This design comes from an exercise in tuning for small area on the open sky130 flow, not from production work.
The RTL was checked by simulation tests, not by an equivalence proof against the original design.
The series may have gaps, and a smaller design here may also do less where the tests do not look.

**design/flow/config.mk**
```make
export PLATFORM = sky130hd
export DESIGN_NAME = Snake404
export DESIGN_NICKNAME = Snake404
export VERILOG_FILES = /design/flow/design.v
export SDC_FILE = /design/flow/constraint.sdc
export NUM_CORES = 8
export LEC_CHECK = 0
export CAP_MARGIN = 40
export CORE_MARGIN = 2
export CORE_UTILIZATION = 25
export SLEW_MARGIN = 40
```
**design/flow/constraint.sdc**
```tcl
create_clock -name core_clock -period 100.0 [get_ports {clockInp}]
set_input_delay 20.0000 -clock core_clock [delete_from_list [all_inputs] [get_ports {clockInp}]]
set_output_delay 20.0000 -clock core_clock [all_outputs]
set_load 0.01 [all_outputs]
```
**design/flow/design.v**
```verilog
module Snake404
(
input [1:0] KEY ,  
input clockInp,  
input reset,  
output [47:0] HEX,  
output [9:0] LED  
);
function [2:0] jinc; input [2:0] j; jinc = {j[1], j[0], ~j[2]}; endfunction
function [2:0] jdec; input [2:0] j; jdec = {~j[0], j[2], j[1]}; endfunction
function [5:0] step_pos;
    input [5:0] p;
    input [2:0] c;
    reg [2:0] s;
    reg [1:0] dd;  
    begin
        s = 3'd0; dd = 2'd0;
        case ({p[2:0], c})
            6'o00: begin s = 0; dd = 1; end
            6'o01: begin s = 0; dd = 1; end
            6'o02: begin s = 0; dd = 2; end
            6'o03: begin s = 0; dd = 2; end
            6'o04: s = 4;
            6'o05: s = 5;
            6'o06: s = 1;
            6'o07: s = 2;
            6'o10: s = 3;
            6'o11: s = 0;
            6'o12: begin s = 3; dd = 2; end
            6'o13: begin s = 0; dd = 2; end
            6'o14, 6'o15, 6'o16, 6'o17: s = 2;
            6'o20: s = 6;
            6'o21: s = 3;
            6'o22: begin s = 6; dd = 2; end
            6'o23: begin s = 3; dd = 2; end
            6'o24, 6'o25, 6'o26, 6'o27: s = 1;
            6'o30: begin s = 3; dd = 1; end
            6'o31: begin s = 3; dd = 1; end
            6'o32: begin s = 3; dd = 2; end
            6'o33: begin s = 3; dd = 2; end
            6'o34: s = 5;
            6'o35: s = 4;
            6'o36: s = 2;
            6'o37: s = 1;
            6'o40: begin s = 3; dd = 1; end
            6'o41: begin s = 0; dd = 1; end
            6'o42: s = 3;
            6'o43: s = 0;
            6'o44, 6'o45, 6'o46, 6'o47: s = 5;
            6'o50: begin s = 6; dd = 1; end
            6'o51: begin s = 3; dd = 1; end
            6'o52: s = 6;
            6'o53: s = 3;
            6'o54, 6'o55, 6'o56, 6'o57: s = 4;
            6'o60: begin s = 6; dd = 1; end
            6'o61: begin s = 6; dd = 1; end
            6'o62: begin s = 6; dd = 2; end
            6'o63: begin s = 6; dd = 2; end
            6'o64: s = 4;
            6'o65: s = 5;
            6'o66: s = 1;
            6'o67: s = 2;
            default: ;
        endcase
        step_pos[2:0] = s;
        step_pos[5:3] = (dd == 2'd1) ? jinc(p[5:3]) : (dd == 2'd2) ? jdec(p[5:3]) : p[5:3];
    end
endfunction
function [2:0] cand_code;
    input [2:0] cp;
    input [2:0] k;
    begin
        if (cp == 3'd0 || cp == 3'd3 || cp == 3'd6)
            cand_code = k[2] ? {1'b0, k[0], 1'b0} : {1'b1, k[1:0]};
        else
            cand_code = (k == 3'd0) ? 3'b100 : {1'b0, 2'(k - 3'd1)};
    end
endfunction
localparam [47:0] MSG_COOL = 48'b111111111000111010001000100010001000111111111111;
localparam [47:0] MSG_LOSE = 48'b100010011111111110001111100010001010001010000110;
reg [47:0] hq;       
reg [4:0] cnt;       
reg mclk;            
reg [3:0] lvl;       
reg ledu;            
reg [4:0] c5;        
reg eg;              
reg pressed, applied;
reg [2:0] dhv;       
reg [5:0] apple;
reg [5:0] headpos;
reg [5:0] tail;
reg [4:0] H;         
reg [4:0] T;         
reg [4:0] ph;        
reg [2:0] pend;      
reg [2:0] ring [0:29];
reg adv;             
reg [1:0] wst;       
reg [5:0] wpos;
reg [5:0] tf;        
reg [3:0] sf;        
integer i;
genvar g;
generate for (g = 0; g < 48; g = g + 1) begin : gh
    if (g % 8 == 7) begin : dot
        assign HEX[g] = 1'b1;
    end
    else begin : seg
        assign HEX[g] = hq[g];
    end
end endgenerate
wire [3:0] nled = lvl + {3'b0, ledu};
generate for (g = 0; g < 10; g = g + 1) begin : gl
    assign LED[g] = (nled > g);
end endgenerate
wire ph_h = (ph == H);
wire ph_t = (ph == T);
wire [2:0] code = ph_h ? pend : ring[29];
wire idle = (wst == 2'd0);
wire w_start = (wst == 2'd1) && ph_t;
wire [5:0] sx = idle ? headpos : (w_start ? tail : wpos);
wire [2:0] sc = idle ? dhv : code;
wire [5:0] sy = step_pos(sx, sc);
wire [5:0] np = sy;
wire [5:0] cin = w_start ? 6'd0 : sy;
wire wrapT = (T > H) && (T <= 5'd28);
reg [5:0] match;
always @* begin
    for (i = 0; i < 6; i = i + 1)
        match[i] = (cin == step_pos(headpos, cand_code(headpos[2:0], i[2:0])));
end
wire wrap = cnt[4] & cnt[1] & cnt[0];    
wire stp = wrap && mclk;
wire mv = !eg && c5[2];                   
wire egend = c5[4] & c5[2];               
wire typeA = (headpos[2:0] == 3'd0) || (headpos[2:0] == 3'd3) || (headpos[2:0] == 3'd6);
reg [2:0] nslot;
reg [1:0] rslot, lslot;
always @* begin
    if (typeA) begin
        nslot = dhv[2] ? {1'b0, dhv[1:0]} : {2'b10, dhv[1]};
        if (!dhv[2]) begin
            rslot = {dhv[1], 1'b0};
            lslot = {dhv[1], 1'b1};
        end
        else begin
            rslot = {1'b0, dhv[0]};
            lslot = {1'b1, dhv[0]};
        end
    end
    else begin
        nslot = dhv[2] ? 3'd0 : {1'b0, dhv[1:0]} + 3'd1;
        rslot = 2'd0;
        lslot = 2'd0;
    end
end
wire crash = tf[nslot] || (sf[rslot] && sf[lslot]);
wire eat = (apple == np);
wire [4:0] T4 = (T >= 5'd26) ? T - 5'd26 : T + 5'd4;
wire win = eat && (H == T4) && !(lvl[3] && lvl[1]);
wire [4:0] Hn = (H == 5'd29) ? 5'd0 : H + 5'd1;
wire [4:0] Tn = (T == 5'd29) ? 5'd0 : T + 5'd1;
wire [5:0] apple_n = (apple[2:0] == 3'd0) ? {~apple[5:3], 3'd6}
                                         : {~jinc(apple[5:3]), apple[2:0] - 3'd1};
wire [3:0] lvl_n = (stp && mv) ? (crash ? 4'd0 : (win ? lvl + 4'd1 : lvl)) : lvl;
function [5:0] dig1h; input [2:0] j;
    dig1h = {j[2] & ~j[1], j[1] & ~j[0], j[2] & j[0], j[1] & ~j[2], ~j[1] & j[0], ~j[2] & ~j[0]};
endfunction
wire [5:0] dA = dig1h(apple[5:3]), dT = dig1h(tail[5:3]), dN = dig1h(np[5:3]);
wire [7:0] sA = 8'd1 << apple[2:0], sT = 8'd1 << tail[2:0], sN = 8'd1 << np[2:0];
reg [47:0] hx;
always @* begin
    for (i = 0; i < 48; i = i + 1) begin
        hx[i] = hq[i];
        if (mv) begin
            if (dT[i/8] && sT[i%8]) hx[i] = 1'b1;
            if (crash) hx[i] = MSG_LOSE[i];
            else begin
                if (dN[i/8] && sN[i%8]) hx[i] = 1'b0;
                if (win) hx[i] = MSG_COOL[i];
            end
        end
        if (dA[i/8] && sA[i%8]) hx[i] = ~hq[i];
    end
end
always @(posedge clockInp) begin
    for (i = 1; i < 30; i = i + 1) ring[i] <= ring[i-1];
    ring[0] <= code;
    ph <= (ph == 5'd29) ? 5'd0 : ph + 5'd1;
    if (reset) begin
        hq <= 48'hFFFFFFFFFFFF;
        cnt <= 0;
        mclk <= 0;
        lvl <= 0;
        ledu <= 0;
        c5 <= 0;
        eg <= 0;
        pressed <= 0;
        applied <= 0;
        dhv <= 0;
        apple <= 0;
        headpos <= 0;
        tail <= 0;
        H <= 0;
        T <= 0;
        adv <= 0;
        wst <= 2'd1;
    end
    else begin
        begin : btn
            reg a1, p1;
            a1 = wrap ? 1'b0 : applied;
            p1 = (KEY == 2'b11) ? 1'b0 : pressed;
            if (!KEY[0] && !p1 && !a1) begin
                p1 = 1; a1 = 1;
                if (!dhv[2]) dhv <= {1'b1, dhv[1], ~dhv[1]};
                else dhv <= {1'b0, dhv[0], dhv[0]};
            end
            else if (!KEY[1] && !p1 && !a1) begin
                p1 = 1; a1 = 1;
                if (!dhv[2]) dhv <= {1'b1, dhv[1], dhv[1]};
                else dhv <= {1'b0, ~dhv[0], dhv[0]};
            end
            pressed <= p1;
            applied <= a1;
        end
        case (wst)
            2'd1: if (ph_t) begin
                tf <= match & {6{wrapT}};
                sf <= 4'd0;
                if (adv) begin
                    tail <= sy;
                    wpos <= sy;
                end
                else wpos <= tail;
                adv <= 0;
                wst <= ph_h ? 2'd0 : 2'd2;
            end
            2'd2: begin
                wpos <= sy;
                tf <= tf | match;
                wst <= ph_h ? 2'd0 : 2'd3;
            end
            2'd3: begin
                wpos <= sy;
                tf <= tf | match;
                sf <= sf | match[3:0];
                wst <= ph_h ? 2'd0 : 2'd3;
            end
            default: ;
        endcase
        cnt <= wrap ? {1'b0, lvl_n} : cnt + 5'd1;
        if (wrap) mclk <= ~mclk;
        if (stp) begin
            c5 <= (mv || egend) ? 5'd0 : c5 + 5'd1;
            if (eg) begin
                if (egend) begin
                    hq <= 48'hFFFFFFFFFFFF;
                    eg <= 0;
                end
            end
            else begin
                ledu <= 1;
                hq <= hx;
                if (mv) begin
                    wst <= 2'd1;
                    if (crash) begin
                        eg <= 1;
                        apple <= 0;
                        lvl <= 0;
                        ledu <= 0;
                        headpos <= 0;
                        tail <= 0;
                        T <= H;
                        adv <= 0;
                    end
                    else begin
                        H <= Hn;
                        headpos <= np;
                        pend <= dhv;
                        if (eat) apple <= apple_n;
                        if (win) begin
                            lvl <= lvl + 4'd1;
                            ledu <= 0;
                            eg <= 1;
                            T <= Hn;
                            tail <= np;
                            adv <= 0;
                        end
                        else if (eat) adv <= 0;
                        else begin
                            T <= Tn;
                            adv <= 1;
                        end
                    end
                end
            end
        end
    end
end
endmodule
```
**design/flow/run.sh**
```bash
#!/bin/bash
# synth_recipe.tcl (not shown) runs the flow's synth.tcl, then flattens the netlist and writes it again
# the make line also repeats each setting of config.mk as NAME=value (left out here)
make -C /OpenROAD-flow-scripts/flow DESIGN_CONFIG=/design/flow/config.mk WORK_HOME=/design/flow/orfs CLKGATE_MAP_FILE= SYNTH_SCRIPT=/design/flow/synth_recipe.tcl finish
```
**Run 1: nets reached from selected ports**

Drawn at 1.5 px/um.
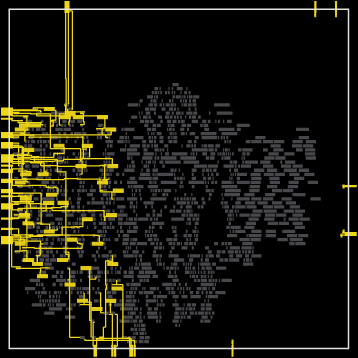
port	color	bits	direction	edge	end cells	wire
HEX	yellow	48	output	32 left, 8 bottom, 5 top, 3 right	48	2,630 um

**Run 1: local utilization**

Drawn at 1.5 px/um. The die is cut into 23 by 23 equal tiles; dark blue is low, red is high, 0 to 100% covered.
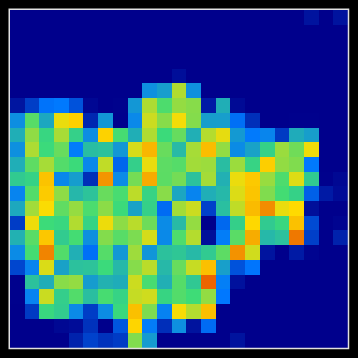
mean over tiles	26%
fullest tile	89%
emptiest ninth of the die	upper right
nearly empty tiles	43%
tiles over 75% full	4.9%

**Run 1: congestion heat map**

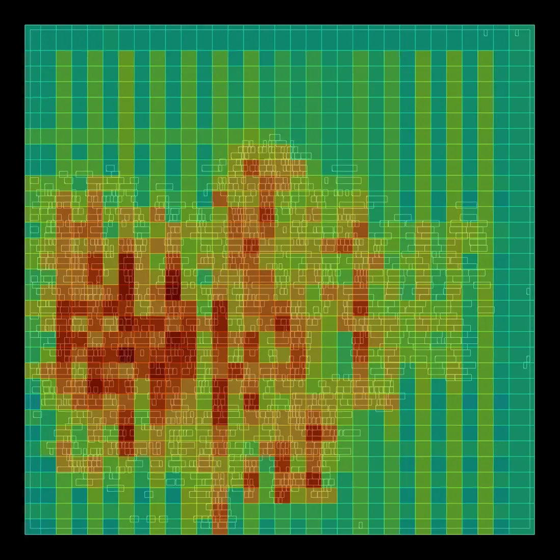
DR WL/cell: 17.67 um
GR Util met3: 2.099%
GRT busiest layer: met2
GRT Resource Usage Total: 14.45%
post-layout util: 28.78%

==> out/qor.txt, run 1 <==
final hold violation count -> 0
mux share of post-synthesis cell area -> 5.506%
CP Depth -> 7
post-DP HPWL -> 25.94 mm
Hold Path End -> ring[11][0]
status -> no timing/DRC/antenna violations
maximum clock rate -> 44.25 MHz
first-pass GRT wire length -> 58.91 mm
die width -> 225.2 um
CTS tree -> done
Seq/Total Area, Yosys -> 36.27%
ratio of cells with drive above 1 in the final layout -> 8.798%
clock sinks -> 212
IO Count -> 62
Synth cell types -> 85
area share of fa/ha/maj cells after synthesis -> 4.093%
Hold Path Stages -> 0
Avg Synthesized Cell Area -> 8.272 um2
clock skew -> 31.39 ps
final WL -> 37.30 mm
CTS Buf Count -> 23
area leader, netlist -> dfxtp_1
Crit Path Max Fanout -> 5
Clock Latency Late Sink -> 540 ps
Post-Synth Simple-Gate Area -> 20.19%
Worst Setup SP -> lvl[0]
period utilisation layout -> 22.60%
Setup crit end kind -> output pin
Primary FF master, synth -> dfxtp_1
Place WS -> 77,950 ps
DRT iter0 DRCs -> 1,202
# Post-CTS Setup Buffers -> 0
synth warn -> 2
Crit path required time -> 80,000 ps
Slew Limit Fails -> 0
Critical path destination -> LED[2]
Starting Density -> 25.13%
Slowest-stage cell, CP -> clkdlybuf4s50_1
largest net degree at the start of global routing -> 52
final worst slack -> 77,400 ps
Synth Area in Compound Gates -> 24.37%
largest family of logic cells by synthesized area -> compound AO/OA/AOI/OAI gates
die height -> 225.2 um
fillers -> 5,202
Mapped Area -> 0.01223 mm2
Yosys top cell area share -> 31.60%
critical path arrival -> 2600 ps
Seq cells post-synth -> 212
final-report setup violation count -> 0
reg2reg path depth -> 15
final setup TNS -> 0 ps
share of flip-flops with an asynchronous set or reset -> 0%
min cycle time layout -> 22,600 ps
vias in the first global route -> 10,550
RD Place Congestion -> 0.9312
Tightest Pin Transition -> 850.2 ps
Placed Cells -> 2,070
final non-filler cell total -> 2,111
Core Rows -> 81
# diodes -> 0
number of flops mapped to enable cells by yosys -> 19
max_cap viols -> 0
Final ANT Viol Nets -> 0
NumNets Final -> 1,517
Layout area overhead -> 14.49%
CTS clk-pin slew, worst paths -> 60 ps
CP Cell Sequence -> ha_1 -> nand3_1 -> xor2_1 -> inv_1 -> or2_2 -> a21o_1 -> clkdlybuf4s50_1
First-pass DRT Iterations -> 8
family with the most delay on the worst path -> buffers and inverters
Core Area -> 0.04865 mm2
==> run 1: state kept, by name (all words and copies together) (netlist names), 2 cells and up, named ones only <==
name     count
wpos         6
lvl          4
sf           4
tail         6
ph           5
ring        90
cnt          5
c5           5
dhv          3
headpos      6
H            5
T            5
hq          42
tf           6
wst          2
apple        6
pend         3
==> run 1: cell usage in the layout, fill, tap and decap left out, types with 11 or more instances in the layout <==
cell,n
edfxtp_1,19
nor3_1,26
a221oi_1,14
a22oi_1,11
buf_4,17
o21ai_0,101
nand3_1,65
a221oi_2,24
nor2_1,146
and2_1,12
and3_1,18
clkdlybuf4s50_1,54
nand2_1,139
a211oi_1,16
nor2b_1,17
clkbuf_16,24
or2_2,13
inv_1,39
ha_1,40
xor2_1,18
mux2i_1,59
dfxtp_1,192
xnor2_1,43
nand4_1,15
a21oi_1,121
a31oi_1,41
==> run 1: worst register-to-register path: stages (launching register included) <==
cell,delay [ps]
dfxtp_1,600
inv_1,290
ha_1,330
nor3_1,600
nor2_1,360
a21oi_1,410
mux2i_1,240
mux2_2,190
o211ai_2,90
buf_4,260
nor2_2,600
a22oi_1,220
nor2_1,230
inv_1,90
ha_1,280
mux2i_1,140
==> run 1: layout make-up <==
cell class | instances | area share, %
clock buffer | 33 | 4.746
clock inverter | 8 | 0.4290
inverter | 39 | 1.046
multi-input combinational | 1126 | 51.76
sequential | 212 | 31.69
tap | 622 | 5.560
timing repair buffer | 71 | 4.773
==> run 1: cell usage after synthesis (7+ instances only) <==
master	n
or2_2	13
buf_4	7
and3_1	18
nor2_1	150
buf_2	14
xnor2_1	43
o21a_1	10
ha_1	40
clkbuf_1	71
a211oi_1	16
edfxtp_1	19
a221oi_2	24
xor2_1	18
or3_1	8
inv_1	39
o21ai_0	101
a221oi_1	14
nand3_1	65
a22oi_1	11
a21oi_1	121
nor4_1	7
buf_1	8
a21boi_0	9
a21o_1	10
mux2i_1	59
dfxtp_1	193
nand4_1	15
o211ai_1	10
and2_1	12
nor3_1	29
nor2b_1	19
nand2_1	139
a31oi_1	41
==> run 1: layer usage <==
layer  wire (um)  GRT usage, %
met5           0             0
met4        1529         5.918
met3        2378         2.099
met2       16920         23.36
met1       16470         19.27
**Run 1: placed cells, one color a class**

Drawn at 2 px/um.
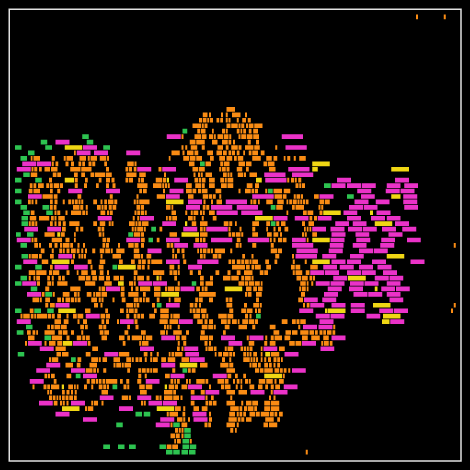

--- run 2 (changed files replaced; the others as in run 1) ---
removed: design/flow/run.sh
==> design/flow/design.v <==
module Snake404
(
input [1:0] KEY ,  
input clockInp,  
input reset,  
output [47:0] HEX,  
output [9:0] LED  
);
function [2:0] jinc; input [2:0] j; jinc = {j[1], j[0], ~j[2]}; endfunction
function [2:0] jdec; input [2:0] j; jdec = {~j[0], j[2], j[1]}; endfunction
function [5:0] step_pos;
    input [5:0] p;
    input [2:0] c;
    reg [2:0] cp, s;
    reg up, dn;  
    begin
        cp = p[2:0];
        s = cp; up = 1'b0; dn = 1'b0;
        if (c[2]) begin  
            if (cp == 3'd1) s = 3'd2;
            else if (cp == 3'd2) s = 3'd1;
            else if (cp == 3'd4) s = 3'd5;
            else if (cp == 3'd5) s = 3'd4;
            else if (cp == 3'd3) s = c[1] ? (c[0] ? 3'd1 : 3'd2) : (c[0] ? 3'd4 : 3'd5);
            else s = c[1] ? (c[0] ? 3'd2 : 3'd1) : (c[0] ? 3'd5 : 3'd4);  
        end
        else if (cp == 3'd0 || cp == 3'd3 || cp == 3'd6) begin
            up = !c[1]; dn = c[1];
        end
        else if (cp == 3'd1 || cp == 3'd2) begin
            s = c[0] ? (cp == 3'd1 ? 3'd0 : 3'd3) : (cp == 3'd1 ? 3'd3 : 3'd6);
            dn = c[1];
        end
        else begin  
            s = c[0] ? (cp == 3'd4 ? 3'd0 : 3'd3) : (cp == 3'd4 ? 3'd3 : 3'd6);
            up = !c[1];
        end
        step_pos[2:0] = s;
        step_pos[5:3] = up ? jinc(p[5:3]) : dn ? jdec(p[5:3]) : p[5:3];
    end
endfunction
function [2:0] cand_code;
    input [2:0] cp;
    input [2:0] k;
    begin
        if (cp == 3'd0 || cp == 3'd3 || cp == 3'd6)
            cand_code = k[2] ? {1'b0, k[0], 1'b0} : {1'b1, k[1:0]};
        else
            cand_code = (k == 3'd0) ? 3'b100 : {1'b0, 2'(k - 3'd1)};
    end
endfunction
localparam [47:0] MSG_COOL = 48'b111111111000111010001000100010001000111111111111;
localparam [47:0] MSG_LOSE = 48'b100010011111111110001111100010001010001010000110;
reg [47:0] hq;       
reg [4:0] cnt;       
reg mclk;            
reg [3:0] lvl;       
reg [4:0] c5;        
reg eg;              
reg pressed, applied;
reg [2:0] dhv;       
reg [5:0] apple;
reg [5:0] headpos;
reg [5:0] tail;
reg [4:0] H;         
reg [4:0] T;         
reg [4:0] ph;        
reg [2:0] pend;      
reg [2:0] ring [0:29];
reg adv;             
reg [1:0] wst;       
reg [5:0] wpos;
reg [5:0] tf;        
reg [3:0] sf;        
integer i;
genvar g;
generate for (g = 0; g < 48; g = g + 1) begin : gh
    if (g % 8 == 7) begin : dot
        assign HEX[g] = 1'b1;
    end
    else begin : seg
        assign HEX[g] = hq[g];
    end
end endgenerate
wire [3:0] nled = lvl + {3'b0, c5[3] & !eg};
generate for (g = 0; g < 10; g = g + 1) begin : gl
    assign LED[g] = (nled > g);
end endgenerate
wire ph_h = (ph == H);
wire ph_t = (ph == T);
wire [2:0] code = ph_h ? pend : ring[29];
wire idle = (wst == 2'd0);
wire w_start = (wst == 2'd1) && ph_t;
wire [5:0] sx = idle ? headpos : (w_start ? tail : wpos);
wire [2:0] sc = idle ? dhv : code;
wire [5:0] sy = step_pos(sx, sc);
wire [5:0] np = sy;
wire [5:0] cin = w_start ? 6'd0 : sy;
wire wrapT = (T > H) && (T <= 5'd28);
wire [2:0] hj = headpos[5:3], cj = cin[5:3], hs = headpos[2:0], cs = cin[2:0];
wire e0 = (cj == hj), ep = (cj == jinc(hj)), em = (cj == jdec(hj));
wire [5:0] match;
generate for (g = 0; g < 6; g = g + 1) begin : mt
    wire [5:0] t = step_pos({3'b000, hs}, cand_code(hs, g));    
    assign match[g] = (cs == t[2:0]) && ((t[5:3] == 3'b000) ? e0 : (t[5:3] == 3'b001) ? ep : em);
end endgenerate
wire wrap = cnt[4] & cnt[1] & cnt[0];    
wire stp = wrap && mclk;
wire mv = !eg && c5[2];                   
wire egend = c5[4] & c5[2];               
wire typeA = (headpos[2:0] == 3'd0) || (headpos[2:0] == 3'd3) || (headpos[2:0] == 3'd6);
reg [2:0] nslot;
reg [1:0] rslot, lslot;
always @* begin
    if (typeA) begin
        nslot = dhv[2] ? {1'b0, dhv[1:0]} : {2'b10, dhv[1]};
        if (!dhv[2]) begin
            rslot = {dhv[1], 1'b0};
            lslot = {dhv[1], 1'b1};
        end
        else begin
            rslot = {1'b0, dhv[0]};
            lslot = {1'b1, dhv[0]};
        end
    end
    else begin
        nslot = dhv[2] ? 3'd0 : {1'b0, dhv[1:0]} + 3'd1;
        rslot = 2'd0;
        lslot = 2'd0;
    end
end
wire crash = tf[nslot] || (sf[rslot] && sf[lslot]);
wire eat = (apple == np);
wire [4:0] T4 = (T >= 5'd26) ? T - 5'd26 : T + 5'd4;
wire win = eat && (H == T4) && !(lvl[3] && lvl[1]);
wire [4:0] Hn = (H == 5'd29) ? 5'd0 : H + 5'd1;
wire [4:0] Tn = (T == 5'd29) ? 5'd0 : T + 5'd1;
wire [5:0] apple_n = (apple[2:0] == 3'd0) ? {~apple[5:3], 3'd6}
                                         : {~jinc(apple[5:3]), apple[2:0] - 3'd1};
wire [3:0] lvl_n = (stp && mv) ? (crash ? 4'd0 : (win ? lvl + 4'd1 : lvl)) : lvl;
function [5:0] dig1h; input [2:0] j;
    dig1h = {j[2] & ~j[1], j[1] & ~j[0], j[2] & j[0], j[1] & ~j[2], ~j[1] & j[0], ~j[2] & ~j[0]};
endfunction
wire [5:0] dA = dig1h(apple[5:3]), dT = dig1h(tail[5:3]), dN = dig1h(np[5:3]);
wire [7:0] sA = 8'd1 << apple[2:0], sT = 8'd1 << tail[2:0], sN = 8'd1 << np[2:0];
localparam [47:0] APPLES = (48'd1 << 0) | (48'd1 << 3) | (48'd1 << 6) | (48'd1 << 10) | (48'd1 << 13) |
                           (48'd1 << 17) | (48'd1 << 20) | (48'd1 << 24) | (48'd1 << 27) | (48'd1 << 30) |
                           (48'd1 << 34) | (48'd1 << 37) | (48'd1 << 41) | (48'd1 << 44);
wire rst1 = reset || (stp && eg && egend);           
wire tk = stp && !eg && !reset;                       
wire mvt = tk && mv;                                   
wire lsx = mvt && crash;                               
wire wnx = mvt && !crash && win;                       
wire nmx = mvt && !crash && !win;                      
wire [3:0] f1 = {rst1 | lsx | wnx, rst1 | lsx, rst1 | wnx, rst1};    
wire [3:0] f0 = {1'b0, wnx, lsx, lsx | wnx};
wire [5:0] dAt = dA & {6{tk}}, dTn = dT & {6{nmx}}, dNn = dN & {6{nmx}};
wire [47:0] hn;
generate for (g = 0; g < 48; g = g + 1) begin : hb
    wire a = APPLES[g] & dAt[g/8] & sA[g%8];
    wire t = dTn[g/8] & sT[g%8];
    wire h = dNn[g/8] & sN[g%8];
    wire s1 = f1[{MSG_LOSE[g], MSG_COOL[g]}] | (t & ~h);
    wire s0 = f0[{MSG_LOSE[g], MSG_COOL[g]}] | h;
    wire u = s1 | (hq[g] & ~s0);
    assign hn[g] = (a & ~hq[g]) | (~a & u);
end endgenerate
always @(posedge clockInp) begin
    hq <= hn;
    for (i = 1; i < 30; i = i + 1) ring[i] <= ring[i-1];
    ring[0] <= code;
    ph <= (ph == 5'd29) ? 5'd0 : ph + 5'd1;
    if (reset) begin
        cnt <= 0;
        mclk <= 0;
        lvl <= 0;
        c5 <= 0;
        eg <= 0;
        pressed <= 0;
        applied <= 0;
        dhv <= 0;
        apple <= 0;
        headpos <= 0;
        tail <= 0;
        H <= 0;
        T <= 0;
        adv <= 0;
        wst <= 2'd1;
    end
    else begin
        begin : btn
            reg a1, p1;
            a1 = wrap ? 1'b0 : applied;
            p1 = (KEY == 2'b11) ? 1'b0 : pressed;
            if (!KEY[0] && !p1 && !a1) begin
                p1 = 1; a1 = 1;
                if (!dhv[2]) dhv <= {1'b1, dhv[1], ~dhv[1]};
                else dhv <= {1'b0, dhv[0], dhv[0]};
            end
            else if (!KEY[1] && !p1 && !a1) begin
                p1 = 1; a1 = 1;
                if (!dhv[2]) dhv <= {1'b1, dhv[1], dhv[1]};
                else dhv <= {1'b0, ~dhv[0], dhv[0]};
            end
            pressed <= p1;
            applied <= a1;
        end
        case (wst)
            2'd1: if (ph_t) begin
                tf <= match & {6{wrapT}};
                sf <= 4'd0;
                if (adv) begin
                    tail <= sy;
                    wpos <= sy;
                end
                else wpos <= tail;
                adv <= 0;
                wst <= ph_h ? 2'd0 : 2'd2;
            end
            2'd2: begin
                wpos <= sy;
                tf <= tf | match;
                wst <= ph_h ? 2'd0 : 2'd3;
            end
            2'd3: begin
                wpos <= sy;
                tf <= tf | match;
                sf <= sf | match[3:0];
                wst <= ph_h ? 2'd0 : 2'd3;
            end
            default: ;
        endcase
        cnt <= wrap ? {1'b0, lvl_n} : cnt + 5'd1;
        if (wrap) mclk <= ~mclk;
        if (stp) begin
            if (eg) begin
                c5 <= egend ? 5'd0 : c5 + 5'd1;
                if (egend) eg <= 0;
            end
            else begin
                c5 <= {2'b01, mv ? 3'd0 : c5[2:0] + 3'd1};
                if (mv) begin
                    wst <= 2'd1;
                    if (crash) begin
                        eg <= 1;
                        apple <= 0;
                        lvl <= 0;
                        c5 <= 0;
                        headpos <= 0;
                        tail <= 0;
                        T <= H;
                        adv <= 0;
                    end
                    else begin
                        H <= Hn;
                        headpos <= np;
                        pend <= dhv;
                        if (eat) apple <= apple_n;
                        if (win) begin
                            lvl <= lvl + 4'd1;
                            c5 <= 0;
                            eg <= 1;
                            T <= Hn;
                            tail <= np;
                            adv <= 0;
                        end
                        else if (eat) adv <= 0;
                        else begin
                            T <= Tn;
                            adv <= 1;
                        end
                    end
                end
            end
        end
    end
end
endmodule
==> design/flow/flow/run.sh <==
#!/bin/bash
# Own layout flow: the standard flow (standard.sh) with two changes.
#  1. Synthesis is the standard flow's own synthesis script, except that ABC maps the logic with the
#     area-oriented script flow/area.abc and Yosys does not extract half/full adders first.
#     (&deepsyn, a time-limited search, then area-oriented mapping.)
#     Registers are inferred and mapped exactly as in the standard synthesis (ABC only sees
#     the logic between them), so they keep their names and cell types.
#  2. Ports are buffered with the smallest buffer cell.
#  3. Clock tree synthesis uses clkbuf_8 buffers, clusters of at most 20 flip-flops and no dummy
#     loads (the standard settings build the tree from clkbuf_16 cells).
# Each tool's output goes to a log file in this folder (synth.log, layout.log) and ORFS's own
# logs under orfs/logs.
set -euo pipefail
W=$(pwd)
RES="$W/orfs/results/$FLOW_PLATFORM/Snake404/base"
ABC="$W/flow/area.abc"

# synth_recipe.tcl, with Yosys's abc command redirected to our script
{
  cat <<EOF
proc abc {args} {
  set out {}
  set skip 0
  foreach a \$args {
    if {\$skip} { set skip 0; continue }
    if {\$a eq "-script"} { set skip 1; continue }
    lappend out \$a
  }
  yosys abc -script $ABC {*}\$out
}
EOF
  cat "$W/synth_recipe.tcl"
} > "$W/own_synth.tcl"

make -C "$FLOW_HOME" DESIGN_CONFIG="$W/config.mk" WORK_HOME="$W/orfs" CLKGATE_MAP_FILE= \
  SYNTH_SCRIPT="$W/own_synth.tcl" ADDER_MAP_FILE= "$RES/1_2_yosys.v" > "$W/synth.log" 2>&1

CTS="-sink_clustering_enable -sink_clustering_size 20 -sink_clustering_max_diameter 60"
CTS="$CTS -buf_list sky130_fd_sc_hd__clkbuf_8 -root_buf sky130_fd_sc_hd__clkbuf_8 -dont_use_dummy_load -repair_clock_nets"
bash "$W/standard.sh" "BUFFER_PORTS_ARGS=-buffer_cell sky130_fd_sc_hd__buf_1" "CTS_ARGS=$CTS" finish \
  > "$W/layout.log" 2>&1
==> design/flow/flow/area.abc <==
strash; &get -n; &deepsyn -T 300; &put; &get -n; &dch -f; &nf -a -R 1000; &put; topo; dnsize -c
==> design/flow/standard.sh <==
#!/bin/bash
# synth_recipe.tcl (not shown) runs the flow's synth.tcl, then flattens the netlist and writes it again
# the make line also repeats each setting of config.mk as NAME=value (left out here)
make -C /OpenROAD-flow-scripts/flow DESIGN_CONFIG=/design/flow/config.mk WORK_HOME=/design/flow/orfs CLKGATE_MAP_FILE= SYNTH_SCRIPT=/design/flow/synth_recipe.tcl "${@:-finish}"
==> design/flow/config.mk <==
export PLATFORM = sky130hd
export DESIGN_NAME = Snake404
export DESIGN_NICKNAME = Snake404
export VERILOG_FILES = /design/flow/design.v
export SDC_FILE = /design/flow/constraint.sdc
export NUM_CORES = 8
export LEC_CHECK = 0
export CAP_MARGIN = 40
export CORE_MARGIN = 2
export CORE_UTILIZATION = 60
export SLEW_MARGIN = 40
**Run 2: placed cells, one color a class**

Drawn at 4 px/um.
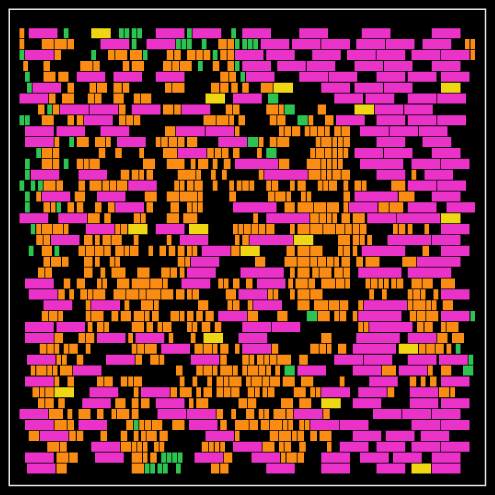
class	color	cells
sequential cells	magenta	208
clock drivers	yellow	15
remaining buffers and delay cells	green	63
combinational and other logic	orange	632

**Run 2: routed metal per tile**

Drawn at 3 px/um. The die is cut into 24 by 24 equal tiles; dark blue is low, red is high, scaled to the fullest tile. Values are wire area over tile area, all layers added.
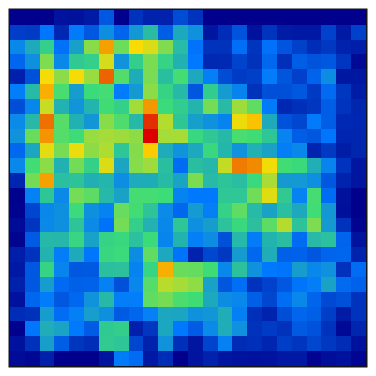
fullest tile	0.77
emptiest ninth of the die	upper right
nearly empty tiles	5.2%

==> out/qor.txt, run 2 <==
status -> no timing/DRC/antenna violations
Synth cell types -> 53
Seq cells post-synth -> 208
Tightest Pin Transition -> 888.3 ps
min cycle time layout -> 22,650 ps
period utilisation layout -> 22.65%
Seq/Total Area, Yosys -> 55.16%
Worst slew margin -> 40.65%
Crit path required time -> 100,360 ps
die height -> 118.7 um
CTS tree -> done
biggest regs -> ring (90), hq (42)
CTS Buf Count -> 15
area leader, netlist -> dfxtp_1
commonest non-fill, non-tap cell in the layout -> dfxtp_1
die width -> 118.7 um
largest net degree at the start of global routing -> 23
met1 Use GR -> 37.06%
Layout area overhead -> 8.876%
Core Area -> 0.01272 mm2
vias in the first global route -> 6,351
CP Cell Sequence -> buf_1 -> buf_4 -> nor2_1 -> nor2_1 -> a21oi_1 -> or2_0 -> a21boi_0 -> or2_0 -> o21ai_0
Synth Instances -> 841
Resized Gates After CTS -> 0
GR Util met3 -> 4.054%
Primary FF master, synth -> dfxtp_1
final WL -> 19.78 mm
ratio of cells with drive above 1 in the final layout -> 3.377%
critical path arrival -> 23,010 ps
Hold-fix buffers, CTS -> 0
clock skew -> 50.50 ps
CTS H-tree depth -> 1
Synth Area in Compound Gates -> 18.94%
IO Count -> 62
maximum clock path buffer count -> 3
Yosys top cell area share -> 47.93%
die area -> 0.01409 mm2
DR WL/cell -> 18.14 um
GRT Resource Usage Total -> 27.61%
DRT iter0 DRCs -> 557
xor-xnor portion of the synthesized cell area -> 3.994%
Vias/cell -> 6.179
Setup crit end kind -> flop
First-pass DRT Iterations -> 5
NumNets Final -> 924
most flop-heavy register -> ring
# Post-CTS Setup Buffers -> 0
RSZ-0062 raised after global routing -> no
max reg flops -> 90
Slew Limit Fails -> 0
most numerous cell in the Yosys netlist -> dfxtp_1
# diodes -> 0
Crit Path Max Fanout -> 22
CTS clk-pin slew, worst paths -> 110 ps
GRT overflow -> 0
Final ANT Viol Nets -> 0
final hold violation count -> 0
max_cap viols -> 0
Setup CP Type -> in2reg
maximum clock rate -> 44.14 MHz
final worst slack -> 77,350 ps
Slowest-stage cell, CP -> a21boi_0
top cells by area, synth -> dfxtp_1 48%, edfxtp_1 7.2%, a21oi_1 5.8%
number of flops mapped to enable cells by yosys -> 19
Starting Density -> 62.05%
buffers added on ports -> 55
most frequent cells in the layout -> 189 x dfxtp_1, 92 x a21oi_1, 92 x nor2_1, 90 x nand2_1, 55 x buf_1
hold_ws -> 312.6 ps
Post-Synth Simple-Gate Area -> 19.34%
area share of fa/ha/maj cells after synthesis -> 0%
synth warn -> 2
post-DP HPWL -> 14.02 mm
Mapped Area -> 0.007894 mm2
root buffer cell -> clkbuf_8
Worst Hold Class -> reg2reg
final setup TNS -> 0 ps
final-report setup violation count -> 0
most frequent cells after synthesis -> 189 x dfxtp_1, 92 x a21oi_1, 92 x nor2_1
CP startpoint kind -> input pin
mux share of post-synthesis cell area -> 0.9035%
Place WS -> 76,920 ps
first-pass GRT wire length -> 31.83 mm
M2 GR Usage -> 44.90%
DRC Markers -> 0
Critical Path Max Stage Delay -> 670 ps
Core Rows -> 41
GRT busiest layer -> met2
share of flip-flops with an asynchronous set or reset -> 0%
vias after detailed routing -> 6,735
initial antenna violation count -> 0
Avg Synthesized Cell Area -> 9.386 um2
clock sinks -> 208
Clock Latency Late Sink -> 490 ps
largest family of logic cells by synthesized area -> simple AND/OR/NAND/NOR gates
RD Place Congestion -> 0.9358
-- run 2: cell families after synthesis --
logic type / count (synthesis)
AOI/OAI and AO/OA: 236
xor gates and xnor gates: 36
buffers and inverters: 28
DFF: 208
muxes: 7
other: 1
and+or+nand+nor: 325
-- run 2: area by class of cell --
type,instances,area [um2]
multi-input cells,610,3470
fillers,1046,4128
repair buffers,63,266.5
well taps,172,215.2
flip-flops and latches,208,4354
inverters,22,82.58
clock buffers,15,206.4
-- run 2: worst paths after layout --
kind / slack (ps) / end / from / cells past startpoint
setup reg to reg: 93480 / tail[2] / ph[0] / 22
setup / recovery: 77350 / tail[2] / reset / 9
hold reg to reg: 310 / ring[10][2] / ring[9][2] / 0
hold / removal: 310 / ring[10][2] / ring[9][2] / 0
-- run 2: worst max-delay path, delay by kind of cell --
kind / cells / cell delay (ps)
and+or+nand+nor: 4 / 1490
buffers and inverters: 2 / 290
AOI/OAI and AO/OA: 3 / 1230
-- run 2: per-layer routing --
layer,vias to the layer above,part of all wire (%),wire length [um]
met4,0,4.0,798
met1,3207,43,8569
met5,-,0,0
met2,273,46,9083
met3,58,6.7,1324
li1,3197,-,-
-- run 2: per-stage QoR --
stage / cell area, um2 / utilization, % / instances
4_1_cts: 8584 / 67.48 / 1090
2_1_floorplan: 7913 / - / 846
3_5_place_dp: 8378 / 65.85 / 1075
5_1_grt: 8594 / 67.56 / 1090
6_report: 8594 / 67.56 / 1090
3_3_place_gp: 8349 / 65.63 / 1075
**Run 2: nets reached from selected ports**

Drawn at 3 px/um.
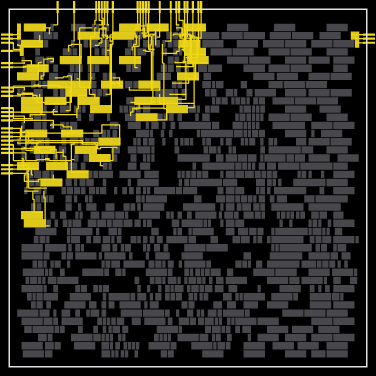

==> run 3, diff against run 2 <==
--- a/design/flow/design.v
+++ b/design/flow/design.v
@@ -60,6 +60,7 @@
 reg pressed, applied;
 reg [2:0] dhv;       
 reg [5:0] apple;
+reg [2:0] lc;        
 reg [5:0] headpos;
 reg [5:0] tail;
 reg [4:0] H;         
@@ -95,7 +96,7 @@
 wire [2:0] sc = idle ? dhv : code;
 wire [5:0] sy = step_pos(sx, sc);
 wire [5:0] np = sy;
-wire [5:0] cin = w_start ? 6'd0 : sy;
+wire [5:0] cin = sy;
 wire wrapT = (T > H) && (T <= 5'd28);
 wire [2:0] hj = headpos[5:3], cj = cin[5:3], hs = headpos[2:0], cs = cin[2:0];
 wire e0 = (cj == hj), ep = (cj == jinc(hj)), em = (cj == jdec(hj));
@@ -129,10 +130,9 @@
         lslot = 2'd0;
     end
 end
-wire crash = tf[nslot] || (sf[rslot] && sf[lslot]);
+wire crash = tf[nslot] || (wrapT && np == 6'd0) || (sf[rslot] && sf[lslot]);
 wire eat = (apple == np);
-wire [4:0] T4 = (T >= 5'd26) ? T - 5'd26 : T + 5'd4;
-wire win = eat && (H == T4) && !(lvl[3] && lvl[1]);
+wire win = eat && (lc == 3'd4) && !(lvl[3] && lvl[1]);   
 wire [4:0] Hn = (H == 5'd29) ? 5'd0 : H + 5'd1;
 wire [4:0] Tn = (T == 5'd29) ? 5'd0 : T + 5'd1;
 wire [5:0] apple_n = (apple[2:0] == 3'd0) ? {~apple[5:3], 3'd6}
@@ -166,6 +166,11 @@
     assign hn[g] = (a & ~hq[g]) | (~a & u);
 end endgenerate
 always @(posedge clockInp) begin
+    wpos <= (w_start && !adv) ? tail : sy;
+    tf <= w_start ? 6'd0 : (tf | (match & {6{wst[1]}}));
+    sf <= w_start ? 4'd0 : (sf | (match[3:0] & {4{wst == 2'd3}}));
+end
+always @(posedge clockInp) begin
     hq <= hn;
     for (i = 1; i < 30; i = i + 1) ring[i] <= ring[i-1];
     ring[0] <= code;
@@ -180,6 +185,7 @@
         applied <= 0;
         dhv <= 0;
         apple <= 0;
+        lc <= 0;
         headpos <= 0;
         tail <= 0;
         H <= 0;
@@ -207,27 +213,12 @@
         end
         case (wst)
             2'd1: if (ph_t) begin
-                tf <= match & {6{wrapT}};
-                sf <= 4'd0;
-                if (adv) begin
-                    tail <= sy;
-                    wpos <= sy;
-                end
-                else wpos <= tail;
+                if (adv) tail <= sy;
                 adv <= 0;
                 wst <= ph_h ? 2'd0 : 2'd2;
             end
-            2'd2: begin
-                wpos <= sy;
-                tf <= tf | match;
-                wst <= ph_h ? 2'd0 : 2'd3;
-            end
-            2'd3: begin
-                wpos <= sy;
-                tf <= tf | match;
-                sf <= sf | match[3:0];
-                wst <= ph_h ? 2'd0 : 2'd3;
-            end
+            2'd2: wst <= ph_h ? 2'd0 : 2'd3;
+            2'd3: wst <= ph_h ? 2'd0 : 2'd3;
             default: ;
         endcase
         cnt <= wrap ? {1'b0, lvl_n} : cnt + 5'd1;
@@ -244,6 +235,7 @@
                     if (crash) begin
                         eg <= 1;
                         apple <= 0;
+                        lc <= 0;
                         lvl <= 0;
                         c5 <= 0;
                         headpos <= 0;
@@ -255,9 +247,13 @@
                         H <= Hn;
                         headpos <= np;
                         pend <= dhv;
-                        if (eat) apple <= apple_n;
+                        if (eat) begin
+                            apple <= apple_n;
+                            lc <= lc + 3'd1;
+                        end
                         if (win) begin
                             lvl <= lvl + 4'd1;
+                            lc <= 0;
                             c5 <= 0;
                             eg <= 1;
                             T <= Hn;
--- a/design/flow/flow/run.sh
+++ b/design/flow/flow/run.sh
@@ -1,5 +1,5 @@
 #!/bin/bash
-# Own layout flow: the standard flow (standard.sh) with two changes.
+# Own layout flow: the standard flow (standard.sh) with three changes.
 #  1. Synthesis is the standard flow's own synthesis script, except that ABC maps the logic with the
 #     area-oriented script flow/area.abc and Yosys does not extract half/full adders first.
 #     (&deepsyn, a time-limited search, then area-oriented mapping.)
**Run 3: nets reached from selected ports**

Drawn at 3 px/um.
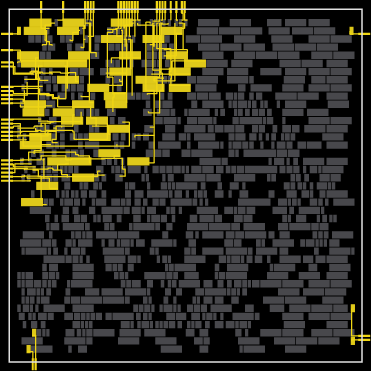
buffers added on ports: 55
IO Count: 62

**Run 3: congestion heat map**

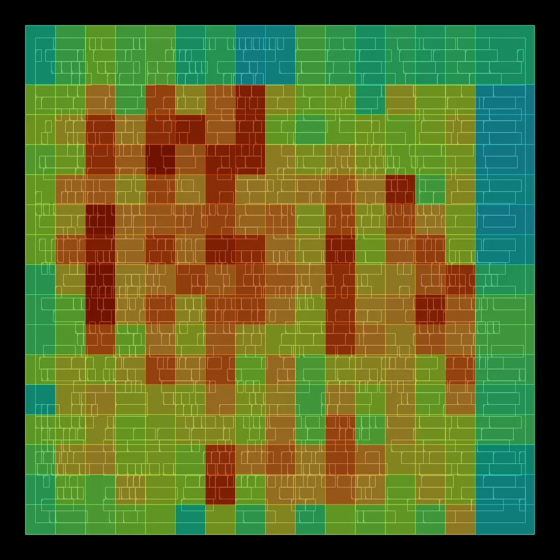
GR Util met3: 5.201%
GRT Resource Usage Total: 27.91%

==> out/qor.txt, run 3 <==
maximum clock path buffer count -> 3
Hold Path End -> ring[2][0]
Setup CP Type -> in2reg
Reg2Reg Setup Slack -> 92,630 ps
most numerous cell in the Yosys netlist -> dfxtp_1
Yosys top cell area share -> 54.25%
area share of fa/ha/maj cells after synthesis -> 0%
Setup crit end kind -> flop
mux share of post-synthesis cell area -> 1.761%
HP Start -> ring[1][0]
Place WS -> 77,210 ps
vias after detailed routing -> 6,438
share of flip-flops with an asynchronous set or reset -> 0%
Vias/cell -> 6.126
post-DP HPWL -> 13.09 mm
Starting Density -> 61.07%
DRT iter0 DRCs -> 442
CTS Buf Count -> 16
commonest non-fill, non-tap cell in the layout -> dfxtp_1
clock sinks -> 211
# Post-CTS Setup Buffers -> 0
Hold-fix buffers, CTS -> 0
CTS tree -> done
die width -> 117.1 um
xor-xnor portion of the synthesized cell area -> 2.625%
R2R Path Start -> ph[0]
Layout area overhead -> 9.749%
Avg Synthesized Cell Area -> 9.594 um2
initial antenna violation count -> 0
Synth Instances -> 800
area leader, netlist -> dfxtp_1
# diodes -> 0
Clock Latency Late Sink -> 500 ps
Worst Setup SP -> reset
die height -> 117.1 um
final hold violation count -> 0
max_cap viols -> 0
die area -> 0.01371 mm2
most frequent cells after synthesis -> 208 x dfxtp_1, 93 x a21oi_1, 78 x nor2_1
root buffer cell -> clkbuf_8
status -> no timing/DRC/antenna violations
Worst slew margin -> 45.24%
most frequent cells in the layout -> 208 x dfxtp_1, 93 x a21oi_1, 76 x nor2_1, 56 x nand2_1, 55 x buf_1
reg2reg path depth -> 22
Reg-to-Reg End -> tail[2]
final setup TNS -> 0 ps
clock skew -> 48.94 ps
biggest regs -> ring (90), hq (42)
critical path arrival -> 22,710 ps
Post-Synth Simple-Gate Area -> 17.69%
largest family of logic cells by synthesized area -> compound AO/OA/AOI/OAI gates
Hold Path Stages -> 0
Crit path required time -> 100,340 ps
Slew Limit Fails -> 0
final-report setup violation count -> 0
GRT overflow -> 0
final worst slack -> 77,630 ps
Seq/Total Area, Yosys -> 55.43%
max reg flops -> 90
Tightest Pin Transition -> 809.9 ps
fillers -> 1,041
Crit Path Max Fanout -> 18
min cycle time layout -> 22,370 ps
ratio of cells with drive above 1 in the final layout -> 3.982%
Final ANT Viol Nets -> 0
Primary FF master, synth -> dfxtp_1
Synth Area in Compound Gates -> 20.39%
DRC Markers -> 0
First-pass DRT Iterations -> 5
period utilisation layout -> 22.37%
synth warn -> 2
Synth cell types -> 49
maximum clock rate -> 44.71 MHz
RSZ-0062 raised after global routing -> no
RD Place Congestion -> 0.9204
largest net degree at the start of global routing -> 21
final WL -> 18.79 mm
CP startpoint kind -> input pin
first-pass GRT wire length -> 30.30 mm
Core Rows -> 41
CTS H-tree depth -> 1
NumNets Final -> 885
Mapped Area -> 0.007675 mm2
most flop-heavy register -> ring
top cells by area, synth -> dfxtp_1 54%, a21oi_1 6.1%, nor2_1 3.8%
Worst Hold Class -> reg2reg
Resized Gates After CTS -> 0
number of flops mapped to enable cells by yosys -> 3
Seq cells post-synth -> 211
DR WL/cell -> 17.88 um
vias in the first global route -> 6,102
Core Area -> 0.01257 mm2
CTS clk-pin slew, worst paths -> 100 ps
## run 3: cell count changes in the layout (fill, tap and decap cells not counted), moves of 5 or more
cell and change:
a221oi_1 +6, a22oi_1 -6, clkinv_1 +8, dfxtp_1 +19, edfxtp_1 -16, nand2_1 -34
nand3_1 -9, nand4_1 +6, nor2_1 -16, nor3_1 +5, o21ai_0 -16, or2_0 +7
xnor2_1 -12
## run 3: layout make-up
class	count	area (um2)	share of cell area, %
inverter	30	112.6	1.337
clock buffer	16	220.2	2.614
tap	172	215.2	2.555
multi-input combinational	558	3347	39.74
sequential	211	4254	50.51
timing repair buffer	64	274.0	3.253
## run 3: through the flow
stage	instances	hold WS, ps	area [um2]	utilization (%)
after floorplan	805	309.6	7694	-
after global placement	1035	309.9	8150	64.85
after detailed placement	1035	312.1	8188	65.15
after CTS	1051	318.0	8408	66.90
after global routing	1051	316.4	8423	67.02
final	1051	320.2	8423	67.02
## run 3: critical path: stages
cell      delay, ps
buf_1            70
buf_4           230
or3_1           350
clkinv_1        320
nand2_1         130
or2_0           480
nand2_1         490
a221oi_1        350
a21oi_1          80
a21oi_1         150
a31oi_1          50
## run 3: kinds of logic after synthesis
logic type / Yosys count
mux: 13
other cells: 1
simple gates: 278
xor+xnor: 23
compound gates: 238
buf+inv: 36
flops: 211
## run 3: worst max path at each step
stage                        end  depth (start not counted)
after floorplan           hq[20]                          9
after global placement    hq[17]                         11
after detailed placement  hq[20]                         11
after CTS                  hq[3]                         11
after global routing       hq[3]                         11
final                      hq[3]                         11
## run 3: per-layer routing
metal | vias to the layer above | wire length [um] | global-route usage [%]
li1 | 3082 | - | -
met1 | 3030 | 8206 | 37.03
met2 | 285 | 8799 | 46.44
met3 | 41 | 1375 | 5.201
met4 | 0 | 406 | 8.941
met5 | - | 0 | 0
**Run 3: the clock network**

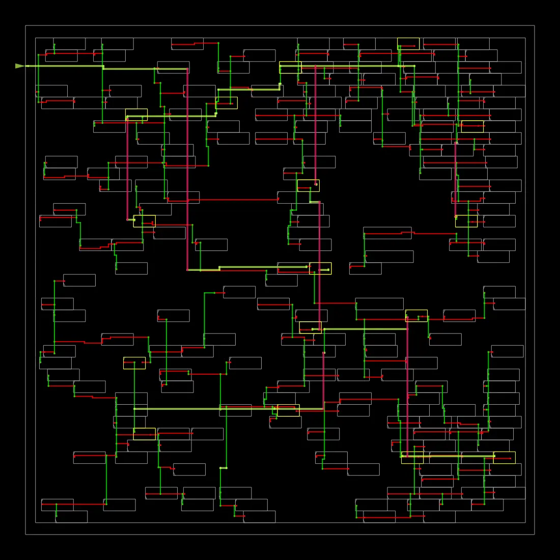

==> run 4, diff against run 3 <==
--- a/design/flow/design.v
+++ b/design/flow/design.v
@@ -63,9 +63,10 @@
 reg [2:0] lc;        
 reg [5:0] headpos;
 reg [5:0] tail;
-reg [4:0] H;         
-reg [4:0] T;         
 reg [4:0] ph;        
+reg [4:0] kH;        
+reg [4:0] kT;        
+reg pT;              
 reg [2:0] pend;      
 reg [2:0] ring [0:29];
 reg adv;             
@@ -87,8 +88,8 @@
 generate for (g = 0; g < 10; g = g + 1) begin : gl
     assign LED[g] = (nled > g);
 end endgenerate
-wire ph_h = (ph == H);
-wire ph_t = (ph == T);
+wire ph_h = (kH == 5'd0);
+wire ph_t = (kT == 5'd0);
 wire [2:0] code = ph_h ? pend : ring[29];
 wire idle = (wst == 2'd0);
 wire w_start = (wst == 2'd1) && ph_t;
@@ -97,7 +98,6 @@
 wire [5:0] sy = step_pos(sx, sc);
 wire [5:0] np = sy;
 wire [5:0] cin = sy;
-wire wrapT = (T > H) && (T <= 5'd28);
 wire [2:0] hj = headpos[5:3], cj = cin[5:3], hs = headpos[2:0], cs = cin[2:0];
 wire e0 = (cj == hj), ep = (cj == jinc(hj)), em = (cj == jdec(hj));
 wire [5:0] match;
@@ -130,11 +130,11 @@
         lslot = 2'd0;
     end
 end
-wire crash = tf[nslot] || (wrapT && np == 6'd0) || (sf[rslot] && sf[lslot]);
+wire crash = tf[nslot] || (pT && np == 6'd0) || (sf[rslot] && sf[lslot]);
 wire eat = (apple == np);
 wire win = eat && (lc == 3'd4) && !(lvl[3] && lvl[1]);   
-wire [4:0] Hn = (H == 5'd29) ? 5'd0 : H + 5'd1;
-wire [4:0] Tn = (T == 5'd29) ? 5'd0 : T + 5'd1;
+function [4:0] inc30; input [4:0] x; inc30 = (x == 5'd29) ? 5'd0 : x + 5'd1; endfunction
+wire moved = stp && mv && !crash;             
 wire [5:0] apple_n = (apple[2:0] == 3'd0) ? {~apple[5:3], 3'd6}
                                          : {~jinc(apple[5:3]), apple[2:0] - 3'd1};
 wire [3:0] lvl_n = (stp && mv) ? (crash ? 4'd0 : (win ? lvl + 4'd1 : lvl)) : lvl;
@@ -168,14 +168,17 @@
 always @(posedge clockInp) begin
     wpos <= (w_start && !adv) ? tail : sy;
     tf <= w_start ? 6'd0 : (tf | (match & {6{wst[1]}}));
+    pT <= w_start ? 1'b0 : (pT | (wst == 2'd3 && ph == 5'd0));
     sf <= w_start ? 4'd0 : (sf | (match[3:0] & {4{wst == 2'd3}}));
 end
 always @(posedge clockInp) begin
     hq <= hn;
     for (i = 1; i < 30; i = i + 1) ring[i] <= ring[i-1];
     ring[0] <= code;
-    ph <= (ph == 5'd29) ? 5'd0 : ph + 5'd1;
     if (reset) begin
+        ph <= 0;
+        kH <= 0;
+        kT <= 0;
         cnt <= 0;
         mclk <= 0;
         lvl <= 0;
@@ -188,12 +191,14 @@
         lc <= 0;
         headpos <= 0;
         tail <= 0;
-        H <= 0;
-        T <= 0;
         adv <= 0;
         wst <= 2'd1;
     end
     else begin
+        ph <= inc30(ph);
+        kH <= moved ? kH : inc30(kH);
+        if (stp && mv && (crash || win)) kT <= moved ? kH : inc30(kH);    
+        else if (!(moved && !eat)) kT <= inc30(kT);                       
         begin : btn
             reg a1, p1;
             a1 = wrap ? 1'b0 : applied;
@@ -240,11 +245,9 @@
                         c5 <= 0;
                         headpos <= 0;
                         tail <= 0;
-                        T <= H;
                         adv <= 0;
                     end
                     else begin
-                        H <= Hn;
                         headpos <= np;
                         pend <= dhv;
                         if (eat) begin
@@ -256,13 +259,11 @@
                             lc <= 0;
                             c5 <= 0;
                             eg <= 1;
-                            T <= Hn;
                             tail <= np;
                             adv <= 0;
                         end
                         else if (eat) adv <= 0;
                         else begin
-                            T <= Tn;
                             adv <= 1;
                         end
                     end
--- a/design/flow/flow/run.sh
+++ b/design/flow/flow/run.sh
@@ -6,7 +6,7 @@
 #     Registers are inferred and mapped exactly as in the standard synthesis (ABC only sees
 #     the logic between them), so they keep their names and cell types.
 #  2. Ports are buffered with the smallest buffer cell.
-#  3. Clock tree synthesis uses clkbuf_8 buffers, clusters of at most 20 flip-flops and no dummy
+#  3. Clock tree synthesis uses clkbuf_8 buffers, clusters of at most 16 flip-flops and no dummy
 #     loads (the standard settings build the tree from clkbuf_16 cells).
 # Each tool's output goes to a log file in this folder (synth.log, layout.log) and ORFS's own
 # logs under orfs/logs.
@@ -35,7 +35,7 @@
 make -C "$FLOW_HOME" DESIGN_CONFIG="$W/config.mk" WORK_HOME="$W/orfs" CLKGATE_MAP_FILE= \
   SYNTH_SCRIPT="$W/own_synth.tcl" ADDER_MAP_FILE= "$RES/1_2_yosys.v" > "$W/synth.log" 2>&1
 
-CTS="-sink_clustering_enable -sink_clustering_size 20 -sink_clustering_max_diameter 60"
+CTS="-sink_clustering_enable -sink_clustering_size 16 -sink_clustering_max_diameter 60"
 CTS="$CTS -buf_list sky130_fd_sc_hd__clkbuf_8 -root_buf sky130_fd_sc_hd__clkbuf_8 -dont_use_dummy_load -repair_clock_nets"
 bash "$W/standard.sh" "BUFFER_PORTS_ARGS=-buffer_cell sky130_fd_sc_hd__buf_1" "CTS_ARGS=$CTS" finish \
   > "$W/layout.log" 2>&1
==> design/flow/config.mk (replaced) <==
export PLATFORM = sky130hd
export DESIGN_NAME = Snake404
export DESIGN_NICKNAME = Snake404
export VERILOG_FILES = /design/flow/design.v
export SDC_FILE = /design/flow/constraint.sdc
export NUM_CORES = 8
export LEC_CHECK = 0
export CAP_MARGIN = 20
export CORE_MARGIN = 2
export CORE_UTILIZATION = 70
export SLEW_MARGIN = 20
**Run 4: the clock network**

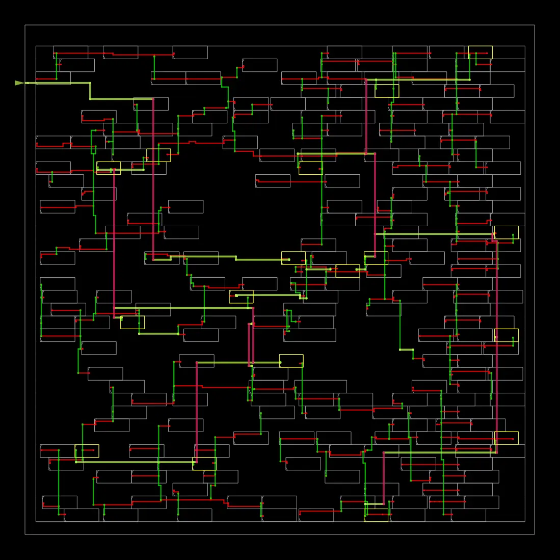
clkbuf count: 17
CTS Buf Count: 17
sequential cells: 212
clock sinks: 212
clock skew: 66.78 ps

==> out/qor.txt, run 4 <==
max reg flops -> 90
Synth cell types -> 50
Starting Density -> 72.42%
CTS H-tree depth -> 1
Crit path required time -> 100,410 ps
Core Rows -> 37
buffers added on ports -> 55
largest net degree at the start of global routing -> 28
number of flops mapped to enable cells by yosys -> 3
Post-Synth Simple-Gate Area -> 17.12%
critical path arrival -> 22,720 ps
most frequent cells in the layout -> 209 x dfxtp_1, 80 x nor2_1, 79 x a21oi_1, 76 x nand2_1, 55 x buf_1
area share of fa/ha/maj cells after synthesis -> 0%
die width -> 107.8 um
# Post-CTS Setup Buffers -> 0
First-pass DRT Iterations -> 8
Setup CP Type -> in2reg
root buffer cell -> clkbuf_8
area leader, netlist -> dfxtp_1
synth warn -> 2
final hold violation count -> 0
xor-xnor portion of the synthesized cell area -> 2.787%
DRC Markers -> 0
post-DP HPWL -> 13.71 mm
most frequent cells after synthesis -> 209 x dfxtp_1, 80 x nor2_1, 79 x a21oi_1
largest family of logic cells by synthesized area -> compound AO/OA/AOI/OAI gates
share of flip-flops with an asynchronous set or reset -> 0%
die height -> 107.8 um
most numerous cell in the Yosys netlist -> dfxtp_1
maximum clock rate -> 44.82 MHz
Synth Instances -> 779
biggest regs -> ring (90), hq (42)
top cells by area, synth -> dfxtp_1 55%, a21oi_1 5.2%, nor2_1 4.0%
CTS clk-pin slew, worst paths -> 100 ps
Clock Latency Late Sink -> 510 ps
first-pass GRT wire length -> 31.12 mm
Resized Gates After CTS -> 0
commonest non-fill, non-tap cell in the layout -> dfxtp_1
Hold-fix buffers, CTS -> 0
vias in the first global route -> 6,287
final WL -> 19.75 mm
Layout area overhead -> 8.559%
Avg Synthesized Cell Area -> 9.684 um2
Tightest Pin Transition -> 1137 ps
DRT iter0 DRCs -> 719
fin area -> 0.008189 mm2
Vias/cell -> 6.621
ratio of cells with drive above 1 in the final layout -> 3.034%
maximum clock path buffer count -> 3
Crit Path Max Fanout -> 27
Final ANT Viol Nets -> 0
die area -> 0.01162 mm2
IO Count -> 62
most flop-heavy register -> ring
Slew Limit Fails -> 0
mux share of post-synthesis cell area -> 1.692%
Synth Area in Compound Gates -> 20.25%
period utilisation layout -> 22.31%
CP startpoint kind -> input pin
vias after detailed routing -> 6,575
# diodes -> 0
Core Area -> 0.01042 mm2
Worst slew margin -> 24.06%
CTS tree -> done
Placed Area -> 0.007945 mm2
RSZ-0062 raised after global routing -> no
Mapped Area -> 0.007543 mm2
status -> no timing/DRC/antenna violations
max_cap viols -> 0
final setup TNS -> 0 ps
NumNets Final -> 863
RD Place Congestion -> 0.9174
final-report setup violation count -> 0
Worst Hold Class -> reg2reg
min cycle time layout -> 22,310 ps
Primary FF master, synth -> dfxtp_1
initial antenna violation count -> 0
Setup crit end kind -> flop
GRT overflow -> 0
Yosys top cell area share -> 55.47%
Seq/Total Area, Yosys -> 56.66%
Seq cells post-synth -> 212
**Run 4: congestion heat map**

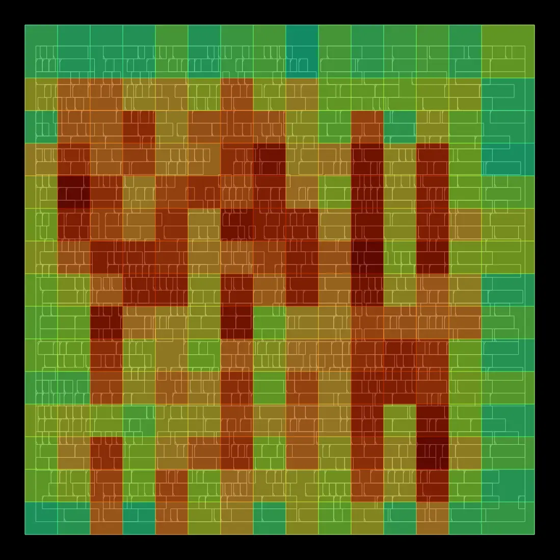
GR Util met3: 5.448%
GRT Resource Usage Total: 33.73%
met1 Use GR: 44.15%
post-layout util: 78.62%
DR WL/cell: 19.89 um

==> run 4: metrics by stage <==
stage                     instances  worst slack [ps]  utilization, %  hold WS, ps
after global routing            993             77410           78.62        328.2
final                           993             77690           78.62        322.2
after CTS                       992             77300           78.52        305.1
after global placement          975             76830           76.22        311.3
after detailed placement        975             76840           76.28        312.1
after floorplan                 784             77740               -        309.6
==> run 4: critical path, cell delays in order <==
cell and delay, ps:
buf_1 70, buf_4 210, nor3_2 590, clkinv_1 380, nor2_1 390, nand2_1 90, nor2_1 430, a22oi_1 140
a21oi_1 200, nor3_1 80, a21oi_1 120
==> run 4: area by class of cell <==
| cell class | instances | area (um2) |
|---|---|---|
| Clock buffer | 17 | 234.0 |
| Sequential cell | 212 | 4274 |
| Multi-Input combinational cell | 549 | 3191 |
| Tap cell | 136 | 170.2 |
| Inverter | 17 | 63.81 |
| Fill cell | 699 | 2227 |
| Timing Repair Buffer | 62 | 256.5 |
==> run 4: logic make-up (layout without fill, tap and decap cells) <==
logic type      after synthesis  in the layout
compound gates              231            231
xor+xnor                     24             24
buf+inv                      23             96
flops                       212            212
mux                          12             12
other cells                   1              6
simple gates                276            276
==> run 4: final timing paths <==
path | startpoint | endpoint | slack [ps] | cells after the start
worst max-delay path | reset | hq[37] | 77690 | 11
worst min-delay path | ring[1][2] | ring[2][2] | 320 | 0
worst max register to register | wst[1] | hq[3] | 93260 | 19
worst min register to register | ring[1][2] | ring[2][2] | 320 | 0
==> run 4: routing by layer <==
| metal | GRT usage [%] | part of all wire (%) | up-vias |
|---|---|---|---|
| li1 | - | - | 3012 |
| met1 | 44.15 | 40 | 3052 |
| met3 | 5.448 | 9.5 | 106 |
| met5 | 0 | 0 | - |
| met2 | 55.44 | 46 | 405 |
| met4 | 14.47 | 4.6 | 0 |
**Run 4: placed cells, one color a class**

Drawn at 6 px/um.
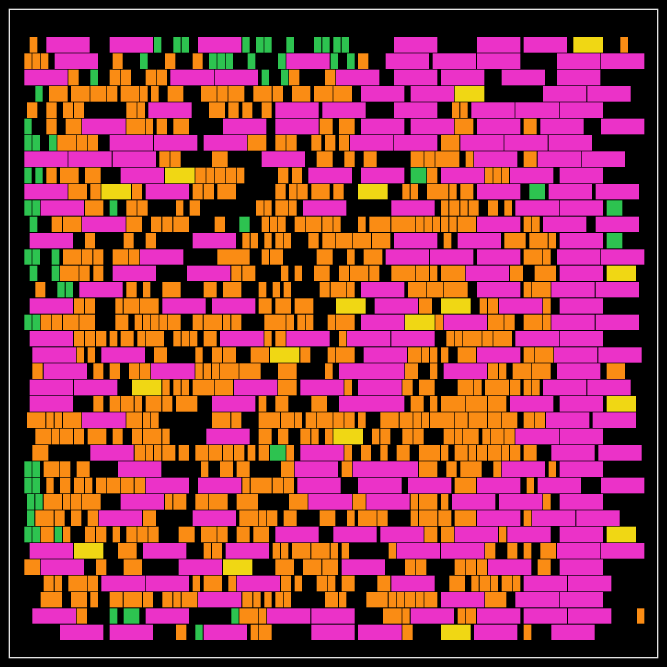

==> run 5, diff against run 4 <==
--- a/design/flow/design.v
+++ b/design/flow/design.v
@@ -54,7 +54,7 @@
 reg [47:0] hq;       
 reg [4:0] cnt;       
 reg mclk;            
-reg [3:0] lvl;       
+reg [3:0] nl;        
 reg [4:0] c5;        
 reg eg;              
 reg pressed, applied;
@@ -84,9 +84,9 @@
         assign HEX[g] = hq[g];
     end
 end endgenerate
-wire [3:0] nled = lvl + {3'b0, c5[3] & !eg};
+wire ledu = c5[3] & !eg;                  
 generate for (g = 0; g < 10; g = g + 1) begin : gl
-    assign LED[g] = (nled > g);
+    assign LED[g] = (nl > g);
 end endgenerate
 wire ph_h = (kH == 5'd0);
 wire ph_t = (kT == 5'd0);
@@ -105,7 +105,7 @@
     wire [5:0] t = step_pos({3'b000, hs}, cand_code(hs, g));    
     assign match[g] = (cs == t[2:0]) && ((t[5:3] == 3'b000) ? e0 : (t[5:3] == 3'b001) ? ep : em);
 end endgenerate
-wire wrap = cnt[4] & cnt[1] & cnt[0];    
+wire wrap = ledu ? (cnt[4] & cnt[2]) : (cnt[4] & cnt[1] & cnt[0]);    
 wire stp = wrap && mclk;
 wire mv = !eg && c5[2];                   
 wire egend = c5[4] & c5[2];               
@@ -132,12 +132,12 @@
 end
 wire crash = tf[nslot] || (pT && np == 6'd0) || (sf[rslot] && sf[lslot]);
 wire eat = (apple == np);
-wire win = eat && (lc == 3'd4) && !(lvl[3] && lvl[1]);   
+wire win = eat && (lc == 3'd4) && !(nl[3] && nl[1] && nl[0]);   
 function [4:0] inc30; input [4:0] x; inc30 = (x == 5'd29) ? 5'd0 : x + 5'd1; endfunction
 wire moved = stp && mv && !crash;             
 wire [5:0] apple_n = (apple[2:0] == 3'd0) ? {~apple[5:3], 3'd6}
                                          : {~jinc(apple[5:3]), apple[2:0] - 3'd1};
-wire [3:0] lvl_n = (stp && mv) ? (crash ? 4'd0 : (win ? lvl + 4'd1 : lvl)) : lvl;
+wire [3:0] nl_n = (stp && !eg) ? ((mv && crash) ? 4'd0 : (ledu ? nl : nl + 4'd1)) : nl;
 function [5:0] dig1h; input [2:0] j;
     dig1h = {j[2] & ~j[1], j[1] & ~j[0], j[2] & j[0], j[1] & ~j[2], ~j[1] & j[0], ~j[2] & ~j[0]};
 endfunction
@@ -181,7 +181,7 @@
         kT <= 0;
         cnt <= 0;
         mclk <= 0;
-        lvl <= 0;
+        nl <= 0;
         c5 <= 0;
         eg <= 0;
         pressed <= 0;
@@ -226,7 +226,8 @@
             2'd3: wst <= ph_h ? 2'd0 : 2'd3;
             default: ;
         endcase
-        cnt <= wrap ? {1'b0, lvl_n} : cnt + 5'd1;
+        cnt <= wrap ? {1'b0, nl_n} : cnt + 5'd1;
+        nl <= nl_n;
         if (wrap) mclk <= ~mclk;
         if (stp) begin
             if (eg) begin
@@ -241,7 +242,6 @@
                         eg <= 1;
                         apple <= 0;
                         lc <= 0;
-                        lvl <= 0;
                         c5 <= 0;
                         headpos <= 0;
                         tail <= 0;
@@ -255,7 +255,6 @@
                             lc <= lc + 3'd1;
                         end
                         if (win) begin
-                            lvl <= lvl + 4'd1;
                             lc <= 0;
                             c5 <= 0;
                             eg <= 1;
**Run 5: placed cells, one color a class**

Drawn at 6 px/um.
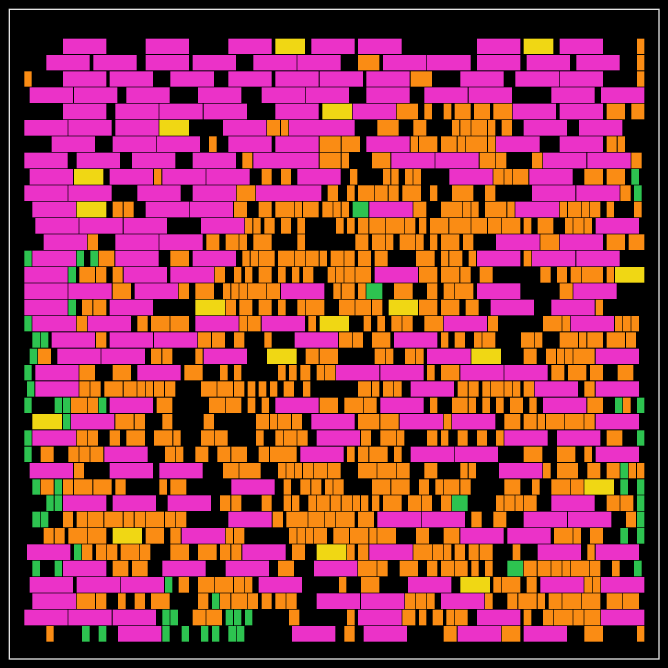
fin area: 0.008195 mm2
post-layout util: 78.68%
sequential share of cell area: 52.15%
Core Area: 0.01042 mm2
Core Rows: 37

==> out/qor.txt, run 5 <==
status -> no timing/DRC/antenna violations
IO Count -> 62
most flop-heavy register -> ring
buffers added on ports -> 55
Primary FF master, synth -> dfxtp_1
GRT overflow -> 0
maximum clock rate -> 44.52 MHz
largest net degree at the start of global routing -> 22
area leader, netlist -> dfxtp_1
NumNets Final -> 862
CTS tree -> done
Final ANT Viol Nets -> 0
maximum clock path buffer count -> 3
final-report setup violation count -> 0
Hold-fix buffers, CTS -> 0
period utilisation layout -> 22.46%
Yosys top cell area share -> 55.21%
GRT Resource Usage Total -> 33.38%
Worst slew margin -> 26.12%
final hold violation count -> 0
Tightest Pin Transition -> 1098 ps
most frequent cells after synthesis -> 209 x dfxtp_1, 81 x a21oi_1, 80 x nor2_1
Starting Density -> 72.76%
post-DP HPWL -> 13.75 mm
Synth Instances -> 782
Layout area overhead -> 8.139%
share of flip-flops with an asynchronous set or reset -> 0%
Seq cells post-synth -> 212
die height -> 108.1 um
critical path arrival -> 22,900 ps
most numerous cell in the Yosys netlist -> dfxtp_1
synth warn -> 2
# Post-CTS Setup Buffers -> 0
Resized Gates After CTS -> 0
die width -> 108.1 um
vias in the first global route -> 6,290
CP startpoint kind -> input pin
max reg flops -> 90
Worst Hold Class -> reg2reg
Seq/Total Area, Yosys -> 56.40%
DR WL/cell -> 19.58 um
top cells by area, synth -> dfxtp_1 55%, a21oi_1 5.3%, nor2_1 4.0%
CTS clk-pin slew, worst paths -> 100 ps
clock skew -> 40.01 ps
Setup crit end kind -> flop
Synth cell types -> 50
CTS H-tree depth -> 1
ratio of cells with drive above 1 in the final layout -> 2.570%
Crit path required time -> 100,440 ps
# diodes -> 0
die area -> 0.01167 mm2
commonest non-fill, non-tap cell in the layout -> dfxtp_1
Slew Limit Fails -> 0
min cycle time layout -> 22,460 ps
GR Util met3 -> 5.726%
CTS Buf Count -> 17
DRT iter0 DRCs -> 685
clock sinks -> 212
hold_ws -> 317.5 ps
final setup TNS -> 0 ps
max_cap viols -> 0
vias after detailed routing -> 6,509
M2 GR Usage -> 57.28%
Setup CP Type -> in2reg
RSZ-0062 raised after global routing -> no
Avg Synthesized Cell Area -> 9.691 um2
Clock Latency Late Sink -> 500 ps
final WL -> 19.42 mm
Crit Path Max Fanout -> 21
Mapped Area -> 0.007579 mm2
initial antenna violation count -> 0
GRT busiest layer -> met2
RD Place Congestion -> 0.9193
DRC Markers -> 0
number of flops mapped to enable cells by yosys -> 3
first-pass GRT wire length -> 31.21 mm
met1 Use GR -> 42.97%
most frequent cells in the layout -> 209 x dfxtp_1, 81 x a21oi_1, 80 x nor2_1, 73 x nand2_1, 55 x buf_1
Placed Area -> 0.007955 mm2
First-pass DRT Iterations -> 8
Vias/cell -> 6.561
biggest regs -> ring (90), hq (42)
**Run 5: routed metal per tile**

Drawn at 3 px/um. The die is cut into 22 by 22 equal tiles; dark blue is low, red is high, scaled to the fullest tile. Values are wire area over tile area, all layers added.
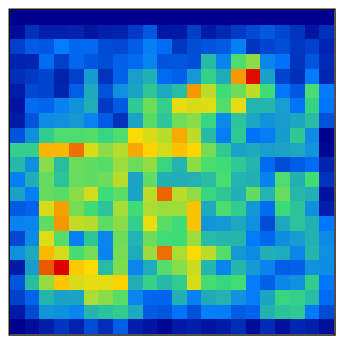
mean over tiles	0.28
nearly empty tiles	5.4%
densest ninth of the die	center
tiles over half the peak	27%
emptiest ninth of the die	upper left

-- run 5: changes by cell type after synthesis, moves of 6 or more --
cell / delta
xnor2_1: +11
o21a_1: +6
nand2b_1: +9
mux2_1: -6
nor3_1: -15
or2_0: +6
o21ai_0: -9
-- run 5: metrics by stage --
stage / setup slack (ps) / cells
floorplan: 78210 / 787
detailed placement: 77130 / 975
CTS: 77640 / 992
global placement: 77250 / 975
global route: 77340 / 992
finish: 77540 / 992
-- run 5: metal layers --
metal,up-vias,part of all wire (%),routed length [um]
li1,2968,-,-
met1,3051,39,7656
met2,429,47,9169
met3,61,10,2004
met4,0,3.0,592
met5,-,0,0
-- run 5: critical path, stage by stage --
cell and delay (ps):
buf_1 390, nor2_1 440, nand3_1 250, or3_1 470, nor3b_1 830, a22oi_1 160, a21oi_1 180, nor3_1 60
a21oi_1 130
-- run 5: kinds of logic after synthesis --
| logic type | count (synthesis) | synth area share (%) |
|---|---|---|
| and+or+nand+nor | 276 | 17.30 |
| AOI/OAI and AO/OA | 228 | 19.85 |
| DFF | 212 | 56.40 |
| xor gates and xnor gates | 35 | 4.045 |
| buffers and inverters | 23 | 1.436 |
| muxes | 7 | 0.9246 |
| other | 1 | 0.04948 |
-- run 5: final timing paths --
path / startpoint / end / slack, ps / cells after the start
min reg2reg: ring[7][1] / ring[8][1] / 320 / 0
min: ring[7][1] / ring[8][1] / 320 / 0
max reg2reg: wst[1] / tail[0] / 93300 / 22
max: reset / hq[44] / 77540 / 9
-- run 5: final cells by class --
type / instances / area [um2]
Sequential cell: 212 / 4274
Multi-Input combinational cell: 552 / 3221
Tap cell: 136 / 170.2
Inverter: 16 / 60.06
Fill cell: 719 / 2221
Timing Repair Buffer: 59 / 236.5
Clock buffer: 17 / 234.0
**Run 5: the clock network**

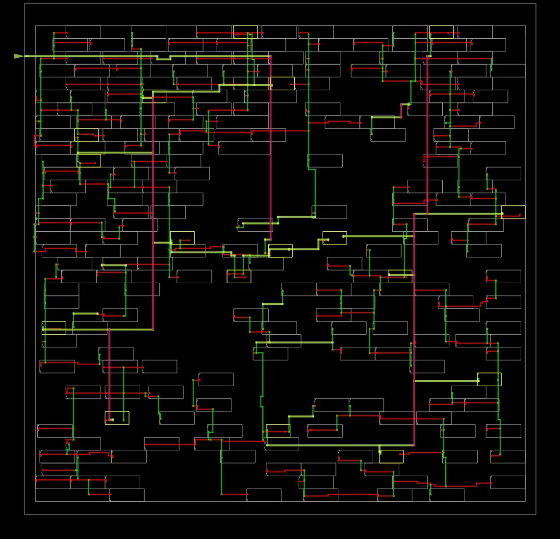

==> run 6, diff against run 5 <==
--- a/design/flow/design.v
+++ b/design/flow/design.v
@@ -93,7 +93,7 @@
 wire [2:0] code = ph_h ? pend : ring[29];
 wire idle = (wst == 2'd0);
 wire w_start = (wst == 2'd1) && ph_t;
-wire [5:0] sx = idle ? headpos : (w_start ? tail : wpos);
+wire [5:0] sx = idle ? headpos : wpos;    
 wire [2:0] sc = idle ? dhv : code;
 wire [5:0] sy = step_pos(sx, sc);
 wire [5:0] np = sy;
@@ -165,8 +165,12 @@
     wire u = s1 | (hq[g] & ~s0);
     assign hn[g] = (a & ~hq[g]) | (~a & u);
 end endgenerate
+wire [5:0] tail_n = (reset || (stp && mv && crash)) ? 6'd0 :
+                    (stp && mv && win) ? np :
+                    (w_start && adv) ? sy : tail;
 always @(posedge clockInp) begin
-    wpos <= (w_start && !adv) ? tail : sy;
+    wpos <= (!wst[1] && !(w_start && adv)) ? tail_n : sy;
+    tail <= tail_n;
     tf <= w_start ? 6'd0 : (tf | (match & {6{wst[1]}}));
     pT <= w_start ? 1'b0 : (pT | (wst == 2'd3 && ph == 5'd0));
     sf <= w_start ? 4'd0 : (sf | (match[3:0] & {4{wst == 2'd3}}));
@@ -190,7 +194,6 @@
         apple <= 0;
         lc <= 0;
         headpos <= 0;
-        tail <= 0;
         adv <= 0;
         wst <= 2'd1;
     end
@@ -218,7 +221,6 @@
         end
         case (wst)
             2'd1: if (ph_t) begin
-                if (adv) tail <= sy;
                 adv <= 0;
                 wst <= ph_h ? 2'd0 : 2'd2;
             end
@@ -244,7 +246,6 @@
                         lc <= 0;
                         c5 <= 0;
                         headpos <= 0;
-                        tail <= 0;
                         adv <= 0;
                     end
                     else begin
@@ -258,7 +259,6 @@
                             lc <= 0;
                             c5 <= 0;
                             eg <= 1;
-                            tail <= np;
                             adv <= 0;
                         end
                         else if (eat) adv <= 0;
**Run 6: the clock network**

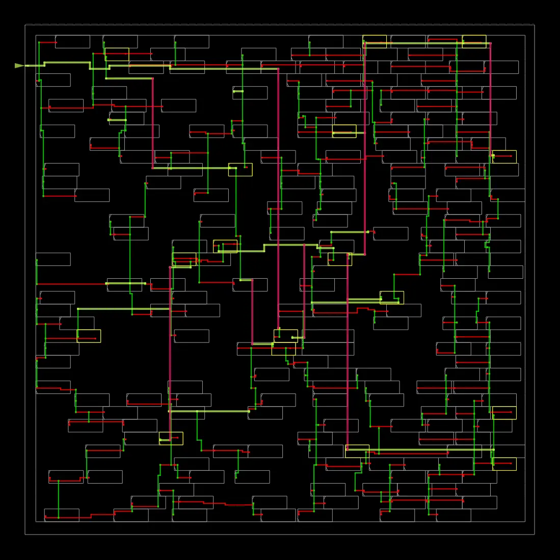
clock skew: 44.84 ps
Clock Latency Late Sink: 510 ps

==> out/qor.txt, run 6 <==
status -> no timing/DRC/antenna violations
most frequent cells after synthesis -> 209 x dfxtp_1, 86 x nand2_1, 86 x nor2_1
IO Count -> 62
largest net degree at the start of global routing -> 21
fillers -> 753
Mapped Area -> 0.007610 mm2
maximum clock rate -> 44.52 MHz
Seq cells post-synth -> 212
ratio of cells with drive above 1 in the final layout -> 3.171%
Setup crit end kind -> flop
synth warn -> 2
CP Cell Sequence -> buf_1 -> buf_4 -> nor2_1 -> nand2_1 -> or2_0 -> and2_0 -> nand2_1 -> a211oi_1 -> a21oi_1 -> nor2_1 -> a21oi_1
DRC Markers -> 0
Worst Hold Class -> reg2reg
Vias/cell -> 6.569
Setup CP Type -> in2reg
biggest regs -> ring (90), hq (42)
max reg flops -> 90
initial antenna violation count -> 0
Slowest-stage cell, CP -> nor2_1
Reg2Reg Setup Slack -> 93,160 ps
max_cap viols -> 0
Starting Density -> 70.82%
vias after detailed routing -> 6,720
buffers added on ports -> 55
period utilisation layout -> 22.46%
vias in the first global route -> 6,336
final non-filler cell total -> 1,023
RSZ-0062 raised after global routing -> no
DR WL/cell -> 19.26 um
Worst slew margin -> 26.18%
Crit Path Max Fanout -> 20
CTS clk-pin slew, worst paths -> 100 ps
Synth cell types -> 48
first-pass GRT wire length -> 31.24 mm
critical path arrival -> 22,890 ps
# diodes -> 0
maximum clock path buffer count -> 3
CP startpoint kind -> input pin
number of flops mapped to enable cells by yosys -> 3
Final ANT Viol Nets -> 0
final WL -> 19.70 mm
CTS Buf Count -> 17
NumNets Final -> 889
area leader, netlist -> dfxtp_1
Tightest Pin Transition -> 1103 ps
Hold Path Stages -> 0
Yosys top cell area share -> 54.98%
Core Rows -> 38
Hold-fix buffers, CTS -> 0
Seq/Total Area, Yosys -> 56.17%
min cycle time layout -> 22,460 ps
Placed Cells -> 1,006
Primary FF master, synth -> dfxtp_1
final hold violation count -> 0
top cells by area, synth -> dfxtp_1 55%, a21oi_1 5.2%, nand2_1 4.2%
root buffer cell -> clkbuf_8
multi-input logic area -> 0.003241 mm2
Resized Gates After CTS -> 0
Avg Synthesized Cell Area -> 9.477 um2
final-report setup violation count -> 0
clock sinks -> 212
RD Place Congestion -> 0.9528
Critical Path Max Stage Delay -> 760 ps
Synth Instances -> 803
R2R Path Start -> wst[1]
reg2reg path depth -> 19
Core Area -> 0.01075 mm2
GRT Resource Usage Total -> 33.78%
Hold Path End -> ring[24][1]
die height -> 108.3 um
DRT iter0 DRCs -> 590
Slew Limit Fails -> 0
final setup TNS -> 0 ps
CTS tree -> done
GRT overflow -> 0
Layout area overhead -> 8.764%
share of flip-flops with an asynchronous set or reset -> 0%
die width -> 108.3 um
most flop-heavy register -> ring
most frequent cells in the layout -> 209 x dfxtp_1, 86 x nor2_1, 86 x nand2_1, 79 x a21oi_1, 55 x buf_1
# Post-CTS Setup Buffers -> 0
Crit path required time -> 100,430 ps
HP Start -> ring[23][1]
commonest non-fill, non-tap cell in the layout -> dfxtp_1
most numerous cell in the Yosys netlist -> dfxtp_1
die area -> 0.01172 mm2
Reg-to-Reg End -> hq[27]
CTS H-tree depth -> 1
Storage cell area -> 0.004274 mm2
First-pass DRT Iterations -> 8
post-DP HPWL -> 13.84 mm
**Run 6: congestion heat map**

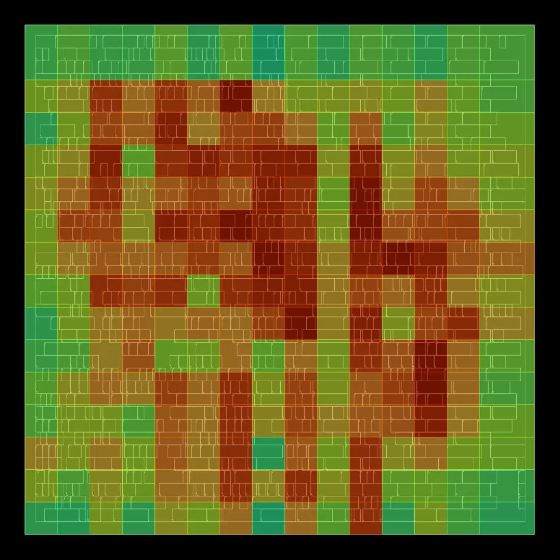
M2 GR Usage: 53.64%
post-layout util: 77.03%
GR Util met3: 6.872%

run 6: logic make-up after synthesis:
family | share of synthesized area (%)
buffers and inverters | 1.578
AOI/OAI and AO/OA | 19.30
other | 0.04928
muxes | 2.351
xor gates and xnor gates | 2.302
DFF | 56.17
and+or+nand+nor | 18.25
run 6: final cells by class:
cell class                 instances  share of cell area (%)
clock buffer                      17                   2.827
inverter                          19                  0.8617
tap                              140                   2.116
timing repair buffer              65                   3.401
multi-input combinational        570                   39.15
sequential                       212                   51.64
run 6: routing by layer:
metal / global-route usage [%] / vias to the layer above / wire [um]
li1: - / 3061 / -
met1: 44.12 / 3154 / 7804
met2: 53.64 / 421 / 8867
met3: 6.872 / 84 / 2054
met4: 16.76 / 0 / 974
met5: 0 / - / 0
run 6: critical path, delay by kind of cell:
family                 cells  cell delay (ps)
buffers and inverters      2              270
AOI/OAI and AO/OA          3              320
and+or+nand+nor            6             2300
run 6: worst max-delay path by stage:
stage	start	end	slack [ps]	cells past startpoint
finish	reset	hq[27]	77540	11
global route	reset	hq[27]	77320	11
CTS	reset	hq[27]	77620	11
detailed placement	reset	hq[20]	77120	10
global placement	reset	hq[20]	77220	10
floorplan	reset	hq[20]	78010	8
run 6: per-stage QoR:
step	hold slack [ps]	worst slack (ps)	utilization, %	area [um2]
floorplan	309.6	78010	-	7629
detailed placement	312.1	77120	74.85	8043
finish	327.7	77540	77.03	8277
CTS	330.5	77620	77.03	8277
global placement	312.1	77220	74.85	8043
global route	335.6	77320	77.03	8277
**Run 6: placed cells, one color a class**

Drawn at 6 px/um.
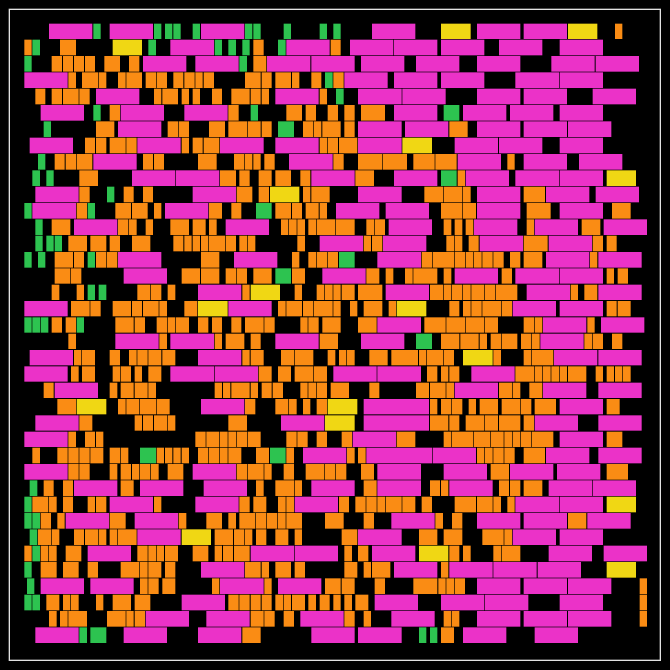

==> run 7, diff against run 6 <==
--- a/design/flow/design.v
+++ b/design/flow/design.v
@@ -132,7 +132,7 @@
 end
 wire crash = tf[nslot] || (pT && np == 6'd0) || (sf[rslot] && sf[lslot]);
 wire eat = (apple == np);
-wire win = eat && (lc == 3'd4) && !(nl[3] && nl[1] && nl[0]);   
+wire win = eat && (lc[1] && !lc[0]) && !(nl[3] && nl[1] && nl[0]);   
 function [4:0] inc30; input [4:0] x; inc30 = (x == 5'd29) ? 5'd0 : x + 5'd1; endfunction
 wire moved = stp && mv && !crash;             
 wire [5:0] apple_n = (apple[2:0] == 3'd0) ? {~apple[5:3], 3'd6}
@@ -160,9 +160,7 @@
     wire a = APPLES[g] & dAt[g/8] & sA[g%8];
     wire t = dTn[g/8] & sT[g%8];
     wire h = dNn[g/8] & sN[g%8];
-    wire s1 = f1[{MSG_LOSE[g], MSG_COOL[g]}] | (t & ~h);
-    wire s0 = f0[{MSG_LOSE[g], MSG_COOL[g]}] | h;
-    wire u = s1 | (hq[g] & ~s0);
+    wire u = f1[{MSG_LOSE[g], MSG_COOL[g]}] | (~h & (t | (hq[g] & ~f0[{MSG_LOSE[g], MSG_COOL[g]}])));
     assign hn[g] = (a & ~hq[g]) | (~a & u);
 end endgenerate
 wire [5:0] tail_n = (reset || (stp && mv && crash)) ? 6'd0 :
@@ -253,7 +251,7 @@
                         pend <= dhv;
                         if (eat) begin
                             apple <= apple_n;
-                            lc <= lc + 3'd1;
+                            lc <= {lc[1], lc[0], ~lc[2]};    
                         end
                         if (win) begin
                             lc <= 0;
--- a/design/flow/flow/run.sh
+++ b/design/flow/flow/run.sh
@@ -2,7 +2,7 @@
 # Own layout flow: the standard flow (standard.sh) with three changes.
 #  1. Synthesis is the standard flow's own synthesis script, except that ABC maps the logic with the
 #     area-oriented script flow/area.abc and Yosys does not extract half/full adders first.
-#     (&deepsyn, a time-limited search, then area-oriented mapping.)
+#     (&deepsyn, stopped after 200 steps without improvement, then area-oriented mapping.)
 #     Registers are inferred and mapped exactly as in the standard synthesis (ABC only sees
 #     the logic between them), so they keep their names and cell types.
 #  2. Ports are buffered with the smallest buffer cell.
==> design/flow/flow/area.abc (replaced) <==
strash; &get -n; &deepsyn -J 200 -T 1500; &put; &get -n; &dch -f; &nf -a -R 1000; &put; topo; dnsize -c
**Run 7: placed cells, one color a class**

Drawn at 6 px/um.
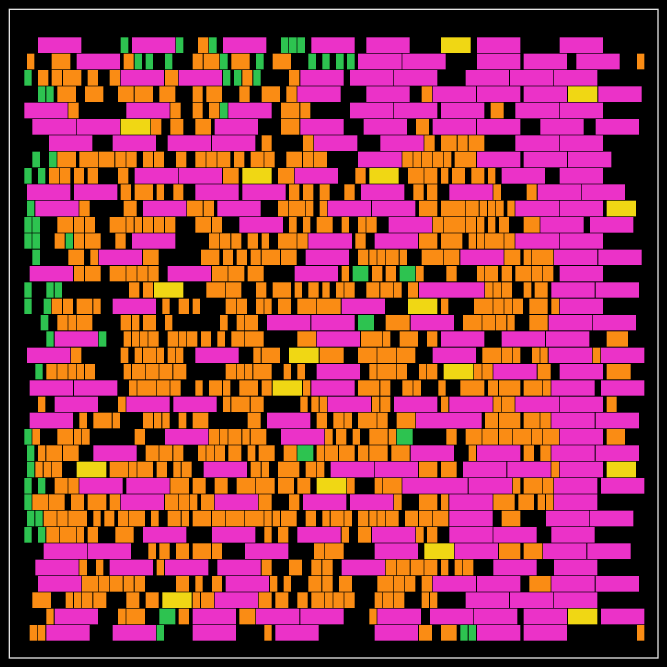
class	color	cells
sequential cells	magenta	212
combinational and other logic	orange	571
remaining buffers and delay cells	green	61
clock drivers	yellow	17

==> out/qor.txt, run 7 <==
Core Rows -> 37
CP startpoint kind -> input pin
ratio of cells with drive above 1 in the final layout -> 2.787%
GRT overflow -> 0
Vias/cell -> 6.466
final worst slack -> 77,660 ps
final WL -> 18.68 mm
vias in the first global route -> 5,983
Resized Gates After CTS -> 0
Clock Latency Late Sink -> 510 ps
top cells by area, synth -> dfxtp_1 55%, a21oi_1 6.0%, nor2_1 3.8%
biggest regs -> ring (90), hq (42)
Layout area overhead -> 8.350%
period utilisation layout -> 22.34%
initial antenna violation count -> 0
critical path arrival -> 22,760 ps
commonest non-fill, non-tap cell in the layout -> dfxtp_1
CTS H-tree depth -> 1
Yosys top cell area share -> 55.40%
min cycle time layout -> 22,340 ps
post-layout util -> 78.56%
# Post-CTS Setup Buffers -> 0
share of flip-flops with an asynchronous set or reset -> 0%
most flop-heavy register -> ring
max reg flops -> 90
maximum clock rate -> 44.76 MHz
die width -> 107.9 um
Seq/Total Area, Yosys -> 56.59%
final-report setup violation count -> 0
DR WL/cell -> 18.74 um
die area -> 0.01164 mm2
Core Area -> 0.01042 mm2
Synth Instances -> 785
post-DP HPWL -> 13.06 mm
synth warn -> 2
First-pass DRT Iterations -> 5
Mapped Area -> 0.007552 mm2
Slew Limit Fails -> 0
most frequent cells after synthesis -> 209 x dfxtp_1, 90 x a21oi_1, 76 x nor2_1
Starting Density -> 72.50%
Seq cells post-synth -> 212
fillers -> 726
final non-filler cell total -> 997
number of flops mapped to enable cells by yosys -> 3
Final ANT Viol Nets -> 0
first-pass GRT wire length -> 29.67 mm
die height -> 107.9 um
RSZ-0062 raised after global routing -> no
root buffer cell -> clkbuf_8
Synth cell types -> 48
Avg Synthesized Cell Area -> 9.621 um2
CTS Buf Count -> 17
Placed Cells -> 980
max_cap viols -> 0
CTS tree -> done
# diodes -> 0
DRC Markers -> 0
vias after detailed routing -> 6,447
final setup TNS -> 0 ps
most numerous cell in the Yosys netlist -> dfxtp_1
GRT Resource Usage Total -> 31.99%
Place WS -> 77,180 ps
clock sinks -> 212
status -> no timing/DRC/antenna violations
most frequent cells in the layout -> 209 x dfxtp_1, 90 x a21oi_1, 76 x nor2_1, 72 x nand2_1, 55 x buf_1
Hold-fix buffers, CTS -> 0
**Run 7: local utilization**

Drawn at 3 px/um. The die is cut into 11 by 11 equal tiles; dark blue is low, red is high, 0 to 100% covered.
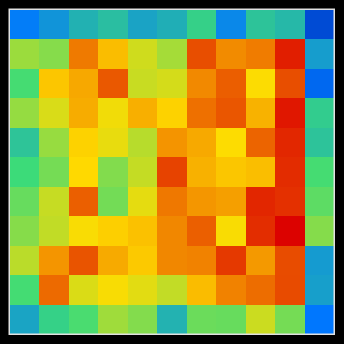
fullest tile	100%
tiles over 75% full	46%
mean over tiles	69%

-- run 7: cell types whose count changed after synthesis, moves of 6 or more --
cell      previous run  this run
a21oi_1             79        90
a22o_1              18         8
clkinv_1            19        13
nand2_1             86        72
nand2b_1             6        13
nor2_1              86        76
nor3_1              41        35
-- run 7: final cells by class --
cell class	instances	area [um2]	share of cell area, %
flip-flops and latches	212	4274	52.23
multi-input cells	558	3204	39.16
repair buffers	61	251.5	3.073
clock buffers	17	234.0	2.859
well taps	136	170.2	2.080
inverters	13	48.80	0.5963
-- run 7: final timing paths --
check | start | end | slack [ps] | depth (start not counted)
max | reset | hq[17] | 77660 | 9
min | ring[2][1] | ring[3][1] | 330 | 0
min reg2reg | ring[2][1] | ring[3][1] | 330 | 0
max reg2reg | wst[1] | wpos[1] | 93890 | 20
-- run 7: cell families after synthesis --
family	synth area share (%)
XOR/XNOR	2.667
AO/OA/AOI/OAI	19.81
flip-flops	56.59
buffers and inverters	1.292
multiplexers	1.955
other	0.04965
AND/OR/NAND/NOR	17.63
-- run 7: worst max-delay path: stages --
cell,delay [ps]
buf_1,70
buf_4,190
nor2_1,660
nand2_1,370
nor3b_1,870
a22oi_1,170
a21oi_1,210
nor3_1,70
a21oi_1,150
-- run 7: metrics by stage --
stage                     cell area [um2]  hold WS (ps)
after CTS                            8183         328.5
after floorplan                      7571         309.6
final                                8183         331.5
after global placement               7949         311.1
after detailed placement             7949         312.1
after global routing                 8183         338.5
-- run 7: metal layers --
| layer | track usage [%] | up-vias | routed length, um |
|---|---|---|---|
| li1 | - | 2986 | - |
| met1 | 41.39 | 3024 | 7410 |
| met3 | 4.903 | 68 | 1765 |
| met4 | 12.18 | 0 | 625 |
| met5 | 0 | - | 0 |
| met2 | 54.04 | 369 | 8880 |
**Run 7: the clock network**

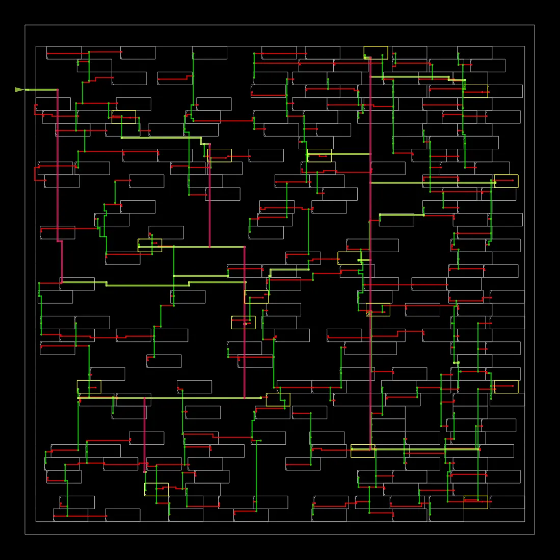

==> run 8, diff against run 7 <==
--- a/design/flow/design.v
+++ b/design/flow/design.v
@@ -106,6 +106,9 @@
     assign match[g] = (cs == t[2:0]) && ((t[5:3] == 3'b000) ? e0 : (t[5:3] == 3'b001) ? ep : em);
 end endgenerate
 wire wrap = ledu ? (cnt[4] & cnt[2]) : (cnt[4] & cnt[1] & cnt[0]);    
+wire keys_up = KEY[0] & KEY[1];
+wire a1 = !wrap && applied;
+wire take = !keys_up && !pressed && !a1;    
 wire stp = wrap && mclk;
 wire mv = !eg && c5[2];                   
 wire egend = c5[4] & c5[2];               
@@ -200,23 +203,9 @@
         kH <= moved ? kH : inc30(kH);
         if (stp && mv && (crash || win)) kT <= moved ? kH : inc30(kH);    
         else if (!(moved && !eat)) kT <= inc30(kT);                       
-        begin : btn
-            reg a1, p1;
-            a1 = wrap ? 1'b0 : applied;
-            p1 = (KEY == 2'b11) ? 1'b0 : pressed;
-            if (!KEY[0] && !p1 && !a1) begin
-                p1 = 1; a1 = 1;
-                if (!dhv[2]) dhv <= {1'b1, dhv[1], ~dhv[1]};
-                else dhv <= {1'b0, dhv[0], dhv[0]};
-            end
-            else if (!KEY[1] && !p1 && !a1) begin
-                p1 = 1; a1 = 1;
-                if (!dhv[2]) dhv <= {1'b1, dhv[1], dhv[1]};
-                else dhv <= {1'b0, ~dhv[0], dhv[0]};
-            end
-            pressed <= p1;
-            applied <= a1;
-        end
+        pressed <= !keys_up && (pressed || !a1);
+        applied <= a1 || take;
+        if (take) dhv <= dhv[2] ? {1'b0, dhv[0] ^ KEY[0], dhv[0]} : {1'b1, dhv[1], dhv[1] ^ !KEY[0]};
         case (wst)
             2'd1: if (ph_t) begin
                 adv <= 0;
**Run 8: the clock network**

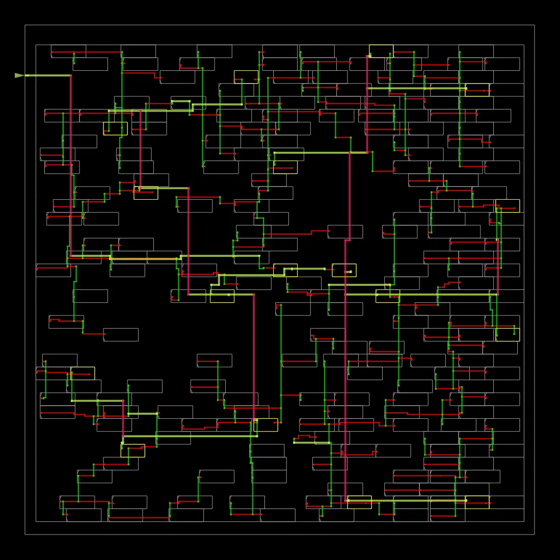
clock skew: 81.18 ps

==> out/qor.txt, run 8 <==
Core Area -> 0.01037 mm2
IO Count -> 62
maximum clock path buffer count -> 3
Hold Path End -> ring[8][2]
maximum clock rate -> 44.07 MHz
Vias/cell -> 6.431
Mapped Area -> 0.007506 mm2
share of flip-flops with an asynchronous set or reset -> 0%
area leader, netlist -> dfxtp_1
most numerous cell in the Yosys netlist -> dfxtp_1
Setup CP Type -> in2reg
Placed Area -> 0.007890 mm2
final setup TNS -> 0 ps
post-DP HPWL -> 13.27 mm
vias in the first global route -> 6,058
DRT iter0 DRCs -> 528
reg2reg path depth -> 21
# diodes -> 0
DR WL/cell -> 19.09 um
biggest regs -> ring (90), hq (42)
CTS Buf Count -> 17
Placed Cells -> 972
commonest non-fill, non-tap cell in the layout -> dfxtp_1
DRC Markers -> 0
final non-filler cell total -> 989
top cells by area, synth -> dfxtp_1 56%, a21oi_1 6.1%, nand2_1 3.9%
Worst slew margin -> 18.05%
R2R Path Start -> wst[1]
Layout area overhead -> 8.385%
ratio of cells with drive above 1 in the final layout -> 2.814%
first-pass GRT wire length -> 30.24 mm
Synth Instances -> 778
final-report setup violation count -> 0
Worst Hold Class -> reg2reg
Primary FF master, synth -> dfxtp_1
Place WS -> 76,430 ps
First-pass DRT Iterations -> 5
fillers -> 690
Reg2Reg Setup Slack -> 93,610 ps
final WL -> 18.88 mm
critical path arrival -> 23,120 ps
CP startpoint kind -> input pin
NumNets Final -> 859
die height -> 107.6 um
vias after detailed routing -> 6,360
CTS H-tree depth -> 1
most flop-heavy register -> ring
Setup crit end kind -> flop
Core Rows -> 37
max reg flops -> 90
most frequent cells after synthesis -> 209 x dfxtp_1, 91 x a21oi_1, 77 x nand2_1
Starting Density -> 72.38%
die width -> 107.6 um
CTS tree -> done
synth warn -> 2
Final ANT Viol Nets -> 0
# Post-CTS Setup Buffers -> 0
die area -> 0.01157 mm2
Crit Path Max Fanout -> 15
Yosys top cell area share -> 55.74%
min cycle time layout -> 22,690 ps
Seq cells post-synth -> 212
max_cap viols -> 0
Reg-to-Reg End -> wpos[0]
Slew Limit Fails -> 0
Avg Synthesized Cell Area -> 9.648 um2
Hold-fix buffers, CTS -> 0
RSZ-0062 raised after global routing -> no
CTS clk-pin slew, worst paths -> 110 ps
final worst slack -> 77,310 ps
HP Start -> ring[7][2]
initial antenna violation count -> 0
most frequent cells in the layout -> 209 x dfxtp_1, 91 x a21oi_1, 77 x nand2_1, 66 x nor2_1, 55 x buf_1
RD Place Congestion -> 0.9115
fin area -> 0.008135 mm2
Tightest Pin Transition -> 1227 ps
Hold Path Stages -> 0
number of flops mapped to enable cells by yosys -> 3
Synth cell types -> 47
GRT Resource Usage Total -> 32.82%
GRT overflow -> 0
clock sinks -> 212
Crit path required time -> 100,430 ps
status -> no timing/DRC/antenna violations
Resized Gates After CTS -> 0
final hold violation count -> 0
buffers added on ports -> 55
root buffer cell -> clkbuf_8
largest net degree at the start of global routing -> 19
Seq/Total Area, Yosys -> 56.94%
Clock Latency Late Sink -> 510 ps
period utilisation layout -> 22.69%
**Run 8: nets reached from selected ports**

Drawn at 3 px/um.
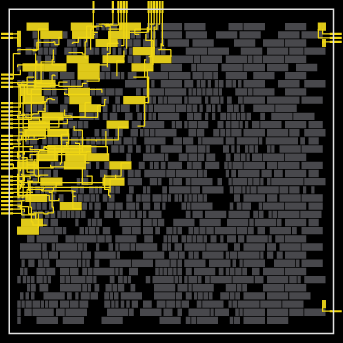
port	color	bits	direction	edge	end cells	wire
HEX	yellow	48	output	32 left, 12 top, 4 right	48	1,380 um

[run 8: cell types whose count changed in the layout (fill, tap and decap cells not counted), sizes merged, moves of 5 or more]
cell    change
nor2       -10
o21ai       +8
nor3        +7
a22oi       +6
a211oi      -5
and2        -5
nand2       +5
[run 8: per-layer routing]
| metal | part of all wire, % | track usage (%) | vias to the layer above |
|---|---|---|---|
| met4 | 4.3 | 14.74 | 0 |
| met2 | 46 | 53.59 | 356 |
| met3 | 8.7 | 6.053 | 71 |
| met1 | 41 | 42.52 | 2959 |
| met5 | 0 | 0 | - |
| li1 | - | - | 2974 |
[run 8: worst max-delay path, stage by stage]
cell      delay, ps
buf_1           280
clkinv_1        300
nand4_1         360
nor4_2          700
nand3_1         480
nand2_1         510
a221oi_1         90
a21oi_1         180
nor2_1           50
a21oi_1         140
[run 8: layout make-up]
cell class                 instances  area (um2)  share of cell area, %
timing repair buffer              60       244.0                  2.999
sequential                       212        4274                  52.54
multi-input combinational        550        3161                  38.85
clock buffer                      17       234.0                  2.876
inverter                          14       52.55                 0.6460
tap                              136       170.2                  2.092
[run 8: logic make-up after synthesis]
logic type	synth area share, %
xor gates and xnor gates	2.567
AOI/OAI and AO/OA	20.05
muxes	1.900
buffers and inverters	1.350
and+or+nand+nor	17.14
DFF	56.94
other	0.04996
[run 8: how the worst max path moves through the flow]
stage,from,end,slack [ps],depth (start not counted)
after global placement,reset,hq[6],76680,10
after CTS,reset,hq[6],76950,10
final,reset,hq[6],77310,10
after detailed placement,reset,hq[6],76430,10
after floorplan,reset,hq[6],77790,9
after global routing,reset,hq[6],77070,10
[run 8: metrics by stage]
stage               hold WS [ps]  utilization (%)
floorplan                  309.6                -
global placement           312.7            76.09
detailed placement         312.1            76.09
CTS                        295.7            78.34
global route               302.0            78.45
finish                     300.6            78.45
==> run 9, diff against run 8 <==
--- a/design/flow/design.v
+++ b/design/flow/design.v
@@ -42,11 +42,13 @@
 function [2:0] cand_code;
     input [2:0] cp;
     input [2:0] k;
+    reg [2:0] km1;
     begin
+        km1 = k - 3'd1;
         if (cp == 3'd0 || cp == 3'd3 || cp == 3'd6)
             cand_code = k[2] ? {1'b0, k[0], 1'b0} : {1'b1, k[1:0]};
         else
-            cand_code = (k == 3'd0) ? 3'b100 : {1'b0, 2'(k - 3'd1)};
+            cand_code = (k == 3'd0) ? 3'b100 : {1'b0, km1[1:0]};
     end
 endfunction
 localparam [47:0] MSG_COOL = 48'b111111111000111010001000100010001000111111111111;
**Run 9: local utilization**

Drawn at 3 px/um. The die is cut into 11 by 11 equal tiles; dark blue is low, red is high, 0 to 100% covered.
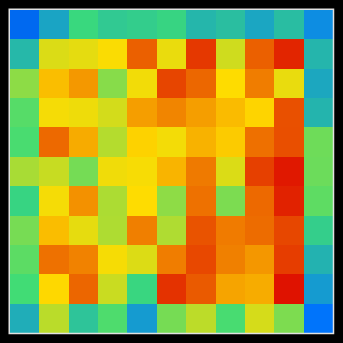
mean over tiles	69%
tiles over 75% full	41%
fullest tile	98%

==> out/qor.txt, run 9 <==
status -> no timing/DRC/antenna violations
Worst Hold Class -> reg2reg
Resized Gates After CTS -> 0
die height -> 107.6 um
IO Count -> 62
Primary FF master, synth -> dfxtp_1
Seq/Total Area, Yosys -> 56.94%
buffers added on ports -> 55
vias in the first global route -> 6,058
post-DP HPWL -> 13.27 mm
largest net degree at the start of global routing -> 19
maximum clock path buffer count -> 3
share of flip-flops with an asynchronous set or reset -> 0%
Final ANT Viol Nets -> 0
CTS tree -> done
final setup TNS -> 0 ps
cell with the most instances on the worst path -> a21oi_1
final hold violation count -> 0
Synth cell types -> 47
most frequent cells in the layout -> 209 x dfxtp_1, 91 x a21oi_1, 77 x nand2_1, 66 x nor2_1, 55 x buf_1
# Post-CTS Setup Buffers -> 0
period utilisation layout -> 22.69%
CP Cell Sequence -> buf_1 -> clkinv_1 -> nand4_1 -> nor4_2 -> nand3_1 -> nand2_1 -> a221oi_1 -> a21oi_1 -> nor2_1 -> a21oi_1
clock sinks -> 212
family with the most delay on the worst path -> simple AND/OR/NAND/NOR gates
biggest regs -> ring (90), hq (42)
most numerous cell in the Yosys netlist -> dfxtp_1
metal3 WL -> 1.642 mm
Slowest-stage cell, CP -> nor4_2
CTS Buf Count -> 17
Critical Path Max Stage Delay -> 700 ps
area leader, netlist -> dfxtp_1
critical path arrival -> 23,120 ps
max reg flops -> 90
# diodes -> 0
Crit path required time -> 100,430 ps
RSZ-0062 raised after global routing -> no
CTS clk-pin slew, worst paths -> 110 ps
Tightest Pin Transition -> 1227 ps
Placed Cells -> 972
Mapped Area -> 0.007506 mm2
Core Area -> 0.01037 mm2
Core Rows -> 37
final worst slack -> 77,310 ps
number of flops mapped to enable cells by yosys -> 3
top cells by area, synth -> dfxtp_1 56%, a21oi_1 6.1%, nand2_1 3.9%
Synth Instances -> 778
reg2reg path depth -> 21
CP Depth -> 10
M1 wire length -> 7.725 mm
NumNets Final -> 859
Top Layer Used -> met4
DR WL met2 -> 8.709 mm
vias after detailed routing -> 6,360
Yosys top cell area share -> 55.74%
Crit Path Max Fanout -> 15
Starting Density -> 72.38%
most flop-heavy register -> ring
maximum clock rate -> 44.07 MHz
Place WS -> 76,430 ps
DR WL/cell -> 19.09 um
final non-filler cell total -> 989
Slew Limit Fails -> 0
Hold Path Stages -> 0
Vias/cell -> 6.431
Setup crit end kind -> flop
clock skew -> 81.18 ps
initial antenna violation count -> 0
final WL -> 18.88 mm
Setup CP Type -> in2reg
final-report setup violation count -> 0
CP startpoint kind -> input pin
Avg Synthesized Cell Area -> 9.648 um2
RD Place Congestion -> 0.9115
max_cap viols -> 0
DRT iter0 DRCs -> 528
most frequent cells after synthesis -> 209 x dfxtp_1, 91 x a21oi_1, 77 x nand2_1
Worst slew margin -> 18.05%
Hold-fix buffers, CTS -> 0
Bufs and invs on worst path -> 2
CTS H-tree depth -> 1
root buffer cell -> clkbuf_8
die area -> 0.01157 mm2
Layout area overhead -> 8.385%
First-pass DRT Iterations -> 5
first-pass GRT wire length -> 30.24 mm
min cycle time layout -> 22,690 ps
GRT overflow -> 0
Clock Latency Late Sink -> 510 ps
ratio of cells with drive above 1 in the final layout -> 2.814%
commonest non-fill, non-tap cell in the layout -> dfxtp_1
synth warn -> 2
die width -> 107.6 um
Seq cells post-synth -> 212
DRC Markers -> 0
**Run 9: congestion heat map**

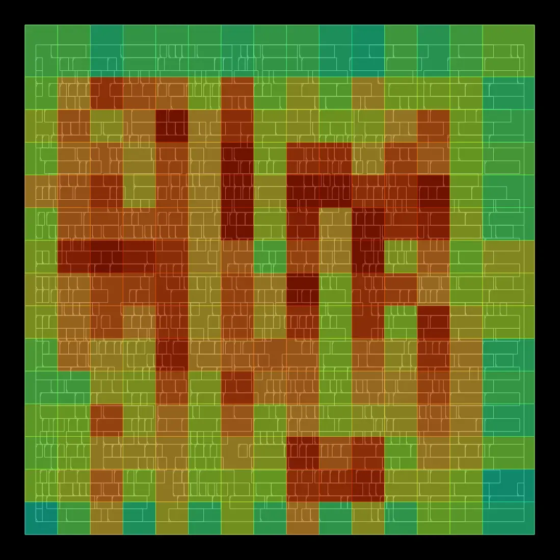
M2 GR Usage: 53.59%
GRT Resource Usage Total: 32.82%
post-layout util: 78.45%
GR Util met3: 6.053%
met1 Use GR: 42.52%

[run 9: cell counts in the layout (fill, tap and decap cells not counted)]
No cell type changed its count.
[run 9: worst register-to-register path, delay by kind of cell (launching register included)]
| family | cells | cell delay, ps |
|---|---|---|
| multiplexers | 1 | 390 |
| flip-flops | 1 | 670 |
| AND/OR/NAND/NOR | 10 | 2210 |
| AO/OA/AOI/OAI | 7 | 2030 |
| XOR/XNOR | 2 | 720 |
| buffers and inverters | 1 | 220 |
[run 9: worst paths after layout]
check / startpoint / to / slack, ps
setup / recovery: reset / hq[6] / 77310
hold / removal: ring[7][2] / ring[8][2] / 300
setup reg to reg: wst[1] / wpos[0] / 93610
hold reg to reg: ring[7][2] / ring[8][2] / 300
[run 9: cells by family (layout without fill, tap and decap cells)]
group,Yosys count,count (layout),share of synthesized area [%]
xor gates and xnor gates,22,22,2.567
buffers and inverters,21,91,1.350
AOI/OAI and AO/OA,238,238,20.05
other,1,6,0.04996
DFF,212,212,56.94
muxes,14,14,1.900
and+or+nand+nor,270,270,17.14
[run 9: final cells by class]
| type | count | area, um2 |
|---|---|---|
| well taps | 136 | 170.2 |
| fillers | 690 | 2235 |
| repair buffers | 60 | 244.0 |
| clock buffers | 17 | 234.0 |
| flip-flops and latches | 212 | 4274 |
| inverters | 14 | 52.55 |
| multi-input cells | 550 | 3161 |
[run 9: metrics by stage]
| stage | hold slack (ps) | cell area [um2] | util [%] |
|---|---|---|---|
| 2_1_floorplan | 309.6 | 7525 | - |
| 3_3_place_gp | 312.7 | 7890 | 76.09 |
| 3_5_place_dp | 312.1 | 7890 | 76.09 |
| 4_1_cts | 295.7 | 8124 | 78.34 |
| 5_1_grt | 302.0 | 8135 | 78.45 |
| 6_report | 300.6 | 8135 | 78.45 |
[run 9: layer usage]
layer  vias to the layer above  track usage [%]
met3                        71            6.053
met4                         0            14.74
li1                       2974                -
met5                         -                0
met2                       356            53.59
met1                      2959            42.52

==> screenshots <==
Routed metal per tile.
picture 1
Drawn at 3 px/um. The die is cut into 22 by 22 equal tiles; dark blue is low, red is high, scaled to the fullest tile. Values are wire area over tile area, all layers added.
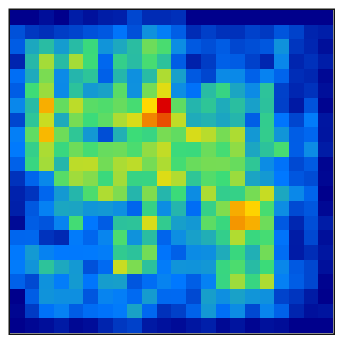
picture 2
Drawn at 3 px/um. The die is cut into 22 by 22 equal tiles; dark blue is low, red is high, scaled to the fullest tile. Values are wire area over tile area, all layers added.
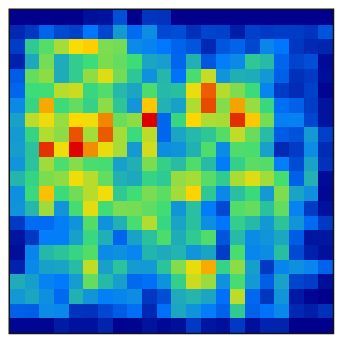
picture 3
Drawn at 1.5 px/um. The die is cut into 23 by 23 equal tiles; dark blue is low, red is high, scaled to the fullest tile. Values are wire area over tile area, all layers added.
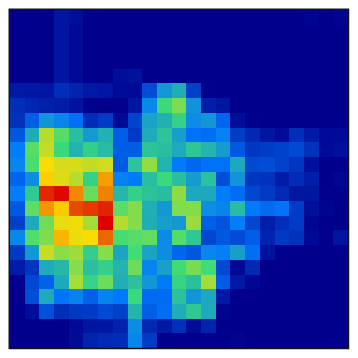
picture 4
Drawn at 3 px/um. The die is cut into 23 by 23 equal tiles; dark blue is low, red is high, scaled to the fullest tile. Values are wire area over tile area, all layers added.
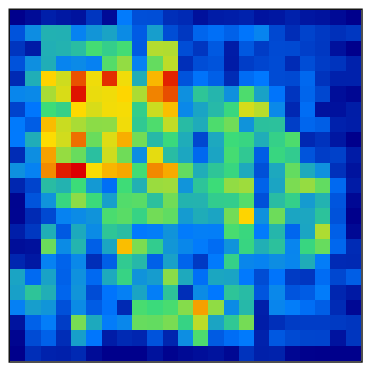
- run 4 = picture 1
- run 3 = picture 4
- run 9 = picture 2
- run 1 = picture 3
Of these, largest die: picture 3

Key to picture 1:
nearly empty tiles	6.4%
tiles over half the peak	21%
emptiest ninth of the die	upper right

==> separate check: timing with driven ports <==
In the flow no input, the clock included, has a driving cell. The finished layouts below were timed again as built, in two steps. Step 1, drivers: a clkbuf_16 drives clockInp and a buf_2 each remaining input, both assumed. Step 2 also shifts input and output timing later by t, the mid clock arrival at the registers, as if the neighbouring blocks saw the same clock. Three values: ideal ports, drivers, drivers and shift; two values: the first two.
run	shift t [ns]	slack for setup (ns)	worst setup path at the end	slew at the worst register clock pin (ns)	worst slew at a driven data input, ns
run 1	0.578	77.401 / 77.349 / 77.927	register to output	0.07 / 0.07	0.06
run 2	0.508	77.345 / 77.358 / 76.851	input to register	0.11 / 0.11	0.03
run 3	0.519	77.632 / 77.652 / 77.133	input to register	0.12 / 0.12	0.05
run 4	0.509	77.688 / 77.703 / 77.194	input to register	0.10 / 0.10	0.03
run 5	0.510	77.538 / 77.546 / 77.036	input to register	0.11 / 0.11	0.03
run 6	0.530	77.539 / 77.560 / 77.029	input to register	0.10 / 0.10	0.03
run 7	0.512	77.658 / 77.674 / 77.162	input to register	0.11 / 0.11	0.03
run 8	0.509	77.310 / 77.323 / 76.814	input to register	0.11 / 0.11	0.03
run 9	0.509	77.310 / 77.323 / 76.814	input to register	0.11 / 0.11	0.03
After both steps setup and hold are still met in every run listed. For run 6, which loses most, drivers alone change the setup slack by +0.021 ns; drivers and shift together by -0.510 ns.
